This is an optimization exercise on Yosys and OpenROAD, whose aim is small area, not a production implementation. The RTL was checked by simulation tests, not by an equivalence proof against the original design. Some runs may be left out. An edit can pass the tests and still lose a function that they never use.

Figure 1. Gate-type map (run 1).
The bar under the picture is 20 um long.
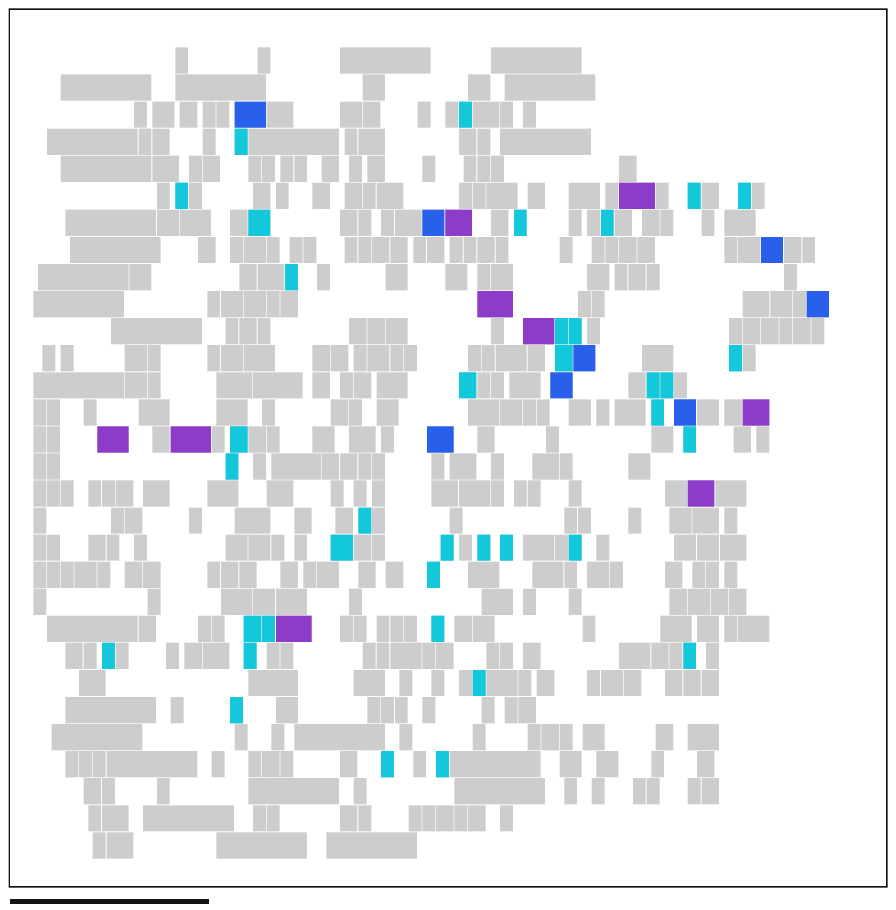
Figure 2. Routed metal, one colour a layer (run 1).
The bar under the picture is 20 um long. Two of the layers only.
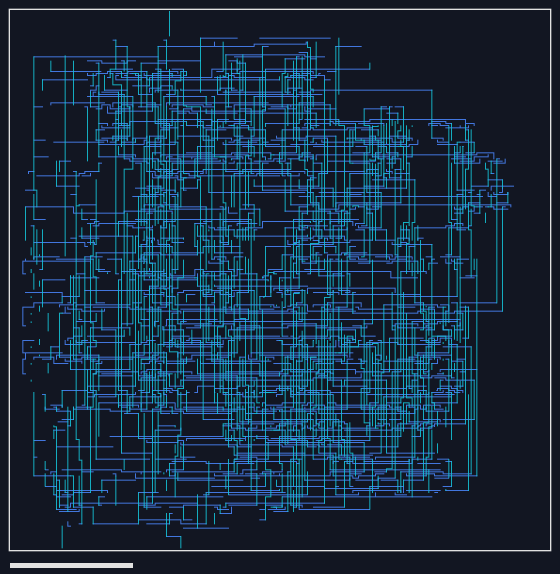
Figure 3. Sizing map (run 1).
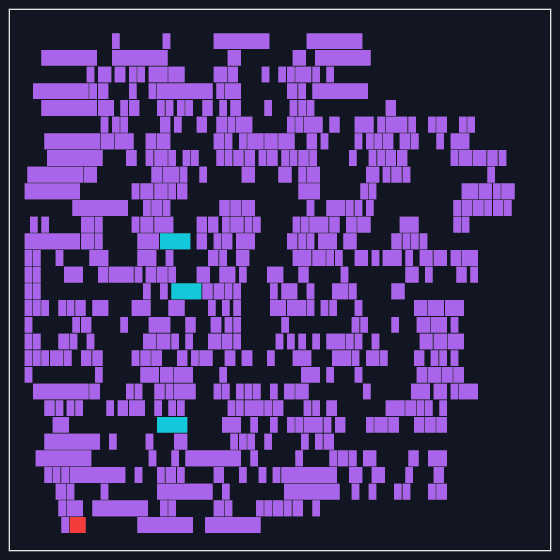
Figure 4. Full-chip view from the flow's report step (run 1).
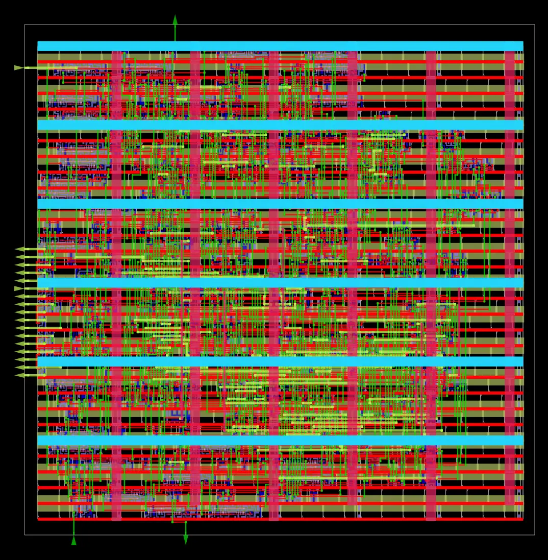
`flow/flow/run.sh`:
```
#!/bin/bash
# Own layout flow: the standard synthesis; its combinational logic re-mapped for
# area with a few ABC scripts in parallel (flip-flops untouched), keeping the
# smallest netlist; then the standard ORFS layout, with port buffers of the
# smallest buffer and a clock tree without dummy loads.
set -euo pipefail
W=$PWD
R=$W/orfs/results/$FLOW_PLATFORM/vga_ttop/base
LIB=$FLOW_HOME/platforms/$FLOW_PLATFORM/lib/sky130_fd_sc_hd__tt_025C_1v80.lib

bash standard.sh "$R/1_2_yosys.v" > synth.log 2>&1
cp "$R/1_2_yosys.v" std_netlist.v
ln -sf "$LIB" lib.lib
python3 flow/mkmodels.py "$LIB" models.v > models.log 2>&1

for i in 1 2 3 4; do
  mkdir -p reopt$i
  cp flow/area$i.abc reopt$i/area.abc
  (cd reopt$i && yosys -s ../flow/reopt.ys > reopt.log 2>&1) &
done
wait

best=""; best_area=""
for i in 1 2 3 4; do
  a=$(grep 'Chip area' reopt$i/reopt_after.txt 2>/dev/null | head -1 | awk '{print $NF}' || true)
  echo "reopt$i: ${a:-failed}" >> reopt_summary.log
  [ -n "$a" ] && [ -s reopt$i/reopt_netlist.v ] || continue
  if [ -z "$best" ] || awk -v a="$a" -v b="$best_area" 'BEGIN{exit !(a < b)}'; then
    best=$i; best_area=$a
  fi
done
echo "chosen: reopt$best ($best_area)" >> reopt_summary.log
cp reopt$best/reopt_netlist.v "$R/1_2_yosys.v"

export BUFFER_PORTS_ARGS="-buffer_cell sky130_fd_sc_hd__buf_1"
export CTS_ARGS="-sink_clustering_enable -repair_clock_nets -dont_use_dummy_load"
bash standard.sh finish > layout.log 2>&1
```
`flow/flow/area1.abc`:
```
strash
&get -n
&deepsyn -T 20 -I 5
&put
dch -f
amap
topo
```
`flow/flow/area2.abc`:
```
strash
&get -n
&deepsyn -T 30 -I 8
&put
dch -f
amap
topo
```
`flow/flow/area3.abc`:
```
strash
&get -n
&deepsyn -T 60
&put
dch -f
amap
topo
```
`flow/flow/area4.abc`:
```
strash
dch -f
amap
topo
```
`flow/flow/mkmodels.py`:
```
#!/usr/bin/env python3
"""Write Verilog models of the liberty's combinational cells (for re-mapping) and blackbox
stubs of its sequential cells. usage: mkmodels.py LIB OUT.v"""
import re, sys
lib = open(sys.argv[1]).read()
out = []
def conv(f):
    f = f.strip().strip('"')
    f = f.replace('!', '~').replace('+', '|').replace('*', '&')
    # implicit AND (space between operands)
    f = re.sub(r'(?<=[\w\)])\s+(?=[\w\(~])', ' & ', f)
    return f
for m in re.finditer(r'\n\s*cell\s*\(\s*"?(\w+)"?\s*\)\s*\{', lib):
    name = m.group(1)
    start = m.end(); depth = 1; i = start
    while depth:
        c = lib[i]
        if c == '{': depth += 1
        elif c == '}': depth -= 1
        i += 1
    body = lib[start:i]
    seq = re.search(r'\b(ff|latch|statetable)\s*\(', body) is not None
    pins = []
    for pm in re.finditer(r'\bpin\s*\(\s*"?(\w+)"?\s*\)\s*\{', body):
        ps = pm.end(); d = 1; j = ps
        while d:
            c = body[j]
            if c == '{': d += 1
            elif c == '}': d -= 1
            j += 1
        pb = body[ps:j]
        dm = re.search(r'direction\s*:\s*"?(\w+)"?', pb)
        fm = re.search(r'\bfunction\s*:\s*("[^"]*")', pb)
        pins.append((pm.group(1), dm.group(1) if dm else 'input', fm.group(1) if fm else None))
    seen=set(); pins=[p for p in pins if not (p[0] in seen or seen.add(p[0]))]
    if not pins: continue
    decl = ", ".join(p[0] for p in pins)
    lines = [f"module {name}({decl});"]
    for p, d, f in pins:
        lines.append(f"  {'output' if d == 'output' else 'input'} {p};")
    outs = [p for p in pins if p[1] == 'output']
    if seq or any(f is None for _, _, f in outs) or not outs:
        lines.insert(0, "(* blackbox *)")
    else:
        for p, d, f in outs:
            lines.append(f"  assign {p} = {conv(f)};")
    lines.append("endmodule")
    out.append("\n".join(lines))
open(sys.argv[2], 'w').write("\n\n".join(out) + "\n")
```
`flow/flow/reopt.ys`:
```
# Re-map the combinational logic of the standard synthesis for area. Every
# flip-flop is a blackbox here, so its instance, name and cell stay as they are.
read_verilog -lib ../models.v
read_verilog ../std_netlist.v
hierarchy -top vga_ttop
read_verilog -overwrite ../models.v
hierarchy -top vga_ttop
tee -o reopt_before.txt stat -liberty ../lib.lib
flatten
opt -purge
techmap
opt -fast -purge
abc -script area.abc -liberty ../lib.lib -dont_use sky130_fd_sc_hd__probe_p_8 -dont_use sky130_fd_sc_hd__probec_p_8 -dont_use sky130_fd_sc_hd__lpflow_*
opt_clean -purge
hilomap -singleton -hicell sky130_fd_sc_hd__conb_1 HI -locell sky130_fd_sc_hd__conb_1 LO
splitnets
opt_clean -purge
tee -o reopt_after.txt stat -liberty ../lib.lib
write_verilog -noattr -nohex -nodec reopt_netlist.v
```
`flow/standard.sh`:
```
#!/bin/bash
# synth_recipe.tcl (not shown) runs the flow's synth.tcl, then flattens the netlist and writes it again
# the make line also repeats each setting of config.mk as NAME=value (left out here)
make -C /OpenROAD-flow-scripts/flow DESIGN_CONFIG=/design/flow/config.mk WORK_HOME=/design/flow/orfs CLKGATE_MAP_FILE= SYNTH_SCRIPT=/design/flow/synth_recipe.tcl "${@:-finish}"
```
`flow/config.mk`:
```
export PLATFORM = sky130hd
export DESIGN_NAME = vga_ttop
export DESIGN_NICKNAME = vga_ttop
export VERILOG_FILES = /design/flow/design.v
export SDC_FILE = /design/flow/constraint.sdc
export NUM_CORES = 4
export LEC_CHECK = 0
export CAP_MARGIN = 20
export CORE_MARGIN = 2
export CORE_UTILIZATION = 40
export SLEW_MARGIN = 20
```
`flow/constraint.sdc`:
```
create_clock -name core_clock -period 20.0 [get_ports {sys_clk}]
set_input_delay 4.0000 -clock core_clock [delete_from_list [all_inputs] [get_ports {sys_clk}]]
set_output_delay 4.0000 -clock core_clock [all_outputs]
set_load 0.01 [all_outputs]
```
`flow/design.v`:
```
module pic_pix(sel_end, pix_x, pix_y, draw);
  input sel_end;
  wire sel_end;
  input [9:0] pix_x;
  wire [9:0] pix_x;
  input [9:0] pix_y;
  wire [9:0] pix_y;
  output draw;
  wire draw;
  wire _0000_;
  wire _0001_;
  wire _0002_;
  wire _0003_;
  wire _0004_;
  wire _0005_;
  wire _0006_;
  wire _0007_;
  wire _0008_;
  wire _0009_;
  wire _0010_;
  wire _0011_;
  wire _0012_;
  wire _0013_;
  wire _0014_;
  wire _0015_;
  wire _0016_;
  wire _0017_;
  wire _0018_;
  wire _0019_;
  wire _0020_;
  wire _0021_;
  wire _0022_;
  wire _0023_;
  wire _0024_;
  wire _0025_;
  wire _0026_;
  wire _0027_;
  wire _0028_;
  wire _0029_;
  wire _0030_;
  wire _0031_;
  wire _0032_;
  wire _0033_;
  wire _0034_;
  wire _0035_;
  wire _0036_;
  wire _0037_;
  wire _0038_;
  wire _0039_;
  wire _0040_;
  wire _0041_;
  wire _0042_;
  wire _0043_;
  wire _0044_;
  wire _0045_;
  wire _0046_;
  wire _0047_;
  wire _0048_;
  wire _0049_;
  wire _0050_;
  wire _0051_;
  wire _0052_;
  wire _0053_;
  wire _0054_;
  wire _0055_;
  wire _0056_;
  wire _0057_;
  wire _0058_;
  wire _0059_;
  wire _0060_;
  wire _0061_;
  wire _0062_;
  wire _0063_;
  wire _0064_;
  wire _0065_;
  wire _0066_;
  wire _0067_;
  wire _0068_;
  wire _0069_;
  wire _0070_;
  wire _0071_;
  wire _0072_;
  wire _0073_;
  wire _0074_;
  wire _0075_;
  wire _0076_;
  wire _0077_;
  wire _0078_;
  wire _0079_;
  wire _0080_;
  wire _0081_;
  wire _0082_;
  wire _0083_;
  wire _0084_;
  wire _0085_;
  wire _0086_;
  wire _0087_;
  wire _0088_;
  wire _0089_;
  wire _0090_;
  wire _0091_;
  wire _0092_;
  wire _0093_;
  wire _0094_;
  wire _0095_;
  wire _0096_;
  wire _0097_;
  wire _0098_;
  wire _0099_;
  wire _0100_;
  wire _0101_;
  wire _0102_;
  wire _0103_;
  wire _0104_;
  wire _0105_;
  wire _0106_;
  wire _0107_;
  wire _0108_;
  wire _0109_;
  wire _0110_;
  wire _0111_;
  wire _0112_;
  wire _0113_;
  wire _0114_;
  wire _0115_;
  wire _0116_;
  wire _0117_;
  wire _0118_;
  wire _0119_;
  wire _0120_;
  wire _0121_;
  wire _0122_;
  wire _0123_;
  wire _0124_;
  wire _0125_;
  wire _0126_;
  wire _0127_;
  wire _0128_;
  wire _0129_;
  wire _0130_;
  wire _0131_;
  wire _0132_;
  wire _0133_;
  wire _0134_;
  wire _0135_;
  wire _0136_;
  wire _0137_;
  wire _0138_;
  wire _0139_;
  wire _0140_;
  wire _0141_;
  wire _0142_;
  wire _0143_;
  wire _0144_;
  wire _0145_;
  wire _0146_;
  wire _0147_;
  wire _0148_;
  wire _0149_;
  wire _0150_;
  wire _0151_;
  wire _0152_;
  wire _0153_;
  wire _0154_;
  wire _0155_;
  wire _0156_;
  wire _0157_;
  wire _0158_;
  wire _0159_;
  wire _0160_;
  wire _0161_;
  wire _0162_;
  wire _0163_;
  wire _0164_;
  wire _0165_;
  wire _0166_;
  wire _0167_;
  wire _0168_;
  wire _0169_;
  wire _0170_;
  wire _0171_;
  wire _0172_;
  wire _0173_;
  wire _0174_;
  wire _0175_;
  wire _0176_;
  wire _0177_;
  wire _0178_;
  wire _0179_;
  wire _0180_;
  wire _0181_;
  wire _0182_;
  wire _0183_;
  wire _0184_;
  wire _0185_;
  wire _0186_;
  wire _0187_;
  wire _0188_;
  wire _0189_;
  wire _0190_;
  wire _0191_;
  wire _0192_;
  wire _0193_;
  wire _0194_;
  wire _0195_;
  wire _0196_;
  wire _0197_;
  wire _0198_;
  wire _0199_;
  wire _0200_;
  wire _0201_;
  wire _0202_;
  wire _0203_;
  wire _0204_;
  wire _0205_;
  wire _0206_;
  wire _0207_;
  wire _0208_;
  wire _0209_;
  wire _0210_;
  wire _0211_;
  wire _0212_;
  wire _0213_;
  wire _0214_;
  wire _0215_;
  wire _0216_;
  wire _0217_;
  wire _0218_;
  wire _0219_;
  wire _0220_;
  wire _0221_;
  wire _0222_;
  wire _0223_;
  wire _0224_;
  wire _0225_;
  wire _0226_;
  wire _0227_;
  wire _0228_;
  wire _0229_;
  wire _0230_;
  wire _0231_;
  wire _0232_;
  wire _0233_;
  wire _0234_;
  wire _0235_;
  wire _0236_;
  wire _0237_;
  wire _0238_;
  wire _0239_;
  wire _0240_;
  wire _0241_;
  wire _0242_;
  wire _0243_;
  wire _0244_;
  wire _0245_;
  wire _0246_;
  wire _0247_;
  wire _0248_;
  wire _0249_;
  wire _0250_;
  wire _0251_;
  wire _0252_;
  wire _0253_;
  wire _0254_;
  wire _0255_;
  wire _0256_;
  wire _0257_;
  wire _0258_;
  wire _0259_;
  wire _0260_;
  wire _0261_;
  wire _0262_;
  wire _0263_;
  wire _0264_;
  wire _0265_;
  wire _0266_;
  wire _0267_;
  wire _0268_;
  wire _0269_;
  wire _0270_;
  wire _0271_;
  wire _0272_;
  wire _0273_;
  wire _0274_;
  wire _0275_;
  wire _0276_;
  wire _0277_;
  wire _0278_;
  wire _0279_;
  wire _0280_;
  wire _0281_;
  wire _0282_;
  wire _0283_;
  wire _0284_;
  wire _0285_;
  wire _0286_;
  wire _0287_;
  wire _0288_;
  wire _0289_;
  wire _0290_;
  wire _0291_;
  wire _0292_;
  wire _0293_;
  wire _0294_;
  wire _0295_;
  wire _0296_;
  wire _0297_;
  wire _0298_;
  wire _0299_;
  wire _0300_;
  wire _0301_;
  wire _0302_;
  wire _0303_;
  wire _0304_;
  wire _0305_;
  wire _0306_;
  wire _0307_;
  wire _0308_;
  wire _0309_;
  wire _0310_;
  wire _0311_;
  wire _0312_;
  wire _0313_;
  wire _0314_;
  wire _0315_;
  wire _0316_;
  wire _0317_;
  wire _0318_;
  wire _0319_;
  wire _0320_;
  wire _0321_;
  wire _0322_;
  wire _0323_;
  wire _0324_;
  wire _0325_;
  wire _0326_;
  wire _0327_;
  wire _0328_;
  wire _0329_;
  wire _0330_;
  wire _0331_;
  wire _0332_;
  wire _0333_;
  wire _0334_;
  wire _0335_;
  wire _0336_;
  wire _0337_;
  wire _0338_;
  wire _0339_;
  wire _0340_;
  wire _0341_;
  wire _0342_;
  wire _0343_;
  wire _0344_;
  wire _0345_;
  wire _0346_;
  wire _0347_;
  wire _0348_;
  wire _0349_;
  wire _0350_;
  wire _0351_;
  wire _0352_;
  wire _0353_;
  wire _0354_;
  wire _0355_;
  wire _0356_;
  wire _0357_;
  wire _0358_;
  wire _0359_;
  wire _0360_;
  wire _0361_;
  wire _0362_;
  wire _0363_;
  wire _0364_;
  wire _0365_;
  wire _0366_;
  wire _0367_;
  wire _0368_;
  wire _0369_;
  wire _0370_;
  wire _0371_;
  wire _0372_;
  wire _0373_;
  wire _0374_;
  wire _0375_;
  wire _0376_;
  wire _0377_;
  wire _0378_;
  wire _0379_;
  wire _0380_;
  wire _0381_;
  wire _0382_;
  wire _0383_;
  wire _0384_;
  wire _0385_;
  wire _0386_;
  wire _0387_;
  wire _0388_;
  wire _0389_;
  wire _0390_;
  wire _0391_;
  wire _0392_;
  wire _0393_;
  wire _0394_;
  wire _0395_;
  wire _0396_;
  wire _0397_;
  wire _0398_;
  wire _0399_;
  wire _0400_;
  wire _0401_;
  wire _0402_;
  wire _0403_;
  wire _0404_;
  wire _0405_;
  wire _0406_;
  wire _0407_;
  wire _0408_;
  wire _0409_;
  wire _0410_;
  wire _0411_;
  wire _0412_;
  wire _0413_;
  wire _0414_;
  wire _0415_;
  wire _0416_;
  wire _0417_;
  wire _0418_;
  wire _0419_;
  wire _0420_;
  wire _0421_;
  wire _0422_;
  wire _0423_;
  wire _0424_;
  wire _0425_;
  wire _0426_;
  wire _0427_;
  wire _0428_;
  wire _0429_;
  wire _0430_;
  wire _0431_;
  wire _0432_;
  wire _0433_;
  wire _0434_;
  wire _0435_;
  wire _0436_;
  wire _0437_;
  wire _0438_;
  wire _0439_;
  wire _0440_;
  wire _0441_;
  wire _0442_;
  wire _0443_;
  wire _0444_;
  wire _0445_;
  wire _0446_;
  wire _0447_;
  wire _0448_;
  wire _0449_;
  wire _0450_;
  wire _0451_;
  wire _0452_;
  wire _0453_;
  wire _0454_;
  wire _0455_;
  wire _0456_;
  wire _0457_;
  wire _0458_;
  wire _0459_;
  wire _0460_;
  wire _0461_;
  wire _0462_;
  wire _0463_;
  wire _0464_;
  wire _0465_;
  wire _0466_;
  wire _0467_;
  wire _0468_;
  wire _0469_;
  wire _0470_;
  wire _0471_;
  wire _0472_;
  wire _0473_;
  wire _0474_;
  wire _0475_;
  wire _0476_;
  wire _0477_;
  wire _0478_;
  wire _0479_;
  wire _0480_;
  wire _0481_;
  wire _0482_;
  wire _0483_;
  wire _0484_;
  wire _0485_;
  wire _0486_;
  wire _0487_;
  wire _0488_;
  wire _0489_;
  wire _0490_;
  wire _0491_;
  wire _0492_;
  wire _0493_;
  wire _0494_;
  wire _0495_;
  wire _0496_;
  wire _0497_;
  wire _0498_;
  wire _0499_;
  wire _0500_;
  wire _0501_;
  wire _0502_;
  wire _0503_;
  wire _0504_;
  wire _0505_;
  wire _0506_;
  wire _0507_;
  wire _0508_;
  wire _0509_;
  wire _0510_;
  wire _0511_;
  wire _0512_;
  wire _0513_;
  wire _0514_;
  wire _0515_;
  wire _0516_;
  wire _0517_;
  wire _0518_;
  wire _0519_;
  wire _0520_;
  wire _0521_;
  wire _0522_;
  wire _0523_;
  wire _0524_;
  wire _0525_;
  wire _0526_;
  wire _0527_;
  wire _0528_;
  wire _0529_;
  wire _0530_;
  wire _0531_;
  wire _0532_;
  wire _0533_;
  wire _0534_;
  wire _0535_;
  wire _0536_;
  wire _0537_;
  wire _0538_;
  wire [5:0] a_lo;
  wire [5:0] ady;
  wire [5:0] dx;
  wire [6:0] dy;
  wire [9:0] x;
  wire [8:0] y;
  assign _0120_ = 4'h8 >> { pix_x[4], pix_x[5] };
  assign _0131_ = 4'h2 >> pix_x[9:8];
  assign _0142_ = 4'h1 >> { pix_x[6], pix_x[7] };
  assign _0153_ = 4'h8 >> { _0142_, _0131_ };
  assign _0164_ = 4'h8 >> { _0153_, _0120_ };
  assign _0175_ = 4'h1 >> { pix_x[7], pix_x[5] };
  assign _0186_ = 4'h8 >> { _0175_, pix_x[6] };
  assign _0197_ = 4'h8 >> pix_x[4:3];
  assign _0208_ = 4'h2 >> { _0197_, _0131_ };
  assign _0219_ = 4'h8 >> { _0208_, _0186_ };
  assign _0230_ = 4'h1 >> { _0219_, _0164_ };
  assign _0241_ = 4'h1 >> { pix_x[1], pix_x[2] };
  assign _0252_ = 4'h1 >> { pix_x[0], pix_x[1] };
  assign _0263_ = 4'h2 >> { _0252_, pix_x[2] };
  assign _0274_ = 4'h1 >> { _0263_, _0241_ };
  assign _0285_ = 4'h4 >> { _0274_, pix_x[3] };
  assign _0296_ = 4'h8 >> { pix_x[0], pix_x[1] };
  assign _0307_ = 4'h1 >> { _0296_, _0252_ };
  assign _0318_ = 4'h1 >> { _0307_, pix_x[3] };
  assign _0329_ = 4'h8 >> { _0318_, pix_x[2] };
  assign _0340_ = 4'h8 >> { pix_x[1], pix_x[2] };
  assign _0351_ = 4'h1 >> { _0340_, pix_x[3] };
  assign _0362_ = 4'h4 >> { _0351_, pix_x[0] };
  assign _0373_ = 4'h1 >> { _0362_, _0329_ };
  assign _0384_ = 4'h8 >> { _0373_, _0263_ };
  assign _0395_ = 4'h1 >> { _0384_, _0285_ };
  assign _0406_ = 4'h2 >> { _0395_, _0120_ };
  assign _0417_ = 4'h2 >> { _0241_, pix_x[3] };
  assign _0428_ = 4'h1 >> { pix_x[2], pix_x[3] };
  assign _0439_ = 4'h1 >> { _0428_, _0417_ };
  assign _0450_ = 4'h8 >> { _0340_, pix_x[0] };
  assign _0461_ = 4'h1 >> { _0450_, _0439_ };
  assign _0472_ = 4'h2 >> { _0461_, pix_x[4] };
  assign _0483_ = 4'h1 >> { _0340_, pix_x[4] };
  assign _0494_ = 4'h1 >> { _0483_, _0472_ };
  assign _0496_ = 4'h1 >> { _0494_, pix_x[5] };
  assign _0497_ = 4'h8 >> { pix_x[2], pix_x[3] };
  assign _0498_ = 4'h1 >> { _0497_, pix_x[4] };
  assign _0499_ = 4'h8 >> { _0498_, pix_x[5] };
  assign _0500_ = 4'h8 >> { pix_x[0], pix_x[2] };
  assign _0501_ = 4'h4 >> { _0500_, pix_x[1] };
  assign _0502_ = 4'h2 >> { _0501_, _0499_ };
  assign _0503_ = 4'h1 >> { _0502_, _0496_ };
  assign _0504_ = 4'h4 >> { _0503_, _0406_ };
  assign _0505_ = 4'h1 >> { _0504_, sel_end };
  assign _0506_ = 4'h2 >> { _0417_, pix_x[5] };
  assign _0507_ = 4'h2 >> { _0506_, sel_end };
  assign _0508_ = 4'h8 >> { _0500_, pix_x[3] };
  assign _0509_ = 4'h8 >> { _0340_, pix_x[3] };
  assign _0510_ = 4'h1 >> { _0509_, pix_x[4] };
  assign _0511_ = 4'h4 >> { _0510_, _0508_ };
  assign _0512_ = 4'h4 >> { _0428_, _0296_ };
  assign _0513_ = 4'h2 >> { _0512_, _0511_ };
  assign _0514_ = 4'h2 >> { _0513_, _0507_ };
  assign _0515_ = 4'h1 >> { _0514_, _0505_ };
  assign _0516_ = 4'h2 >> { _0515_, pix_y[4] };
  assign _0517_ = 4'h1 >> { _0511_, pix_x[5] };
  assign _0518_ = 4'h2 >> { _0517_, _0507_ };
  assign _0519_ = 4'h8 >> { _0417_, _0307_ };
  assign _0520_ = 4'h1 >> { _0519_, pix_x[5] };
  assign _0521_ = 4'h8 >> { _0340_, _0197_ };
  assign _0522_ = 4'h8 >> { _0521_, _0520_ };
  assign _0523_ = 4'h1 >> { _0499_, sel_end };
  assign _0524_ = 4'h4 >> { _0523_, _0522_ };
  assign _0525_ = 4'h2 >> { _0428_, pix_x[4] };
  assign _0526_ = 4'h1 >> { _0525_, pix_x[5] };
  assign _0527_ = 4'h2 >> { _0351_, _0120_ };
  assign _0528_ = 4'h8 >> { _0241_, pix_x[0] };
  assign _0529_ = 4'h2 >> { pix_x[0], pix_x[2] };
  assign _0530_ = 4'h2 >> { _0529_, pix_x[1] };
  assign _0531_ = 4'h1 >> { _0530_, pix_x[3] };
  assign _0532_ = 4'h4 >> { _0531_, _0528_ };
  assign _0533_ = 4'h2 >> { _0532_, _0527_ };
  assign _0534_ = 4'h1 >> { _0533_, _0526_ };
  assign _0535_ = 4'h8 >> { _0534_, _0524_ };
  assign _0536_ = 4'h1 >> { _0535_, _0518_ };
  assign _0537_ = 4'h1 >> { _0536_, pix_y[5] };
  assign _0538_ = 4'h8 >> { _0536_, pix_y[5] };
  assign _0000_ = 4'h1 >> { _0538_, _0537_ };
  assign _0001_ = 4'h4 >> { _0000_, _0516_ };
  assign _0002_ = 4'h1 >> { _0529_, _0528_ };
  assign _0003_ = 4'h1 >> { _0002_, pix_x[4] };
  assign _0004_ = 4'h8 >> { _0252_, pix_x[2] };
  assign _0005_ = 4'h8 >> { _0530_, pix_x[3] };
  assign _0006_ = 4'h1 >> { _0005_, _0004_ };
  assign _0007_ = 4'h4 >> { _0006_, _0532_ };
  assign _0008_ = 4'h4 >> { _0007_, _0003_ };
  assign _0009_ = 4'h1 >> { _0529_, pix_x[4] };
  assign _0010_ = 4'h1 >> { _0009_, _0517_ };
  assign _0011_ = 4'h1 >> { _0010_, _0008_ };
  assign _0012_ = 4'h2 >> { _0329_, pix_x[4] };
  assign _0013_ = 4'h8 >> { _0012_, _0285_ };
  assign _0014_ = 4'h4 >> pix_x[4:3];
  assign _0015_ = 4'h4 >> { _0014_, _0329_ };
  assign _0016_ = 4'h1 >> { _0015_, _0274_ };
  assign _0017_ = 4'h2 >> { _0016_, _0120_ };
  assign _0018_ = 4'h4 >> { _0017_, _0013_ };
  assign _0019_ = 4'h1 >> { _0018_, _0011_ };
  assign _0020_ = 4'h1 >> { _0019_, sel_end };
  assign _0021_ = 4'h2 >> { _0472_, pix_x[5] };
  assign _0022_ = 4'h4 >> { _0318_, _0241_ };
  assign _0023_ = 4'h1 >> { _0022_, _0263_ };
  assign _0024_ = 4'h4 >> { _0023_, _0021_ };
  assign _0025_ = 4'h1 >> { _0022_, _0472_ };
  assign _0026_ = 4'h8 >> { _0263_, pix_x[5] };
  assign _0027_ = 4'h4 >> { _0026_, _0025_ };
  assign _0028_ = 4'h2 >> { _0027_, sel_end };
  assign _0029_ = 4'h4 >> { _0028_, _0024_ };
  assign _0030_ = 4'h1 >> { _0029_, _0020_ };
  assign _0031_ = 4'h4 >> { _0030_, pix_y[3] };
  assign _0032_ = 4'h2 >> { _0030_, pix_y[3] };
  assign _0033_ = 4'h1 >> { _0032_, _0031_ };
  assign _0034_ = 4'h2 >> { _0530_, pix_x[3] };
  assign _0035_ = 4'h1 >> { _0034_, _0022_ };
  assign _0036_ = 4'h2 >> { _0035_, pix_x[5] };
  assign _0037_ = 4'h4 >> { _0307_, pix_x[2] };
  assign _0038_ = 4'h2 >> { _0037_, _0351_ };
  assign _0039_ = 4'h8 >> { _0241_, pix_x[3] };
  assign _0040_ = 4'h2 >> { _0039_, _0520_ };
  assign _0041_ = 4'h4 >> { _0040_, _0038_ };
  assign _0042_ = 4'h1 >> { _0041_, _0036_ };
  assign _0043_ = 4'h2 >> { _0042_, sel_end };
  assign _0044_ = 4'h4 >> { _0002_, _0340_ };
  assign _0045_ = 4'h1 >> { _0012_, _0519_ };
  assign _0046_ = 4'h1 >> { _0045_, _0044_ };
  assign _0047_ = 4'h4 >> { _0044_, pix_x[4] };
  assign _0048_ = 4'h4 >> { _0318_, pix_x[2] };
  assign _0049_ = 4'h1 >> { _0048_, _0047_ };
  assign _0050_ = 4'h4 >> { _0049_, _0046_ };
  assign _0051_ = 4'h2 >> { _0050_, pix_x[5] };
  assign _0052_ = 4'h2 >> { _0039_, _0037_ };
  assign _0053_ = 4'h1 >> { _0052_, _0508_ };
  assign _0054_ = 4'h8 >> { _0053_, _0012_ };
  assign _0055_ = 4'h1 >> { _0047_, pix_x[5] };
  assign _0056_ = 4'h4 >> { _0055_, _0054_ };
  assign _0057_ = 4'h1 >> { _0056_, sel_end };
  assign _0058_ = 4'h4 >> { _0057_, _0051_ };
  assign _0059_ = 4'h1 >> { _0058_, _0043_ };
  assign _0060_ = 4'h8 >> { _0059_, pix_y[2] };
  assign _0061_ = 4'h1 >> { pix_y[0], pix_y[1] };
  assign _0062_ = 4'h1 >> { _0007_, pix_x[5] };
  assign _0063_ = 4'h1 >> { _0340_, _0241_ };
  assign _0064_ = 4'h4 >> { _0063_, _0037_ };
  assign _0065_ = 4'h2 >> { _0064_, pix_x[3] };
  assign _0066_ = 4'h1 >> { _0065_, _0285_ };
  assign _0067_ = 4'h2 >> { _0066_, pix_x[5] };
  assign _0068_ = 4'h1 >> { _0067_, _0062_ };
  assign _0069_ = 4'h2 >> { _0068_, sel_end };
  assign _0070_ = 4'h2 >> { _0002_, pix_x[3] };
  assign _0071_ = 4'h2 >> { _0070_, _0373_ };
  assign _0072_ = 4'h2 >> { _0071_, pix_x[4] };
  assign _0073_ = 4'h4 >> { _0071_, pix_x[4] };
  assign _0074_ = 4'h1 >> { _0073_, _0072_ };
  assign _0075_ = 4'h1 >> { _0074_, sel_end };
  assign _0076_ = 4'h1 >> { _0075_, _0069_ };
  assign _0077_ = 4'h2 >> { _0076_, _0061_ };
  assign _0078_ = 4'h2 >> { pix_y[0], pix_y[1] };
  assign _0079_ = 4'h4 >> { _0078_, _0076_ };
  assign _0080_ = 4'h2 >> { _0079_, pix_y[1] };
  assign _0081_ = 4'h1 >> { _0074_, pix_x[5] };
  assign _0082_ = 4'h4 >> { _0252_, pix_x[2] };
  assign _0083_ = 4'h1 >> { _0340_, _0296_ };
  assign _0084_ = 4'h4 >> { _0083_, _0082_ };
  assign _0085_ = 4'h1 >> { _0084_, pix_x[3] };
  assign _0086_ = 4'h1 >> { _0085_, _0519_ };
  assign _0087_ = 4'h8 >> { _0086_, _0012_ };
  assign _0088_ = 4'h2 >> pix_x[4:3];
  assign _0089_ = 4'h4 >> { _0088_, _0084_ };
  assign _0090_ = 4'h4 >> { _0009_, pix_x[3] };
  assign _0091_ = 4'h4 >> { _0090_, _0048_ };
  assign _0092_ = 4'h1 >> { _0091_, _0089_ };
  assign _0093_ = 4'h4 >> { _0092_, _0087_ };
  assign _0094_ = 4'h1 >> { _0093_, _0081_ };
  assign _0095_ = 4'h8 >> { _0093_, _0081_ };
  assign _0096_ = 4'h1 >> { _0095_, sel_end };
  assign _0097_ = 4'h4 >> { _0096_, _0094_ };
  assign _0098_ = 4'h2 >> { _0439_, pix_x[0] };
  assign _0099_ = 4'h4 >> { _0439_, pix_x[0] };
  assign _0100_ = 4'h1 >> { _0099_, _0098_ };
  assign _0101_ = 4'h1 >> { _0100_, pix_x[5] };
  assign _0102_ = 4'h2 >> { _0340_, _0197_ };
  assign _0103_ = 4'h1 >> { _0102_, pix_x[0] };
  assign _0104_ = 4'h8 >> { _0102_, pix_x[0] };
  assign _0105_ = 4'h1 >> { _0104_, _0103_ };
  assign _0106_ = 4'h8 >> { _0105_, pix_x[5] };
  assign _0107_ = 4'h2 >> { _0106_, sel_end };
  assign _0108_ = 4'h4 >> { _0107_, _0101_ };
  assign _0109_ = 4'h1 >> { _0108_, _0097_ };
  assign _0110_ = 4'h1 >> { _0109_, _0080_ };
  assign _0111_ = 4'h1 >> { _0110_, _0077_ };
  assign _0112_ = 4'h1 >> { _0059_, pix_y[2] };
  assign _0113_ = 4'h1 >> { _0112_, _0060_ };
  assign _0114_ = 4'h8 >> { _0113_, _0111_ };
  assign _0115_ = 4'h1 >> { _0114_, _0060_ };
  assign _0116_ = 4'h8 >> { _0115_, _0033_ };
  assign _0117_ = 4'h1 >> { _0116_, _0031_ };
  assign _0118_ = 4'h4 >> { _0515_, pix_y[4] };
  assign _0119_ = 4'h2 >> { _0118_, _0117_ };
  assign _0121_ = 4'h2 >> { _0119_, _0001_ };
  assign _0122_ = 4'h1 >> { _0113_, _0111_ };
  assign _0123_ = 4'h1 >> { _0122_, _0114_ };
  assign _0124_ = 4'h8 >> { _0123_, sel_end };
  assign _0125_ = 4'h8 >> { pix_y[0], pix_y[1] };
  assign _0126_ = 4'h8 >> { _0125_, _0076_ };
  assign _0127_ = 4'h1 >> { _0126_, _0077_ };
  assign _0128_ = 4'h2 >> { _0127_, _0109_ };
  assign _0129_ = 4'h8 >> { _0076_, pix_y[0] };
  assign _0130_ = 4'h1 >> { _0129_, _0079_ };
  assign _0132_ = 4'h2 >> { _0130_, _0110_ };
  assign _0133_ = 4'h1 >> { _0132_, _0128_ };
  assign _0134_ = 4'h4 >> { _0133_, _0124_ };
  assign _0135_ = 4'h1 >> { _0115_, _0033_ };
  assign _0136_ = 4'h1 >> { _0135_, _0116_ };
  assign _0137_ = 4'h1 >> { _0123_, sel_end };
  assign _0138_ = 4'h1 >> { _0137_, _0136_ };
  assign _0139_ = 4'h4 >> { _0138_, _0134_ };
  assign _0140_ = 4'h4 >> { _0117_, _0001_ };
  assign _0141_ = 4'h8 >> { _0510_, pix_x[5] };
  assign _0143_ = 4'h4 >> { _0141_, _0508_ };
  assign _0144_ = 4'h1 >> { _0143_, _0517_ };
  assign _0145_ = 4'h1 >> { _0144_, _0524_ };
  assign _0146_ = 4'h1 >> { _0537_, pix_y[6] };
  assign _0147_ = 4'h8 >> { _0537_, pix_y[6] };
  assign _0148_ = 4'h1 >> { _0147_, _0146_ };
  assign _0149_ = 4'h4 >> { _0148_, _0145_ };
  assign _0150_ = 4'h2 >> { _0148_, _0145_ };
  assign _0151_ = 4'h1 >> { _0150_, _0149_ };
  assign _0152_ = 4'h1 >> { _0118_, _0000_ };
  assign _0154_ = 4'h1 >> { _0152_, _0151_ };
  assign _0155_ = 4'h4 >> { _0154_, _0140_ };
  assign _0156_ = 4'h4 >> { _0155_, _0139_ };
  assign _0157_ = 4'h4 >> { _0156_, _0121_ };
  assign _0158_ = 4'h4 >> { _0157_, _0230_ };
  assign _0159_ = 4'h1 >> { _0521_, _0510_ };
  assign _0160_ = 4'h8 >> { pix_y[4], pix_y[5] };
  assign _0161_ = 4'h2 >> { _0160_, pix_y[6] };
  assign _0162_ = 4'h4 >> { _0160_, pix_y[6] };
  assign _0163_ = 4'h1 >> { _0162_, _0161_ };
  assign _0165_ = 4'h1 >> { _0125_, _0061_ };
  assign _0166_ = 4'h8 >> { _0165_, _0163_ };
  assign _0167_ = 4'h2 >> { _0163_, pix_y[1] };
  assign _0168_ = 4'h1 >> { _0167_, _0166_ };
  assign _0169_ = 4'h2 >> { _0168_, pix_y[0] };
  assign _0170_ = 4'h1 >> { _0169_, _0061_ };
  assign _0171_ = 4'h4 >> { _0061_, pix_y[2] };
  assign _0172_ = 4'h2 >> { _0061_, pix_y[2] };
  assign _0173_ = 4'h1 >> { _0172_, _0171_ };
  assign _0174_ = 4'h4 >> { _0173_, _0163_ };
  assign _0176_ = 4'h8 >> { _0163_, pix_y[2] };
  assign _0177_ = 4'h1 >> { _0176_, _0174_ };
  assign _0178_ = 4'h4 >> { _0177_, _0170_ };
  assign _0179_ = 4'h2 >> { _0171_, pix_y[3] };
  assign _0180_ = 4'h4 >> { _0171_, pix_y[3] };
  assign _0181_ = 4'h1 >> { _0180_, _0163_ };
  assign _0182_ = 4'h4 >> { _0181_, _0179_ };
  assign _0183_ = 4'h8 >> { _0163_, pix_y[3] };
  assign _0184_ = 4'h1 >> { _0183_, _0182_ };
  assign _0185_ = 4'h2 >> { _0181_, pix_y[4] };
  assign _0187_ = 4'h4 >> { pix_y[6], pix_y[4] };
  assign _0188_ = 4'h4 >> { _0187_, _0180_ };
  assign _0189_ = 4'h1 >> { _0188_, _0185_ };
  assign _0190_ = 4'h4 >> { _0189_, _0184_ };
  assign _0191_ = 4'h4 >> { _0190_, _0178_ };
  assign _0192_ = 4'h8 >> { _0180_, pix_y[4] };
  assign _0193_ = 4'h1 >> { _0192_, _0187_ };
  assign _0194_ = 4'h1 >> { _0193_, pix_y[5] };
  assign _0195_ = 4'h1 >> { pix_y[4], pix_y[5] };
  assign _0196_ = 4'h1 >> { _0195_, pix_y[6] };
  assign _0198_ = 4'h4 >> { _0196_, _0192_ };
  assign _0199_ = 4'h1 >> { _0198_, _0194_ };
  assign _0200_ = 4'h4 >> { _0199_, _0191_ };
  assign _0201_ = 4'h8 >> { _0200_, _0159_ };
  assign _0202_ = 4'h1 >> { _0509_, _0351_ };
  assign _0203_ = 4'h4 >> { _0184_, _0177_ };
  assign _0204_ = 4'h2 >> { _0177_, _0170_ };
  assign _0205_ = 4'h1 >> { _0204_, _0178_ };
  assign _0206_ = 4'h1 >> { _0205_, _0184_ };
  assign _0207_ = 4'h1 >> { _0206_, _0203_ };
  assign _0209_ = 4'h2 >> { _0207_, _0189_ };
  assign _0210_ = 4'h1 >> { _0209_, _0202_ };
  assign _0211_ = 4'h8 >> { _0177_, _0170_ };
  assign _0212_ = 4'h4 >> { _0211_, _0184_ };
  assign _0213_ = 4'h1 >> { _0204_, _0189_ };
  assign _0214_ = 4'h1 >> { _0213_, _0203_ };
  assign _0215_ = 4'h4 >> { _0214_, _0212_ };
  assign _0216_ = 4'h8 >> { _0215_, _0063_ };
  assign _0217_ = 4'h1 >> { _0177_, _0061_ };
  assign _0218_ = 4'h8 >> { _0177_, _0168_ };
  assign _0220_ = 4'h1 >> { _0218_, _0217_ };
  assign _0221_ = 4'h8 >> { _0184_, _0078_ };
  assign _0222_ = 4'h1 >> { _0221_, _0220_ };
  assign _0223_ = 4'h8 >> { _0211_, _0184_ };
  assign _0224_ = 4'h2 >> { _0223_, _0189_ };
  assign _0225_ = 4'h4 >> { _0224_, _0222_ };
  assign _0226_ = 4'h1 >> { _0178_, _0078_ };
  assign _0227_ = 4'h1 >> { _0189_, _0184_ };
  assign _0228_ = 4'h4 >> { _0227_, _0226_ };
  assign _0229_ = 4'h1 >> { _0228_, _0225_ };
  assign _0231_ = 4'h1 >> { _0229_, pix_x[0] };
  assign _0232_ = 4'h8 >> { _0203_, _0169_ };
  assign _0233_ = 4'h1 >> { _0232_, _0061_ };
  assign _0234_ = 4'h4 >> { _0233_, _0212_ };
  assign _0235_ = 4'h2 >> { _0234_, _0189_ };
  assign _0236_ = 4'h2 >> { _0189_, _0184_ };
  assign _0237_ = 4'h4 >> { _0204_, _0189_ };
  assign _0238_ = 4'h1 >> { _0237_, _0236_ };
  assign _0239_ = 4'h4 >> { _0238_, _0235_ };
  assign _0240_ = 4'h4 >> { _0239_, _0231_ };
  assign _0242_ = 4'h2 >> { _0240_, pix_x[1] };
  assign _0243_ = 4'h1 >> { _0215_, _0063_ };
  assign _0244_ = 4'h2 >> { _0239_, _0231_ };
  assign _0245_ = 4'h1 >> { _0244_, _0243_ };
  assign _0246_ = 4'h4 >> { _0245_, _0242_ };
  assign _0247_ = 4'h1 >> { _0246_, _0216_ };
  assign _0248_ = 4'h1 >> { _0247_, _0210_ };
  assign _0249_ = 4'h8 >> { _0209_, _0202_ };
  assign _0250_ = 4'h2 >> { _0249_, _0199_ };
  assign _0251_ = 4'h4 >> { _0250_, _0248_ };
  assign _0253_ = 4'h1 >> { _0251_, _0201_ };
  assign _0254_ = 4'h1 >> { _0200_, _0159_ };
  assign _0255_ = 4'h1 >> { _0510_, pix_x[5] };
  assign _0256_ = 4'h1 >> { _0255_, _0141_ };
  assign _0257_ = 4'h4 >> { _0256_, _0254_ };
  assign _0258_ = 4'h4 >> { _0257_, _0253_ };
  assign _0259_ = 4'h4 >> { _0220_, _0199_ };
  assign _0260_ = 4'h2 >> { _0205_, _0184_ };
  assign _0261_ = 4'h2 >> { _0184_, _0168_ };
  assign _0262_ = 4'h1 >> { _0261_, _0260_ };
  assign _0264_ = 4'h2 >> { _0262_, _0259_ };
  assign _0265_ = 4'h4 >> { _0262_, _0259_ };
  assign _0266_ = 4'h1 >> { _0265_, _0264_ };
  assign _0267_ = 4'h2 >> { _0266_, pix_x[1] };
  assign _0268_ = 4'h1 >> { _0205_, _0199_ };
  assign _0269_ = 4'h2 >> { _0184_, pix_y[0] };
  assign _0270_ = 4'h1 >> { _0269_, _0221_ };
  assign _0271_ = 4'h8 >> { _0270_, _0224_ };
  assign _0272_ = 4'h1 >> { _0271_, _0268_ };
  assign _0273_ = 4'h2 >> { _0272_, pix_x[0] };
  assign _0275_ = 4'h4 >> { _0273_, _0267_ };
  assign _0276_ = 4'h4 >> { _0266_, pix_x[1] };
  assign _0277_ = 4'h2 >> { _0199_, _0168_ };
  assign _0278_ = 4'h1 >> { _0220_, _0211_ };
  assign _0279_ = 4'h1 >> { _0278_, _0184_ };
  assign _0280_ = 4'h8 >> { _0184_, _0178_ };
  assign _0281_ = 4'h2 >> { _0280_, _0189_ };
  assign _0282_ = 4'h4 >> { _0281_, _0279_ };
  assign _0283_ = 4'h1 >> { _0282_, _0277_ };
  assign _0284_ = 4'h2 >> { _0283_, _0063_ };
  assign _0286_ = 4'h1 >> { _0284_, _0276_ };
  assign _0287_ = 4'h4 >> { _0286_, _0275_ };
  assign _0288_ = 4'h4 >> { _0190_, _0171_ };
  assign _0289_ = 4'h2 >> { _0288_, _0199_ };
  assign _0290_ = 4'h8 >> { _0278_, _0236_ };
  assign _0291_ = 4'h1 >> { _0290_, _0199_ };
  assign _0292_ = 4'h1 >> { _0291_, _0289_ };
  assign _0293_ = 4'h4 >> { _0292_, _0202_ };
  assign _0294_ = 4'h4 >> { _0283_, _0063_ };
  assign _0295_ = 4'h1 >> { _0294_, _0293_ };
  assign _0297_ = 4'h4 >> { _0295_, _0287_ };
  assign _0298_ = 4'h2 >> { _0292_, _0202_ };
  assign _0299_ = 4'h8 >> { _0236_, _0217_ };
  assign _0300_ = 4'h2 >> { _0192_, _0171_ };
  assign _0301_ = 4'h1 >> { _0300_, _0299_ };
  assign _0302_ = 4'h1 >> { _0301_, _0159_ };
  assign _0303_ = 4'h1 >> { _0302_, _0298_ };
  assign _0304_ = 4'h4 >> { _0303_, _0297_ };
  assign _0305_ = 4'h4 >> { _0289_, _0159_ };
  assign _0306_ = 4'h2 >> { _0289_, _0159_ };
  assign _0308_ = 4'h8 >> { _0306_, _0301_ };
  assign _0309_ = 4'h1 >> { _0308_, _0305_ };
  assign _0310_ = 4'h4 >> { _0309_, _0304_ };
  assign _0311_ = 4'h1 >> { _0289_, _0256_ };
  assign _0312_ = 4'h4 >> { _0526_, pix_x[6] };
  assign _0313_ = 4'h2 >> { _0312_, pix_x[7] };
  assign _0314_ = 4'h8 >> pix_x[6:5];
  assign _0315_ = 4'h4 >> { _0314_, _0510_ };
  assign _0316_ = 4'h1 >> { _0315_, pix_x[7] };
  assign _0317_ = 4'h2 >> { _0316_, _0131_ };
  assign _0319_ = 4'h4 >> { _0317_, _0313_ };
  assign _0320_ = 4'h4 >> { _0319_, _0311_ };
  assign _0321_ = 4'h4 >> { _0320_, _0310_ };
  assign _0322_ = 4'h4 >> { _0321_, _0258_ };
  assign _0323_ = 4'h1 >> { _0527_, pix_x[8] };
  assign _0324_ = 4'h8 >> { pix_y[2], pix_y[3] };
  assign _0325_ = 4'h2 >> { _0324_, pix_y[5] };
  assign _0326_ = 4'h2 >> { _0325_, pix_y[6] };
  assign _0327_ = 4'h8 >> { _0324_, _0125_ };
  assign _0328_ = 4'h1 >> { _0327_, pix_y[4] };
  assign _0330_ = 4'h4 >> { _0328_, _0326_ };
  assign _0331_ = 4'h1 >> { pix_y[1], pix_y[2] };
  assign _0332_ = 4'h1 >> { _0331_, pix_y[5] };
  assign _0333_ = 4'h1 >> { _0172_, pix_y[3] };
  assign _0334_ = 4'h4 >> { _0333_, _0332_ };
  assign _0335_ = 4'h8 >> { pix_y[6], pix_y[4] };
  assign _0336_ = 4'h4 >> { _0335_, _0334_ };
  assign _0337_ = 4'h1 >> { _0336_, _0330_ };
  assign _0338_ = 4'h1 >> { _0337_, _0323_ };
  assign _0339_ = 4'h2 >> pix_x[8:7];
  assign _0341_ = 4'h4 >> { _0339_, pix_x[9] };
  assign _0342_ = 4'h4 >> { _0314_, _0498_ };
  assign _0343_ = 4'h8 >> { _0342_, _0341_ };
  assign _0344_ = 4'h8 >> { _0497_, pix_x[4] };
  assign _0345_ = 4'h4 >> { _0153_, pix_x[5] };
  assign _0346_ = 4'h4 >> { _0345_, _0344_ };
  assign _0347_ = 4'h1 >> { _0346_, _0343_ };
  assign _0348_ = 4'h1 >> { _0347_, _0338_ };
  assign _0349_ = 4'h2 >> { _0428_, _0131_ };
  assign _0350_ = 4'h8 >> { _0349_, _0314_ };
  assign _0352_ = 4'h8 >> { _0350_, _0316_ };
  assign _0353_ = 4'h8 >> { _0014_, _0241_ };
  assign _0354_ = 4'h1 >> { _0353_, _0088_ };
  assign _0355_ = 4'h8 >> { _0153_, pix_x[5] };
  assign _0356_ = 4'h4 >> { _0355_, _0354_ };
  assign _0357_ = 4'h2 >> { _0498_, _0219_ };
  assign _0358_ = 4'h4 >> { _0357_, _0034_ };
  assign _0359_ = 4'h1 >> { _0358_, _0356_ };
  assign _0360_ = 4'h4 >> { _0359_, _0352_ };
  assign _0361_ = 4'h4 >> { _0360_, _0348_ };
  assign _0363_ = 4'h4 >> { _0361_, _0322_ };
  assign _0364_ = 4'h4 >> { _0363_, _0158_ };
  assign _0365_ = 4'h4 >> { pix_y[7], pix_y[8] };
  assign _0366_ = 4'h8 >> { _0365_, pix_y[6] };
  assign _0367_ = 4'h8 >> { pix_y[3], pix_y[4] };
  assign _0368_ = 4'h2 >> { pix_y[7], pix_y[8] };
  assign _0369_ = 4'h1 >> pix_y[6:5];
  assign _0370_ = 4'h8 >> { _0369_, _0368_ };
  assign _0371_ = 4'h4 >> { _0370_, _0367_ };
  assign _0372_ = 4'h1 >> { _0371_, _0366_ };
  assign _0374_ = 4'h1 >> { pix_y[3], pix_y[5] };
  assign _0375_ = 4'h8 >> { _0374_, _0187_ };
  assign _0376_ = 4'h2 >> { _0375_, sel_end };
  assign _0377_ = 4'h4 >> { _0376_, _0372_ };
  assign _0378_ = 4'h4 >> { _0377_, _0364_ };
  assign _0379_ = 4'h1 >> { pix_x[4], pix_x[5] };
  assign _0380_ = 4'h8 >> { _0379_, _0351_ };
  assign _0381_ = 4'h2 >> { _0380_, pix_x[6] };
  assign _0382_ = 4'h4 >> { _0380_, pix_x[6] };
  assign _0383_ = 4'h2 >> { _0382_, _0341_ };
  assign _0385_ = 4'h4 >> { _0383_, _0381_ };
  assign _0386_ = 4'h8 >> { _0385_, _0157_ };
  assign _0387_ = 4'h8 >> { _0120_, pix_x[3] };
  assign _0388_ = 4'h1 >> { _0387_, pix_x[6] };
  assign _0389_ = 4'h2 >> { _0388_, pix_x[7] };
  assign _0390_ = 4'h1 >> { _0417_, pix_x[4] };
  assign _0391_ = 4'h2 >> { _0390_, pix_x[5] };
  assign _0392_ = 4'h1 >> { _0391_, pix_x[6] };
  assign _0393_ = 4'h2 >> { _0392_, pix_x[7] };
  assign _0394_ = 4'h1 >> { _0125_, pix_y[2] };
  assign _0396_ = 4'h4 >> { _0394_, pix_y[3] };
  assign _0397_ = 4'h2 >> { _0396_, _0160_ };
  assign _0398_ = 4'h8 >> { _0397_, _0393_ };
  assign _0399_ = 4'h4 >> { _0324_, _0061_ };
  assign _0400_ = 4'h2 >> { _0399_, _0195_ };
  assign _0401_ = 4'h2 >> { _0400_, pix_y[6] };
  assign _0402_ = 4'h2 >> { _0394_, pix_y[3] };
  assign _0403_ = 4'h1 >> { _0402_, pix_y[4] };
  assign _0404_ = 4'h2 >> { _0403_, pix_y[5] };
  assign _0405_ = 4'h4 >> { _0404_, _0397_ };
  assign _0407_ = 4'h2 >> { _0405_, _0401_ };
  assign _0408_ = 4'h4 >> { _0314_, _0511_ };
  assign _0409_ = 4'h1 >> { _0408_, pix_x[7] };
  assign _0410_ = 4'h1 >> { _0409_, _0407_ };
  assign _0411_ = 4'h1 >> { _0410_, _0398_ };
  assign _0412_ = 4'h1 >> { _0411_, _0389_ };
  assign _0413_ = 4'h8 >> { _0409_, _0401_ };
  assign _0414_ = 4'h1 >> { pix_y[3], pix_y[4] };
  assign _0415_ = 4'h4 >> { _0414_, pix_y[2] };
  assign _0416_ = 4'h2 >> { _0415_, pix_y[5] };
  assign _0418_ = 4'h1 >> { _0416_, _0413_ };
  assign _0419_ = 4'h2 >> { _0521_, _0175_ };
  assign _0420_ = 4'h1 >> { _0419_, _0142_ };
  assign _0421_ = 4'h4 >> { _0420_, _0393_ };
  assign _0422_ = 4'h4 >> { _0421_, _0404_ };
  assign _0423_ = 4'h4 >> { _0422_, _0418_ };
  assign _0424_ = 4'h1 >> { _0423_, _0412_ };
  assign _0425_ = 4'h2 >> { _0331_, pix_y[3] };
  assign _0426_ = 4'h1 >> { _0425_, pix_y[4] };
  assign _0427_ = 4'h8 >> { _0426_, _0393_ };
  assign _0429_ = 4'h2 >> { _0427_, pix_y[8] };
  assign _0430_ = 4'h2 >> { _0429_, pix_x[8] };
  assign _0431_ = 4'h4 >> { _0430_, _0424_ };
  assign _0432_ = 4'h8 >> { _0314_, _0197_ };
  assign _0433_ = 4'h4 >> { _0432_, _0241_ };
  assign _0434_ = 4'h1 >> { _0527_, pix_x[6] };
  assign _0435_ = 4'h1 >> { _0434_, _0433_ };
  assign _0436_ = 4'h1 >> { _0179_, pix_y[4] };
  assign _0437_ = 4'h2 >> { _0436_, pix_y[8] };
  assign _0438_ = 4'h1 >> { _0437_, _0435_ };
  assign _0440_ = 4'h2 >> { _0105_, _0009_ };
  assign _0441_ = 4'h2 >> { _0440_, _0391_ };
  assign _0442_ = 4'h8 >> { _0339_, pix_x[6] };
  assign _0443_ = 4'h8 >> { _0442_, _0441_ };
  assign _0444_ = 4'h4 >> { _0380_, _0500_ };
  assign _0445_ = 4'h2 >> { _0444_, pix_x[6] };
  assign _0446_ = 4'h4 >> pix_x[8:7];
  assign _0447_ = 4'h4 >> { _0446_, _0445_ };
  assign _0448_ = 4'h1 >> { _0447_, _0443_ };
  assign _0449_ = 4'h1 >> { _0448_, _0438_ };
  assign _0451_ = 4'h8 >> { pix_y[8], pix_x[8] };
  assign _0452_ = 4'h4 >> { _0451_, _0426_ };
  assign _0453_ = 4'h8 >> { _0452_, _0421_ };
  assign _0454_ = 4'h1 >> { _0453_, _0449_ };
  assign _0455_ = 4'h4 >> { _0454_, _0431_ };
  assign _0456_ = 4'h1 >> { _0455_, pix_x[9] };
  assign _0457_ = 4'h4 >> pix_x[9:8];
  assign _0458_ = 4'h8 >> { _0457_, _0142_ };
  assign _0459_ = 4'h4 >> { _0458_, _0441_ };
  assign _0460_ = 4'h2 >> { _0252_, pix_x[4] };
  assign _0462_ = 4'h2 >> { _0460_, _0526_ };
  assign _0463_ = 4'h8 >> { pix_x[6], pix_x[7] };
  assign _0464_ = 4'h8 >> { _0463_, _0131_ };
  assign _0465_ = 4'h4 >> { _0464_, _0462_ };
  assign _0466_ = 4'h1 >> { _0465_, _0459_ };
  assign _0467_ = 4'h1 >> { _0401_, pix_y[8] };
  assign _0468_ = 4'h1 >> { _0380_, _0533_ };
  assign _0469_ = 4'h4 >> { _0468_, _0467_ };
  assign _0470_ = 4'h1 >> { _0469_, _0466_ };
  assign _0471_ = 4'h2 >> { _0082_, pix_x[3] };
  assign _0473_ = 4'h8 >> { _0379_, pix_x[7] };
  assign _0474_ = 4'h4 >> { _0473_, _0471_ };
  assign _0475_ = 4'h1 >> { _0474_, _0432_ };
  assign _0476_ = 4'h1 >> { _0475_, _0463_ };
  assign _0477_ = 4'h8 >> { _0090_, _0252_ };
  assign _0478_ = 4'h8 >> { pix_x[1], pix_x[4] };
  assign _0479_ = 4'h2 >> { _0478_, _0463_ };
  assign _0480_ = 4'h8 >> { _0479_, _0526_ };
  assign _0481_ = 4'h4 >> { _0480_, _0477_ };
  assign _0482_ = 4'h1 >> { _0481_, _0476_ };
  assign _0484_ = 4'h1 >> pix_x[9:8];
  assign _0485_ = 4'h4 >> { _0484_, _0482_ };
  assign _0486_ = 4'h1 >> { _0485_, _0470_ };
  assign _0487_ = 4'h4 >> { _0486_, _0456_ };
  assign _0488_ = 4'h4 >> { _0487_, _0386_ };
  assign _0489_ = 4'h8 >> { _0160_, pix_y[1] };
  assign _0490_ = 4'h8 >> { _0365_, _0324_ };
  assign _0491_ = 4'h8 >> { _0490_, _0489_ };
  assign _0492_ = 4'h2 >> { _0491_, _0372_ };
  assign _0493_ = 4'h1 >> { _0492_, sel_end };
  assign _0495_ = 4'h4 >> { _0493_, _0488_ };
  assign draw = 4'he >> { _0495_, _0378_ };
  assign a_lo[5] = 1'h0;
  assign ady[0] = pix_y[0];
  assign dy[3:0] = pix_y[3:0];
  assign dx[0] = pix_x[0];
  assign y = pix_y[8:0];
  assign x = pix_x;
endmodule
`timescale 1ns/1ps
module vga_ttop(
    input  wire        sys_clk,
    input  wire        sys_rst_n,
    input  wire        btn_next,
    output wire        hsync,
    output wire        vsync,
    output wire [15:0] rgb
);
    reg key_n0, key_n1, key_n2;
    always @(posedge sys_clk or negedge sys_rst_n) begin
        if (!sys_rst_n) begin
            key_n0 <= 1'b0;
            key_n1 <= 1'b0;
            key_n2 <= 1'b0;
        end else begin
            key_n0 <= ~btn_next;
            key_n1 <= key_n0;
            key_n2 <= key_n1;
        end
    end
    wire key_edge = key_n1 & ~key_n2;    
    reg sel_must, sel_end;
    always @(posedge sys_clk or negedge sys_rst_n) begin
        if (!sys_rst_n) begin
            sel_must <= 1'b0;
            sel_end  <= 1'b0;
        end else if (key_edge) begin
            sel_must <= ~sel_must & ~sel_end;
            sel_end  <= sel_must;
        end
    end
    wire sel_bar = ~sel_must & ~sel_end;
    localparam [10:0] HC_RST = 11'd1761;
    reg  [10:0] hc_q;
    wire [10:0] hc = hc_q ^ HC_RST;
    wire [10:0] hc_inc = hc + 11'd1;
    wire hwrap = hc[10] & ~hc[9] & hc[8] & (&hc[4:0]);    
    wire [10:0] hc_next = {hc_inc[10], hc_inc[9] | hwrap, hc_inc[8] & ~hwrap,
                           hc_inc[7] | hwrap, hc_inc[6] | hwrap, hc_inc[5:0]};
    always @(posedge sys_clk or negedge sys_rst_n) begin
        if (!sys_rst_n)
            hc_q <= 11'd0;
        else
            hc_q <= hc_next ^ HC_RST;
    end
    localparam [9:0] VC_RST = 10'd490;
    reg  [9:0] vc_q;
    wire [9:0] vc = vc_q ^ VC_RST;
    wire [9:0] vc_inc = vc + {9'd0, hwrap};
    wire vclr = hwrap & vc[9] & vc[3] & vc[2];            
    wire [9:0] vc_next = vc_inc & ~({10{vclr}} & 10'b10_0000_1101);
    always @(posedge sys_clk or negedge sys_rst_n) begin
        if (!sys_rst_n)
            vc_q <= 10'd0;
        else
            vc_q <= vc_next ^ VC_RST;
    end
    wire [9:0] x = hc[10:1];
    wire [9:0] y = vc;
    assign hsync = x[9] & x[8] & ~(x[7] & x[6] & (x[5] | x[4]));    
    assign vsync = (y[9:1] == 9'd245);                               
    wire active = (~x[9] | (~x[8] & ~x[7])) & ~y[9] & ~(y[8] & y[7] & y[6] & y[5]);
    wire [3:0] b = x[9:6];
    wire g0  = b[2] | (b[3] & ~b[0]);                                         
    wire g4  = b[2] | b[3];                                                   
    wire g5  = (~b[2] & b[1]) | (~b[1] & ~b[0] & (b[2] | b[3]));              
    wire g10 = b[3] | (~b[2] & (b[1] | b[0])) | (b[2] & ~b[1] & ~b[0]);       
    wire lo3 = ~b[3] & ~b[2] & ~(b[1] & b[0]);                                
    wire g11 = lo3 | (b[2] & b[1]) | (b[3] & ~b[0]);                          
    wire g12 = lo3 | (b[2] & b[1] & b[0]) | (b[3] & ~b[0]);                   
    wire g15 = ~b[2] | (b[1] & b[0]);                                         
    wire [15:0] bar = {g15, g11, g12, g12, g11, g10, g5, g5, g5, g5, g5, g4, g0, g0, g0, g0};
    wire pix;
    pic_pix u_pix (.sel_end(sel_end), .pix_x(x), .pix_y(y), .draw(pix));
    wire white = ~sel_bar & pix;
    assign rgb = active ? ((sel_bar ? bar : 16'h0000) | {16{white}}) : 16'h0000;
endmodule
```
==> reports/qor.csv, run 1 <==
stage;metric;value;unit
routing;vias per cell;6.18;
logic_synthesis;Synth Cell Area;0.00283;sq mm
worst_setup_path;worst path required time;16.00;ns
worst_setup_path;Crit Path Class;reg -> out;
routing;DRC;0;
worst_setup_path;Worst R2R Setup Slack;15.72;ns
flow_run;max-cap violation count;0;
clock_tree;Clock Path Buffers;2;
worst_setup_path;Worst Path Arrival;6.31;ns
sta;Tightest Pin Transition;0.591;ns
placed_design;RePlAce Congestion;0.966;
placed_design;detailed-placement wirelength estimate;7590;um
placed_design;Inst Count DP;580;
routing;uppermost layer routed;met4;
worst_setup_path;crit path cell chain;clkinv_1 -> nor2_1 -> clkinv_1 -> a21oi_1 -> o22ai_1 -> a221oi_1 -> clkinv_1 -> nor3_1 -> nor3_1 -> a31oi_1 -> nor2_1 -> o41ai_1 -> and2_0 -> nor2_1 -> and2_0 -> nor4_1 -> nor3_1 -> a222oi_1 -> a21oi_1 -> clkinv_1 -> nor2_1 -> a31o_1 -> buf_1;
sta;unrepaired setup endpoints after global routing;false;
routing;via count;3604;
clock_tree;clk sinks;26;
worst_setup_path;Buf/Inv on CP;5;
clock_tree;CTS Hold Buffers Added;0;
worst_setup_path;crit-path max cell delay;0.59;ns
worst_setup_path;Worst R2R Path Depth;16;
status;status;finished clean;
logic_synthesis;Warnings, synthesis;1;
routing;met2 wire length;4490;um
layout;layout cells sized above 1;0.00821;
clock_tree;H-tree level count;1;
min_path;Hold Path Stages;0;
sta;Final setup violation count;0;
logic_synthesis;Synth Net Count;466;
-- Figure 1 (at the start) --
legend:
  and/or cells:
    colour: blue
    cells: 8
  non-inverting ao/oa cells:
    colour: purple
    cells: 9
  nand cells:
    colour: cyan
    cells: 37
Final Non-Filler Cells: 583
multi-input combinational area share: 0.620
most common cell after layout, fill and taps aside: nor2_1

-- Figure 2 (at the start) --
legend:
  M1:
    colour: blue
    wire_length: 4,560 um
  M2:
    colour: cyan
    wire_length: 4,490 um
routed wire length: 9950 um
routed length per instance: 17.1 um

-- Figure 3 (at the start) --
legend:
  x6 and larger:
    colour: cyan
    cells: 3
    share: 0.62%
  x3 and x4:
    colour: red
    cells: 1
    share: 0.21%
  x1 and smaller:
    colour: purple
    cells: 483
    share: 99%
synth-to-layout area growth: 8.64%
buffers outside the clock class: 21
Final WS setup: 9.69 ns
design area: 0.00307 sq mm

-- Figure 4 (at the start) --
Die Width: 88.0 um
I/O pin cnt: 21
Layout Utilization: 0.449
number of core rows: 30
Die Area: 0.00775 sq mm

run 1: worst paths after layout:
check,startpoint,end
min reg2reg,key_n0,key_n1
min in group asynchronous,sys_rst_n,sel_must
max,hc_q[2],rgb[10]
max in group asynchronous,sys_rst_n,hc_q[5]
max reg2reg,hc_q[2],vc_q[9]
min,key_n0,key_n1
run 1: metrics by stage:
step	hold WS, ns
2_1_floorplan	0.331
3_3_place_gp	0.351
3_5_place_dp	0.345
4_1_cts	0.370
5_1_grt	0.376
6_report	0.364
run 1: layout make-up:
cell class / instances / area (sq um) / area share
multi-input cells: 365 / 1900 / 0.620
inverters: 72 / 270 / 0.0881
well taps: 96 / 120 / 0.0391
clock buffers: 3 / 41.3 / 0.0135
repair buffers: 21 / 82.6 / 0.0269
flip-flops and latches: 26 / 651 / 0.212
run 1: per-layer routing:
layer  vias up  GRT usage
li1       1742          -
met3        13     0.0311
met4         0     0.0702
met1      1650      0.376
met2       199      0.419
met5         -          0
run 1: sequential cells by signal, summed over array words and instances, names as in the netlist:
signal,flops
key_n1,1
sel_end,1
key_n2,1
sel_must,1
key_n0,1
hc_q,11
vc_q,10
==> run 2, diff against run 1 <==
--- a/flow/config.mk
+++ b/flow/config.mk
@@ -5,6 +5,7 @@
 export SDC_FILE = /design/flow/constraint.sdc
 export NUM_CORES = 4
 export LEC_CHECK = 0
+export ABC_AREA = 1
 export CAP_MARGIN = 20
 export CORE_MARGIN = 2
 export CORE_UTILIZATION = 40
Figure 5. Full-chip view from the flow's report step (run 2).
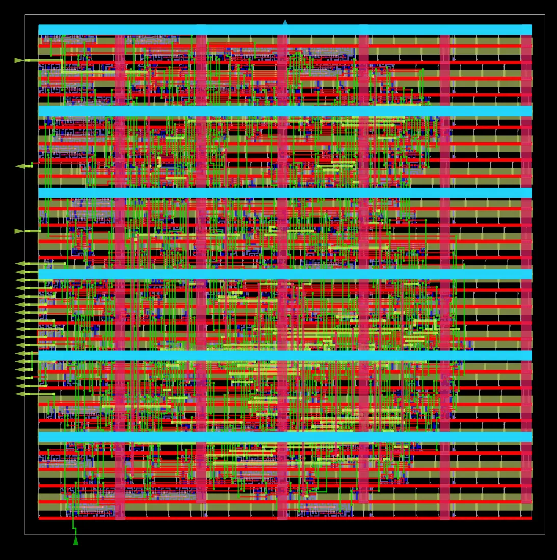
Layout Utilization: 0.442
Die Area: 0.00754 sq mm
Die Span Y: 86.9 um

Figure 6. Sizing map (run 2).
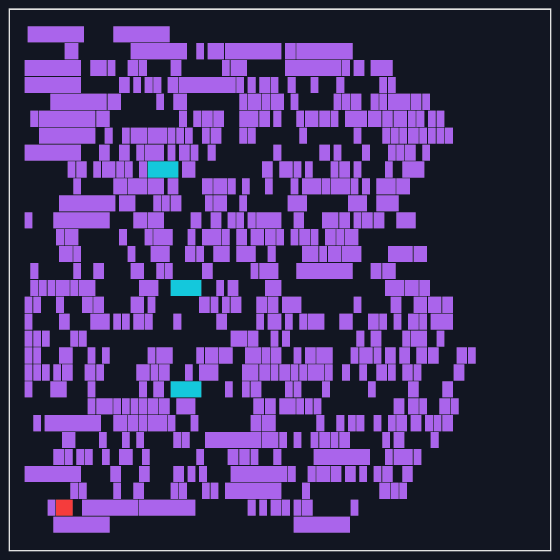
legend:
  x6 and larger:
    colour: cyan
    cells: 3
    share: 0.63%
  x3 and x4:
    colour: red
    cells: 1
    share: 0.21%
  x1 and smaller:
    colour: purple
    cells: 471
    share: 99%
synth-to-layout area growth: 8.15%
Final WS setup: 10.23 ns
design area: 0.00297 sq mm

Figure 7. Routed metal, one colour a layer (run 2).
The bar under the picture is 20 um long. Two of the layers only.
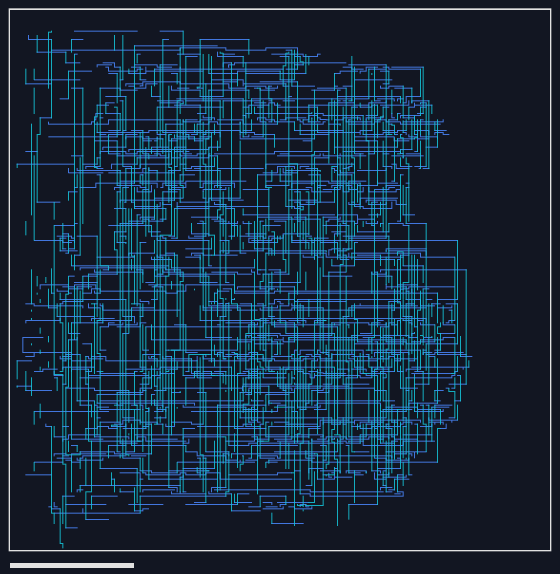
legend:
  M2:
    colour: cyan
    wire_length: 4,160 um
  M1:
    colour: blue
    wire_length: 4,230 um
GRT Overall Usage: 0.261
routed length per instance: 17.1 um
routed wire length: 9510 um

Figure 8. Gate-type map (run 2).
The bar under the picture is 20 um long.
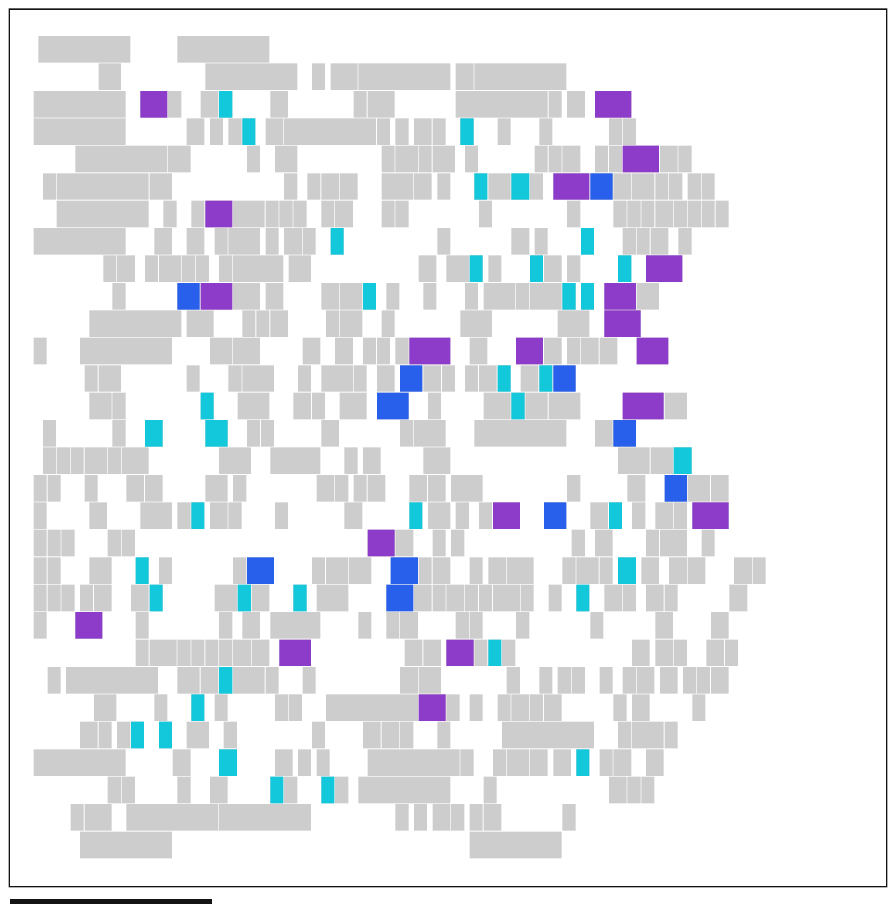
legend:
  nand cells:
    colour: cyan
    cells: 38
  non-inverting ao/oa cells:
    colour: purple
    cells: 20
  and/or cells:
    colour: blue
    cells: 11
Final Non-Filler Cells: 555
multi-input combinational area share: 0.621

==> reports/qor.csv, run 2 <==
stage;metric;value;unit;change
flow_run;max-cap violation count;0;;unchanged
layout;register bank with the most flops;hc_q;;
layout;area of the multi-input gates;0.00184;sq mm;-3.2%
routing;vias per cell;6.26;;+1.2%
worst_setup_path;Worst R2R Path Depth;14;;-2
worst_setup_path;worst path required time;16.00;ns;about the same
sta;unrepaired setup endpoints after global routing;false;;
worst_setup_path;Worst Path Arrival;5.77;ns;-0.54 ns
layout;Largest regs;hc_q x11, vc_q x10;;
floorplan;number of core rows;30;;unchanged
logic_synthesis;Synth Cell Area;0.00275;sq mm;-2.8%
layout;layout cells sized above 1;0.00842;;+0.000208
layout;max reg flops;11;;unchanged
floorplan;I/O pin cnt;21;;unchanged
sta;Final setup violation count;0;;unchanged
logic_synthesis;Warnings, synthesis;1;;unchanged
worst_setup_path;Worst Setup SP;hc_q[2];;
logic_synthesis;Synth Net Count;454;;-2.6%
clock_tree;clk sinks;26;;unchanged
routing;DRC;0;;unchanged
worst_setup_path;worst reg2reg endpoint;vc_q[5];;
status;status;finished clean;;
min_path;Hold Path Stages;0;;unchanged
worst_setup_path;Worst R2R Setup Slack;16.82;ns;+1.10 ns
## run 2: cell type report
| class | count | area share |
|---|---|---|
| clock buffers | 3 | 0.0139 |
| repair buffers | 21 | 0.0278 |
| multi-input cells | 358 | 0.621 |
| inverters | 67 | 0.0847 |
| well taps | 80 | 0.0337 |
| flip-flops and latches | 26 | 0.219 |
## run 2: layer usage
| layer | up-vias | global-route usage | share of wire |
|---|---|---|---|
| met2 | 194 | 0.405 | 0.44 |
| met5 | - | 0 | 0 |
| met4 | 0 | 0.116 | 0.042 |
| met1 | 1570 | 0.363 | 0.45 |
| met3 | 31 | 0.0313 | 0.075 |
| li1 | 1677 | - | - |
## run 2: worst max path at each step
stage                     cells past startpoint      end
after global placement                       26   rgb[7]
after floorplan                              25   rgb[5]
after detailed placement                     26   rgb[7]
final                                        27   rgb[9]
after CTS                                    27   rgb[7]
after global routing                         28  rgb[12]
## run 2: worst max-delay path, stage by stage, from the launching register on
cell and delay [ns]:
dfrtp_1 0.51, clkinv_1 0.37, nor2_1 0.27, nor2_1 0.11, nor2_1 0.20, clkinv_1 0.14, o21ai_0 0.33, clkinv_1 0.16
o21ai_0 0.17, o21ai_0 0.20, o21ai_0 0.20, o311a_1 0.18, a31oi_1 0.07, nor2_1 0.13, a21oi_1 0.06, nand2_1 0.10
o21ai_0 0.11, and2_0 0.19, o221a_1 0.23, nor3b_1 0.15, or3b_1 0.39, o21ai_0 0.20, o2111ai_1 0.13, nand2_1 0.09
nand2b_1 0.10, nand3_1 0.18, a31oi_1 0.34, buf_1 0.19
## run 2: metrics by stage
step	area, sq um	hold slack (ns)	utilization
floorplan	2750	0.331	-
global placement	2930	0.351	0.436
detailed placement	2930	0.338	0.436
CTS	2970	0.369	0.442
global route	2970	0.382	0.442
finish	2970	0.366	0.442
==> run 3, diff against run 2 <==
--- a/flow/flow/run.sh
+++ b/flow/flow/run.sh
@@ -1,6 +1,6 @@
 #!/bin/bash
 # Own layout flow: the standard synthesis; its combinational logic re-mapped for
-# area with a few ABC scripts in parallel (flip-flops untouched), keeping the
+# area with eight ABC scripts, four at a time (flip-flops untouched), keeping the
 # smallest netlist; then the standard ORFS layout, with port buffers of the
 # smallest buffer and a clock tree without dummy loads.
 set -euo pipefail
@@ -13,15 +13,17 @@
 ln -sf "$LIB" lib.lib
 python3 flow/mkmodels.py "$LIB" models.v > models.log 2>&1
 
-for i in 1 2 3 4; do
-  mkdir -p reopt$i
-  cp flow/area$i.abc reopt$i/area.abc
-  (cd reopt$i && yosys -s ../flow/reopt.ys > reopt.log 2>&1) &
+for wave in "1 2 3 4" "5 6 7 8"; do
+  for i in $wave; do
+    mkdir -p reopt$i
+    cp flow/area$i.abc reopt$i/area.abc
+    (cd reopt$i && yosys -s ../flow/reopt.ys > reopt.log 2>&1) &
+  done
+  wait
 done
-wait
 
 best=""; best_area=""
-for i in 1 2 3 4; do
+for i in 1 2 3 4 5 6 7 8; do
   a=$(grep 'Chip area' reopt$i/reopt_after.txt 2>/dev/null | head -1 | awk '{print $NF}' || true)
   echo "reopt$i: ${a:-failed}" >> reopt_summary.log
   [ -n "$a" ] && [ -s reopt$i/reopt_netlist.v ] || continue
==> flow/flow/area1.abc (replaced) <==
strash
&get -n
&deepsyn -T 20 -I 5
&put
dch -f
amap -A 10 -F 3
topo
==> flow/flow/area2.abc (replaced) <==
strash
&get -n
&deepsyn -T 20 -I 5
&put
dch -f
amap
topo
==> flow/flow/area3.abc (replaced) <==
strash
&get -n
&deepsyn -T 30 -I 8
&put
dch -f
amap -A 10 -F 3
topo
==> flow/flow/area4.abc (replaced) <==
strash
&get -n
&deepsyn -T 60
&put
dch -f
amap -A 10 -F 3
topo
==> flow/flow/area5.abc (new file) <==
strash
&get -n
&deepsyn -T 10 -I 10
&put
dch -f
amap -A 10 -F 3
topo
==> flow/flow/area6.abc (new file) <==
strash
&get -n
&deepsyn -T 30 -I 8
&put
dch -f
amap
topo
==> flow/flow/area7.abc (new file) <==
strash
dch -f
amap -A 10 -F 3
topo
==> flow/flow/area8.abc (new file) <==
strash
&get -n
&deepsyn -T 60
&put
dch -f
amap
topo
==> reports/qor.csv, run 3 <==
stage;metric;value;unit;change
worst_setup_path;crit-path max cell delay;0.51;ns;about the same
status;status;finished clean;;
logic_synthesis;Synth Net Count;452;;-0.44%
routing;vias per cell;6.21;;-0.74%
worst_setup_path;Top cell by count, worst path;nor2_1;;
worst_setup_path;worst reg2reg endpoint;vc_q[8];;
global_route;first-pass GRT wire length;15000;um;
worst_setup_path;Worst Path Arrival;6.42;ns;+0.65 ns
sta;final period utilization;0.521;;
worst_setup_path;Worst path slowest cell;or4_1;;
layout;max reg flops;11;;unchanged
worst_setup_path;Crit Path Class;reg -> out;;
routing;DRC;0;;unchanged
layout;register bank with the most flops;hc_q;;
flow_run;max-cap violation count;0;;unchanged
min_path;Hold Path Stages;0;;unchanged
layout;Largest regs;hc_q x11, vc_q x10;;
logic_synthesis;Warnings, synthesis;1;;unchanged
global_route;GR Layer Usage met1;0.340;;-0.0226
sta;unrepaired setup endpoints after global routing;false;;
worst_setup_path;Worst R2R Setup Slack;16.57;ns;-0.25 ns
worst_setup_path;worst path required time;16.00;ns;about the same
sta;Final setup violation count;0;;unchanged
global_route;gr busiest metal;met2;;
global_route;met2 Use GR;0.410;;+0.00522
floorplan;number of core rows;30;;unchanged
layout;layout cells sized above 1;0.00846;;+0.0000356
clock_tree;clk sinks;26;;unchanged
floorplan;I/O pin cnt;21;;unchanged
logic_synthesis;Synth Cell Area;0.00272;sq mm;-1.0%
floorplan;CORE AREA;0.00668;sq mm;
[run 3: worst max-delay path: cells and delay by family, from the launching register on]
kind	cells	cell delay, ns
buffers and inverters	6	1.13
DFF	1	0.47
AOI/OAI and AO/OA	10	2.51
and+or+nand+nor	12	2.05
[run 3: metal layers]
metal / vias to the layer above / share of wire
met3: 28 / 0.071
met4: 0 / 0.027
met5: - / 0
met1: 1539 / 0.43
met2: 197 / 0.47
li1: 1670 / -
[run 3: cell type report]
type                    count  area (sq um)
clock buffers               3          41.3
fillers                   681          3740
inverters                  70           263
multi-input cells         353          1810
flip-flops and latches     26           651
well taps                  80           100
repair buffers             21          82.6
[run 3: worst max-delay path by stage]
stage | start | slack [ns] | endpoint
2_1_floorplan | vc_q[4] | 10.80 | rgb[5]
5_1_grt | vc_q[4] | 8.92 | rgb[8]
3_3_place_gp | vc_q[4] | 9.96 | rgb[8]
3_5_place_dp | vc_q[4] | 10.03 | rgb[8]
6_report | vc_q[4] | 9.58 | rgb[13]
4_1_cts | vc_q[4] | 9.70 | rgb[8]
[run 3: per-stage QoR]
stage	cells	hold WS, ns	area, sq um	setup WS [ns]
CTS	553	0.368	2940	9.70
finish	553	0.364	2940	9.58
global route	553	0.372	2940	8.92
global placement	550	0.341	2900	9.96
detailed placement	550	0.337	2900	10.03
floorplan	449	0.331	2720	10.80
Figure 9. Sizing map (run 3).
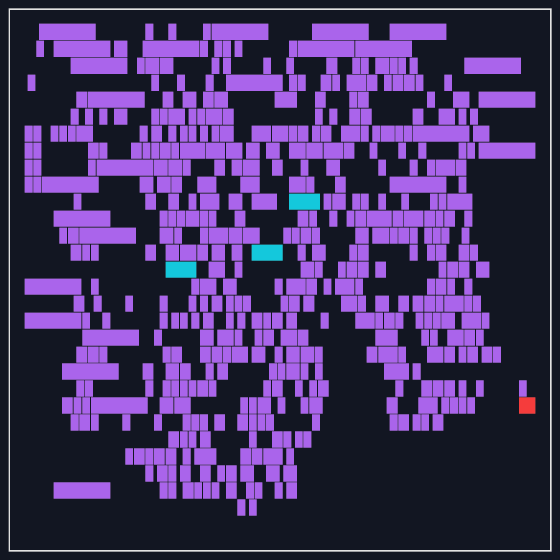
legend:
  x3 and x4:
    colour: red
    cells: 1
    share: 0.21%
  x1 and smaller:
    colour: purple
    cells: 469
    share: 99%
  x6 and larger:
    colour: cyan
    cells: 3
    share: 0.63%
Final WS setup: 9.58 ns
design area: 0.00294 sq mm
synth-to-layout area growth: 8.24%

Figure 10. Full-chip view from the flow's report step (run 3).
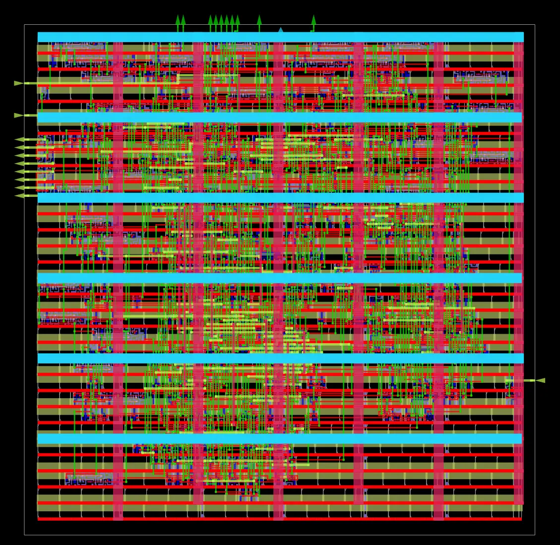
Die Width: 86.4 um
Final Non-Filler Cells: 553
Layout Utilization: 0.440
Die Area: 0.00747 sq mm

Figure 11. Routed metal, one colour a layer (run 3).
The bar under the picture is 20 um long. Two of the layers only.
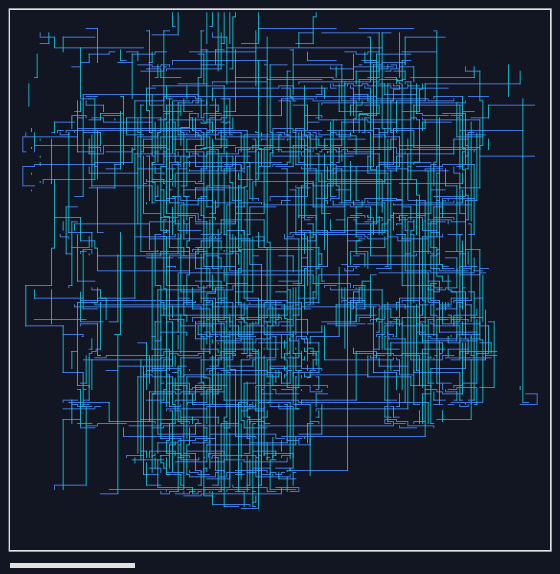
legend:
  M1:
    colour: blue
    wire_length: 3,910 um
  M2:
    colour: cyan
    wire_length: 4,260 um
routed wire length: 9060 um
routed length per instance: 16.4 um
GRT Overall Usage: 0.248
via count: 3,434

Figure 12. Layout detail (run 3).
Region (2, 45) to (42, 85) um. Cells in grey, sequential cells in the stronger grey; small squares are vias.
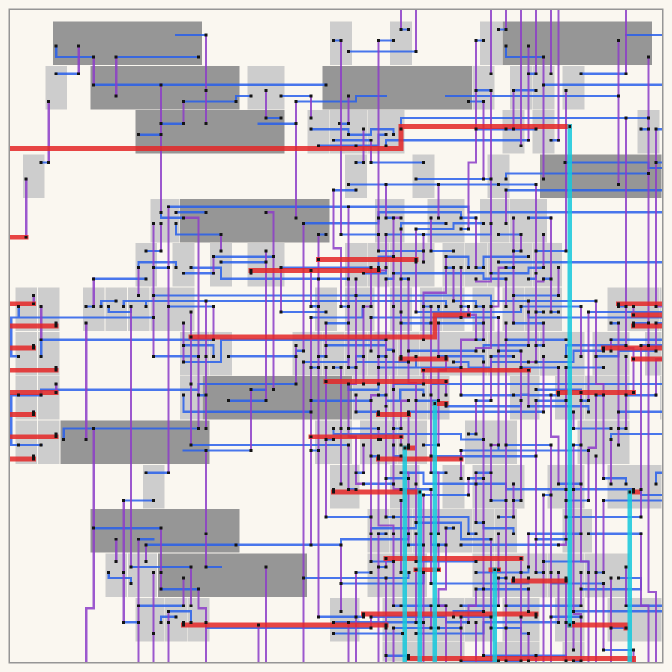
legend:
  M3:
    colour: red
  M4:
    colour: cyan
  M1:
    colour: blue
  M2:
    colour: purple
sequential cells in the window: 11
most frequent: buf_1 (18), nor2_1 (17), clkinv_1 (15)
cells with their middle in the window: 122
netlist names of flops here include: `hc_q` (5)

==> run 4, diff against run 3 <==
--- a/flow/flow/run.sh
+++ b/flow/flow/run.sh
@@ -1,6 +1,6 @@
 #!/bin/bash
 # Own layout flow: the standard synthesis; its combinational logic re-mapped for
-# area with eight ABC scripts, four at a time (flip-flops untouched), keeping the
+# area with twelve ABC scripts, four at a time (flip-flops untouched), keeping the
 # smallest netlist; then the standard ORFS layout, with port buffers of the
 # smallest buffer and a clock tree without dummy loads.
 set -euo pipefail
@@ -13,7 +13,7 @@
 ln -sf "$LIB" lib.lib
 python3 flow/mkmodels.py "$LIB" models.v > models.log 2>&1
 
-for wave in "1 2 3 4" "5 6 7 8"; do
+for wave in "1 2 3 4" "5 6 7 8" "9 10 11 12"; do
   for i in $wave; do
     mkdir -p reopt$i
     cp flow/area$i.abc reopt$i/area.abc
@@ -23,7 +23,7 @@
 done
 
 best=""; best_area=""
-for i in 1 2 3 4 5 6 7 8; do
+for i in 1 2 3 4 5 6 7 8 9 10 11 12; do
   a=$(grep 'Chip area' reopt$i/reopt_after.txt 2>/dev/null | head -1 | awk '{print $NF}' || true)
   echo "reopt$i: ${a:-failed}" >> reopt_summary.log
   [ -n "$a" ] && [ -s reopt$i/reopt_netlist.v ] || continue
==> flow/flow/area10.abc (new file) <==
strash
&get -n
&deepsyn -T 15 -I 7
&put
dch -f
amap -A 10 -F 3
topo
==> flow/flow/area11.abc (new file) <==
strash
&get -n
&deepsyn -T 25 -I 4
&put
dch -f
amap -A 10 -F 3
topo
==> flow/flow/area12.abc (new file) <==
strash
&get -n
&deepsyn -T 20 -I 10
&put
dch -f
amap -A 10 -F 3
topo
==> flow/flow/area9.abc (new file) <==
strash
&get -n
&deepsyn -T 20 -I 5
&put
dch -f
amap -A 20 -F 5
topo
Figure 13. Gate-type map (run 4).
The bar under the picture is 20 um long.
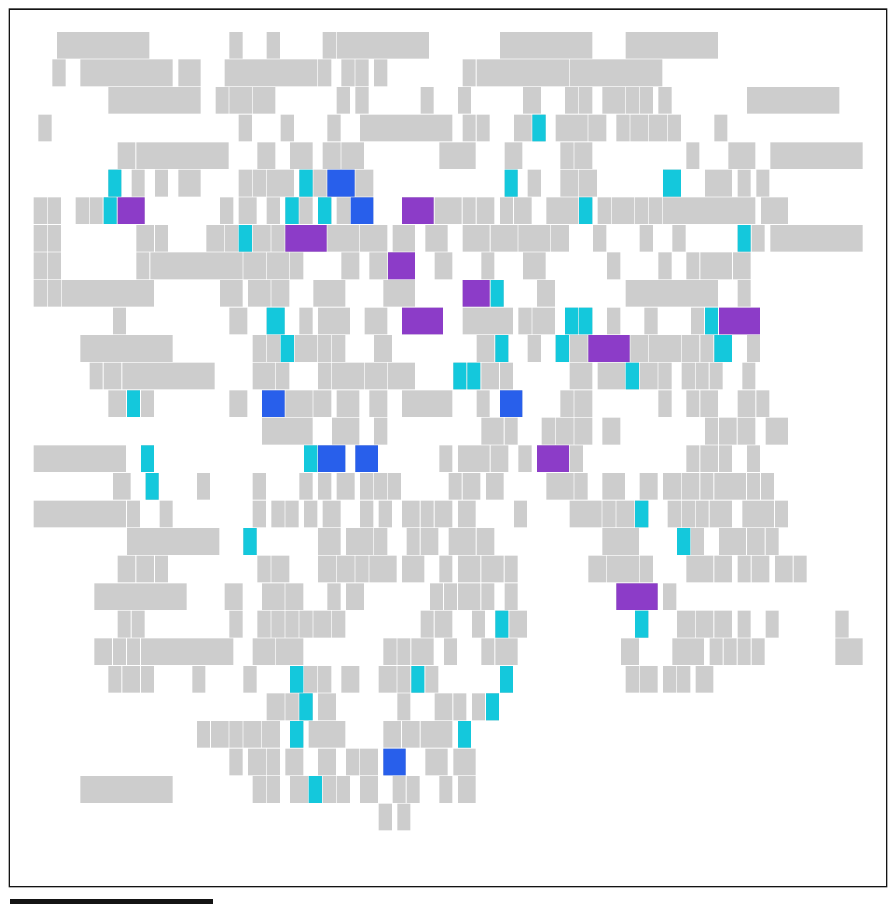
legend:
  and/or cells:
    colour: blue
    cells: 7
  nand cells:
    colour: cyan
    cells: 40
  non-inverting ao/oa cells:
    colour: purple
    cells: 10
multi-input combinational area share: 0.614

==> reports/qor.csv, run 4 <==
stage;metric;value;unit;change
worst_setup_path;worst path required time;16.00;ns;about the same
worst_setup_path;crit path to;rgb[13];;
worst_setup_path;Worst path slowest cell;or4_1;;
flow_run;max-cap violation count;0;;unchanged
sta;Final setup violation count;0;;unchanged
layout;Layout fillers;681;;unchanged
routing;vias per cell;6.21;;unchanged
layout;max reg flops;11;;unchanged
floorplan;I/O pin cnt;21;;unchanged
sta;unrepaired setup endpoints after global routing;false;;
sta;final period utilization;0.521;;unchanged
status;status;finished clean;;
worst_setup_path;Worst R2R Setup Slack;16.57;ns;about the same
floorplan;number of core rows;30;;unchanged
floorplan;Die Area;0.00747;sq mm;unchanged
layout;layout cells sized above 1;0.00846;;unchanged
global_route;first-pass GRT wire length;15000;um;unchanged
global_route;GRT Overall Usage;0.248;;unchanged
worst_setup_path;crit-path max cell delay;0.51;ns;about the same
routing;DRC;0;;unchanged
worst_setup_path;Worst Path Arrival;6.42;ns;about the same
worst_setup_path;Worst Setup SP;vc_q[4];;
routing;routed wire length;9060;um;unchanged
worst_setup_path;Top cell by count, worst path;nor2_1;;
run 4: area by class of cell:
type                            count  area (sq um)  share of cell area
Timing Repair Buffer               21          82.6              0.0281
Tap cell                           80           100              0.0340
Inverter                           70           263              0.0893
Sequential cell                    26           651               0.221
Clock buffer                        3          41.3              0.0140
Multi-Input combinational cell    353          1810               0.614
run 4: critical path: cells and delay by family (launching register included):
kind / cells / cell delay, ns
and+or+nand+nor: 12 / 2.05
DFF: 1 / 0.47
AOI/OAI and AO/OA: 10 / 2.51
buffers and inverters: 6 / 1.13
run 4: worst min path at each step:
stage	end	slack, ns	cells past startpoint
3_5_place_dp	key_n1	0.34	0
5_1_grt	key_n1	0.37	0
3_3_place_gp	key_n1	0.34	0
4_1_cts	key_n1	0.37	0
6_report	key_n1	0.36	0
2_1_floorplan	key_n1	0.33	0
run 4: layer usage:
layer  routed length (um)  vias to the layer above  global-route usage
li1                     -                     1670                   -
met1                 3910                     1539               0.340
met2                 4260                      197               0.410
met3                  641                       28              0.0257
met4                  249                        0              0.0781
met5                    0                        -                   0
run 4: metrics by stage:
| stage | cell area [sq um] | hold slack [ns] | instances | setup WS [ns] |
|---|---|---|---|---|
| 6_report | 2940 | 0.364 | 553 | 9.58 |
| 4_1_cts | 2940 | 0.368 | 553 | 9.70 |
| 2_1_floorplan | 2720 | 0.331 | 449 | 10.80 |
| 5_1_grt | 2940 | 0.372 | 553 | 8.92 |
| 3_5_place_dp | 2900 | 0.337 | 550 | 10.03 |
| 3_3_place_gp | 2900 | 0.341 | 550 | 9.96 |
==> run 5: too many edits to list; what changed since run 4 <==
flow/design.v: 1179 -> 1151 lines; modules unchanged: 1
  pic_pix: edited, 1101 -> 1073 lines
--- a/flow/flow/run.sh
+++ b/flow/flow/run.sh
@@ -1,5 +1,5 @@
 #!/bin/bash
 # Own layout flow: the standard synthesis; its combinational logic re-mapped for
-# area with twelve ABC scripts, four at a time (flip-flops untouched), keeping the
+# area with a few ABC scripts in parallel (flip-flops untouched), keeping the
 # smallest netlist; then the standard ORFS layout, with port buffers of the
 # smallest buffer and a clock tree without dummy loads.
@@ -14,15 +14,13 @@
 python3 flow/mkmodels.py "$LIB" models.v > models.log 2>&1
 
-for wave in "1 2 3 4" "5 6 7 8" "9 10 11 12"; do
-  for i in $wave; do
-    mkdir -p reopt$i
-    cp flow/area$i.abc reopt$i/area.abc
-    (cd reopt$i && yosys -s ../flow/reopt.ys > reopt.log 2>&1) &
-  done
-  wait
+for i in 1 2 3 4; do
+  mkdir -p reopt$i
+  cp flow/area$i.abc reopt$i/area.abc
+  (cd reopt$i && yosys -s ../flow/reopt.ys > reopt.log 2>&1) &
 done
+wait
 
 best=""; best_area=""
-for i in 1 2 3 4 5 6 7 8 9 10 11 12; do
+for i in 1 2 3 4; do
   a=$(grep 'Chip area' reopt$i/reopt_after.txt 2>/dev/null | head -1 | awk '{print $NF}' || true)
   echo "reopt$i: ${a:-failed}" >> reopt_summary.log
==> flow/flow/area1.abc (replaced) <==
strash
&get -n
&deepsyn -T 20 -I 5
&put
dch -f
amap
topo
==> flow/flow/area2.abc (replaced) <==
strash
&get -n
&deepsyn -T 30 -I 8
&put
dch -f
amap
topo
==> flow/flow/area3.abc (replaced) <==
strash
&get -n
&deepsyn -T 60
&put
dch -f
amap
topo
==> flow/flow/area4.abc (replaced) <==
strash
dch -f
amap
topo
removed: flow/flow/area10.abc
removed: flow/flow/area11.abc
removed: flow/flow/area12.abc
removed: flow/flow/area5.abc
removed: flow/flow/area6.abc
removed: flow/flow/area7.abc
removed: flow/flow/area8.abc
removed: flow/flow/area9.abc
Figure 14. Routed metal, one colour a layer (run 5).
The bar under the picture is 20 um long. Two of the layers only.
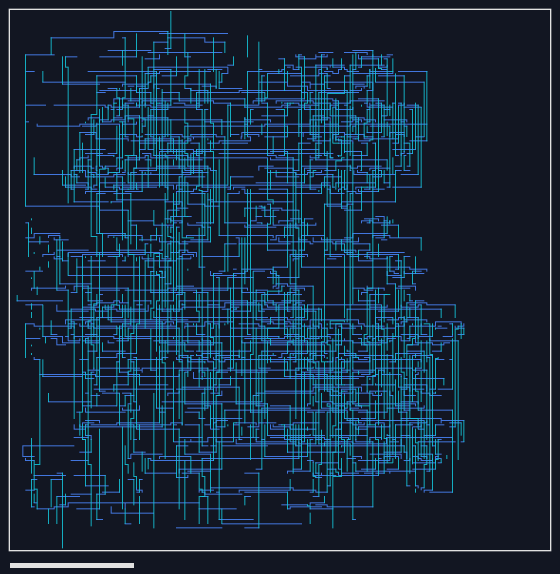
legend:
  M1:
    colour: blue
    wire_length: 3,890 um
  M2:
    colour: cyan
    wire_length: 4,000 um
routed length per instance: 15.8 um
routed wire length: 8990 um
via count: 3,512
GRT Overall Usage: 0.240

Figure 15. Gate-type map (run 5).
The bar under the picture is 20 um long.
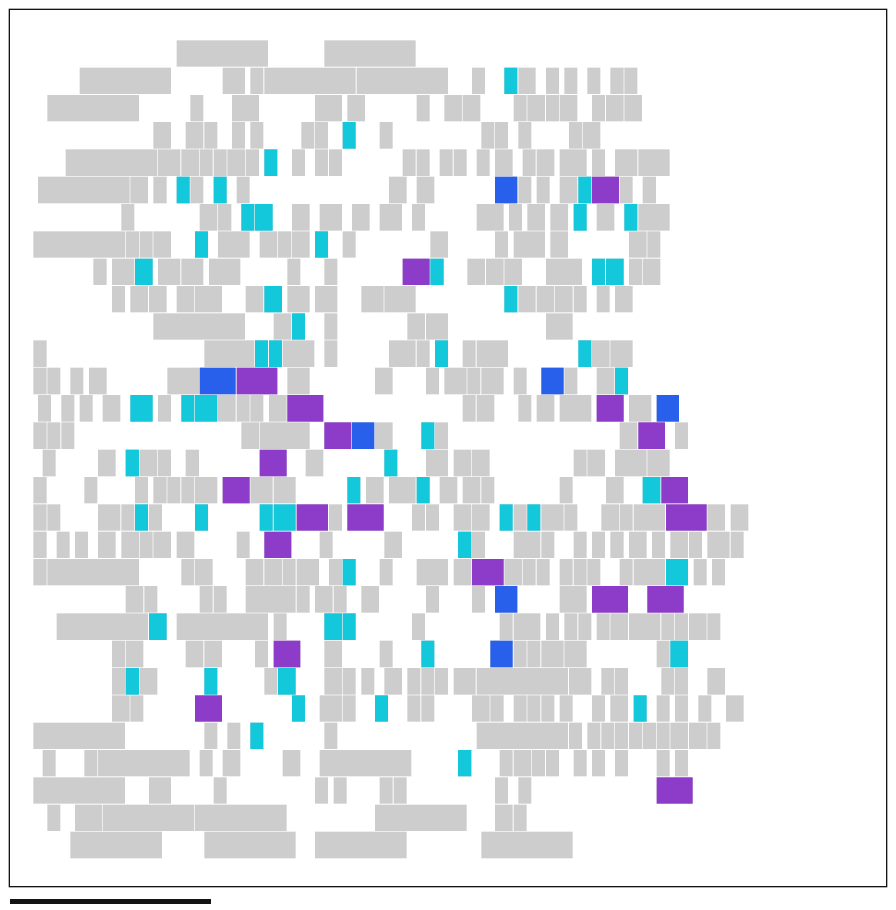
legend:
  non-inverting ao/oa cells:
    colour: purple
    cells: 20
  and/or cells:
    colour: blue
    cells: 7
    where: middle
  nand cells:
    colour: cyan
    cells: 55
multi-input combinational area share: 0.632
Final Non-Filler Cells: 569

Figure 16. Full-chip view from the flow's report step (run 5).
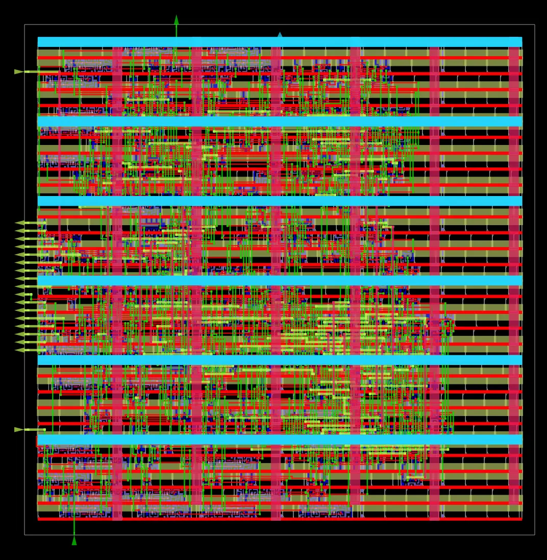
Die Width: 87.3 um
Die Area: 0.00762 sq mm
Die Span Y: 87.3 um
Layout Utilization: 0.444
design area: 0.00300 sq mm

Figure 17. Sizing map (run 5).
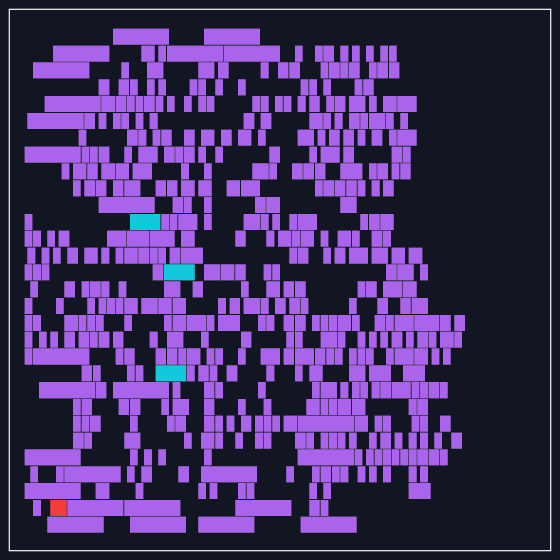
legend:
  x6 and larger:
    colour: cyan
    cells: 3
    share: 0.61%
  x1 and smaller:
    colour: purple
    cells: 485
    share: 99%
  x3 and x4:
    colour: red
    cells: 1
    share: 0.20%
Final WS setup: 9.54 ns
synth-to-layout area growth: 8.07%

==> reports/qor.csv, run 5 <==
stage;metric;value;unit;change
worst_setup_path;Buf/Inv on CP;4;;-2
layout;max reg flops;11;;unchanged
worst_setup_path;Worst Path Arrival;6.46;ns;+0.04 ns
floorplan;I/O pin cnt;21;;unchanged
floorplan;number of core rows;30;;unchanged
sta;worst rel slew slack;0.538;;
sta;unrepaired setup endpoints after global routing;false;;
global_route;initial antenna violation count;0;;
routing;DRC;0;;unchanged
status;status;finished clean;;
worst_setup_path;crit-path max cell delay;0.56;ns;+0.05 ns
layout;Layout fillers;742;;+9.0%
sta;Max Clock Skew;0.0163;ns;
worst_setup_path;Worst Setup SP;vc_q[4];;
worst_setup_path;Worst R2R Setup Slack;17.02;ns;+0.45 ns
worst_setup_path;Worst path depth;27;;-3.6%
worst_setup_path;crit path to;rgb[8];;
logic_synthesis;Synth Cell Area;0.00278;sq mm;
sta;max frequency;95.6;MHz;
global_route;first-pass GRT wire length;14700;um;-2.2%
worst_setup_path;reg2reg start;hc_q[2];;
layout;layout cells sized above 1;0.00818;;-0.000277
worst_setup_path;Worst path slowest cell;o22ai_1;;
worst_setup_path;crit-path leading delay family;compound AO/OA/AOI/OAI gates;;
sta;Final Hold Viols;0;;
routing;vias per cell;6.17;;-0.60%
layout;commonest cells after routing, fill and taps aside;nor2_1, clkinv_1, a21oi_1, nand2_1, o21ai_0;;
flow_run;max-cap violation count;0;;unchanged
worst_setup_path;worst path required time;16.00;ns;about the same
sta;Final setup violation count;0;;unchanged
sta;final period utilization;0.523;;+0.00187
-- run 5: cell count changes in the layout (fill, tap and decap cells not counted), moves of 4 or more --
| cell | previous run | this run |
|---|---|---|
| o21ai_0 | 60 | 38 |
| a21oi_1 | 30 | 50 |
| nor2_1 | 116 | 130 |
| clkinv_1 | 70 | 61 |
| nand3_1 | 3 | 9 |
| nand2_1 | 37 | 42 |
| nor3_1 | 14 | 19 |
| o21a_1 | 3 | 8 |
| a31oi_1 | 14 | 10 |
| o221ai_1 | 1 | 5 |
| o22ai_1 | 19 | 15 |
-- run 5: stage by stage --
step,setup WS [ns],instances,area [sq um],hold slack [ns]
finish,9.54,569,3000,0.366
global route,8.93,569,3000,0.374
CTS,9.63,569,3000,0.369
detailed placement,9.99,566,2960,0.346
global placement,10.06,566,2960,0.337
floorplan,10.83,465,2780,0.331
-- run 5: worst min-delay path by stage --
stage / cells past startpoint / slack, ns / to / startpoint
after floorplan: 0 / 0.33 / key_n1 / key_n0
after global placement: 0 / 0.34 / key_n1 / key_n0
after detailed placement: 0 / 0.35 / key_n1 / key_n0
after CTS: 0 / 0.37 / key_n1 / key_n0
after global routing: 0 / 0.37 / key_n1 / key_n0
final: 0 / 0.37 / key_n1 / key_n0
-- run 5: area by class of cell --
cell class	instances	area (sq um)	share of cell area
Multi-Input combinational cell	378	1900	0.632
Sequential cell	26	651	0.217
Inverter	61	229	0.0763
Tap cell	80	100	0.0334
Timing Repair Buffer	21	82.6	0.0275
Clock buffer	3	41.3	0.0138
-- run 5: layer usage --
layer	track usage	routed length, um
met5	0	0
met4	0.115	343
met3	0.0341	751
met2	0.379	4000
met1	0.320	3890
-- run 5: worst reg2reg max path, delay by kind of cell, from the launching register on --
| family | cells | cell delay (ns) |
|---|---|---|
| simple gates | 7 | 1.54 |
| buf+inv | 3 | 0.69 |
| flops | 1 | 0.51 |
| compound gates | 1 | 0.09 |
==> run 6, diff against run 5 <==
--- a/flow/flow/run.sh
+++ b/flow/flow/run.sh
@@ -1,6 +1,6 @@
 #!/bin/bash
 # Own layout flow: the standard synthesis; its combinational logic re-mapped for
-# area with a few ABC scripts in parallel (flip-flops untouched), keeping the
+# area with twelve ABC scripts, four at a time (flip-flops untouched), keeping the
 # smallest netlist; then the standard ORFS layout, with port buffers of the
 # smallest buffer and a clock tree without dummy loads.
 set -euo pipefail
@@ -13,15 +13,17 @@
 ln -sf "$LIB" lib.lib
 python3 flow/mkmodels.py "$LIB" models.v > models.log 2>&1
 
-for i in 1 2 3 4; do
-  mkdir -p reopt$i
-  cp flow/area$i.abc reopt$i/area.abc
-  (cd reopt$i && yosys -s ../flow/reopt.ys > reopt.log 2>&1) &
+for wave in "1 2 3 4" "5 6 7 8" "9 10 11 12"; do
+  for i in $wave; do
+    mkdir -p reopt$i
+    cp flow/area$i.abc reopt$i/area.abc
+    (cd reopt$i && yosys -s ../flow/reopt.ys > reopt.log 2>&1) &
+  done
+  wait
 done
-wait
 
 best=""; best_area=""
-for i in 1 2 3 4; do
+for i in 1 2 3 4 5 6 7 8 9 10 11 12; do
   a=$(grep 'Chip area' reopt$i/reopt_after.txt 2>/dev/null | head -1 | awk '{print $NF}' || true)
   echo "reopt$i: ${a:-failed}" >> reopt_summary.log
   [ -n "$a" ] && [ -s reopt$i/reopt_netlist.v ] || continue
==> flow/flow/area1.abc (replaced) <==
strash
&get -n
&deepsyn -T 20 -I 5
&put
dch -f
amap -A 10 -F 3
topo
==> flow/flow/area10.abc (new file) <==
strash
&get -n
&deepsyn -T 15 -I 7
&put
dch -f
amap -A 10 -F 3
topo
==> flow/flow/area11.abc (new file) <==
strash
&get -n
&deepsyn -T 25 -I 4
&put
dch -f
amap -A 10 -F 3
topo
==> flow/flow/area12.abc (new file) <==
strash
&get -n
&deepsyn -T 20 -I 10
&put
dch -f
amap -A 10 -F 3
topo
==> flow/flow/area2.abc (replaced) <==
strash
&get -n
&deepsyn -T 20 -I 5
&put
dch -f
amap
topo
==> flow/flow/area3.abc (replaced) <==
strash
&get -n
&deepsyn -T 30 -I 8
&put
dch -f
amap -A 10 -F 3
topo
==> flow/flow/area4.abc (replaced) <==
strash
&get -n
&deepsyn -T 60
&put
dch -f
amap -A 10 -F 3
topo
==> flow/flow/area5.abc (new file) <==
strash
&get -n
&deepsyn -T 10 -I 10
&put
dch -f
amap -A 10 -F 3
topo
==> flow/flow/area6.abc (new file) <==
strash
&get -n
&deepsyn -T 30 -I 8
&put
dch -f
amap
topo
==> flow/flow/area7.abc (new file) <==
strash
dch -f
amap -A 10 -F 3
topo
==> flow/flow/area8.abc (new file) <==
strash
&get -n
&deepsyn -T 60
&put
dch -f
amap
topo
==> flow/flow/area9.abc (new file) <==
strash
&get -n
&deepsyn -T 20 -I 5
&put
dch -f
amap -A 20 -F 5
topo
Figure 18. Layout detail (run 6).
Region (2, 45) to (42, 85) um. Cells in grey, sequential cells in the stronger grey; small squares are vias.
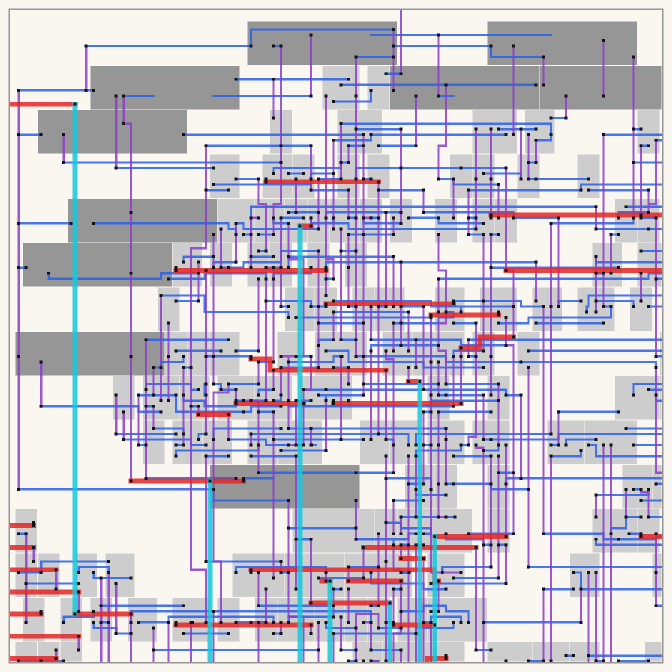
legend:
  M1:
    colour: blue
  M4:
    colour: cyan
  M3:
    colour: red
  M2:
    colour: purple
most frequent: nor2_1 (22), clkinv_1 (16)
cells with their middle in the window: 120
netlist names of flops here include: `vc_q` (10)
sequential cells in the window: 10

==> reports/qor.csv, run 6 <==
stage;metric;value;unit;change
layout;register bank with the most flops;hc_q;;
global_route;first-pass GRT wire length;14700;um;unchanged
floorplan;Die Span Y;87.3;um;unchanged
clock_tree;CTS buffer count;3;;
layout;max reg flops;11;;unchanged
placed_design;RePlAce Congestion;1.08;;
layout;synth-to-layout area growth;8.07;%;unchanged
routing;initial drt markers;329;;
floorplan;I/O pin cnt;21;;unchanged
worst_setup_path;Worst Path Arrival;6.46;ns;about the same
sta;Final Slew Violations;0;;
logic_synthesis;Warnings, synthesis;1;;
floorplan;number of core rows;30;;unchanged
sta;unrepaired setup endpoints after global routing;false;;
clock_tree;CTS Hold Buffers Added;0;;
worst_setup_path;worst path required time;16.00;ns;about the same
floorplan;starting density of the core;0.411;;
routing;via count;3512;;unchanged
layout;commonest cells after routing, fill and taps aside;nor2_1, clkinv_1, a21oi_1, nand2_1, o21ai_0;;
layout;Layout Utilization;0.444;;unchanged
sta;Final setup violation count;0;;unchanged
sta;worst rel slew slack;0.538;;unchanged
floorplan;CORE AREA;0.00676;sq mm;
logic_synthesis;Synth Cell Area;0.00278;sq mm;unchanged
sta;Tmin final;10.46;ns;
floorplan;Die Width;87.3;um;unchanged
global_route;GRT Overall Usage;0.240;;unchanged
layout;Reg area;651;sq um;unchanged
sta;final period utilization;0.523;;unchanged
routing;routed wire length;8990;um;unchanged
layout;area of the multi-input gates;0.00190;sq mm;unchanged
sta;Fin Hold WS;0.366;ns;unchanged
layout;Layout fillers;742;;unchanged
clock_tree;CTS root buf;clkbuf_8;;
layout;layout cells sized above 1;0.00818;;unchanged
floorplan;Die Area;0.00762;sq mm;unchanged
sta;max frequency;95.6;MHz;unchanged
routing;vias per cell;6.17;;unchanged
layout;design area;0.00300;sq mm;unchanged
sta;Max Clock Skew;0.0163;ns;unchanged
placed_design;DP Area;0.00296;sq mm;unchanged
routing;DRC;0;;unchanged
status;status;finished clean;;
clock_tree;Clock Path Buffers;2;;
sta;Final Hold Viols;0;;unchanged
global_route;initial antenna violation count;0;;unchanged
layout;most common cell after layout, fill and taps aside;nor2_1;;
clock_tree;post-CTS sizing;0;;
flow_run;max-cap violation count;0;;unchanged
routing;routed length per instance;15.8;um;unchanged
worst_setup_path;Worst setup SP type;flop;;
[run 6: area by class of cell]
cell class	instances	area share
Multi-Input combinational cell	378	0.632
Sequential cell	26	0.217
Inverter	61	0.0763
Tap cell	80	0.0334
Timing Repair Buffer	21	0.0275
Clock buffer	3	0.0138
[run 6: routing by layer]
metal  GRT usage  vias up  part of all wire
li1            -     1707                 -
met1       0.320     1573              0.43
met2       0.379      193              0.45
met3      0.0341       39             0.084
met4       0.115        0             0.038
met5           0        -                 0
[run 6: stage by stage]
stage	setup slack (ns)	std cells
2_1_floorplan	10.83	465
3_3_place_gp	10.06	566
3_5_place_dp	9.99	566
4_1_cts	9.63	569
5_1_grt	8.93	569
6_report	9.54	569
[run 6: worst max-delay path: stages, from the launching register on]
cell and delay [ns]:
dfrtp_1 0.42, clkinv_1 0.31, nor2_1 0.38, clkinv_1 0.21, o22ai_1 0.34, a21oi_1 0.12, o22ai_1 0.56, clkinv_1 0.34
nor3_1 0.34, or2_0 0.19, nor2_1 0.06, o21ai_0 0.26, a21oi_1 0.13, o32ai_1 0.27, o21ai_0 0.13, nand3_1 0.11
o21ai_0 0.09, nand2_1 0.08, a21o_1 0.08, nor2b_1 0.13, or2_0 0.11, a21oi_1 0.04, o21a_1 0.12, or4b_1 0.46
nand2b_1 0.09, nand4_1 0.25, a31oi_1 0.37, buf_1 0.19
[run 6: worst paths after layout]
check	startpoint	end	slack (ns)	cells past startpoint
min	key_n0	key_n1	0.37	0
min reg2reg	key_n0	key_n1	0.37	0
max reg2reg	hc_q[2]	vc_q[8]	17.02	11
max in group asynchronous	sys_rst_n	vc_q[4]	16.03	2
min in group asynchronous	sys_rst_n	key_n0	3.70	2
max	vc_q[4]	rgb[8]	9.54	27

afterwards: timing with drivers on the ports:
The results above use ideal ports. As a check the final layouts listed here were re-extracted and re-timed, cells and wires unchanged. Step 1, drivers: a clkbuf_16 drives sys_clk and a buf_2 each remaining input, both assumed. Step 2 adds t to the input delays and takes it off the output delays; t is the mean of the earliest and latest rising clock arrival at the registers after step 1. Input paths then give back, and output paths get back, about the clock's delay inside the block. Slacks: ideal / step 1 / step 2; pairs: ideal / step 1.
| run | t, ns | setup slack, ns | cell pins on the clock port's net |
|---|---|---|---|
| run 1 | 0.296 | 9.687 / 9.661 / 9.957 | 1 |
| run 2 | 0.301 | 10.232 / 10.202 / 10.504 | 1 |
| run 3 | 0.302 | 9.578 / 9.548 / 9.850 | 1 |
| run 4 | 0.302 | 9.578 / 9.548 / 9.850 | 1 |
| run 5 | 0.295 | 9.541 / 9.515 / 9.810 | 1 |
| run 6 | 0.295 | 9.541 / 9.515 / 9.810 | 1 |
After both steps setup and hold are still met in every run listed.
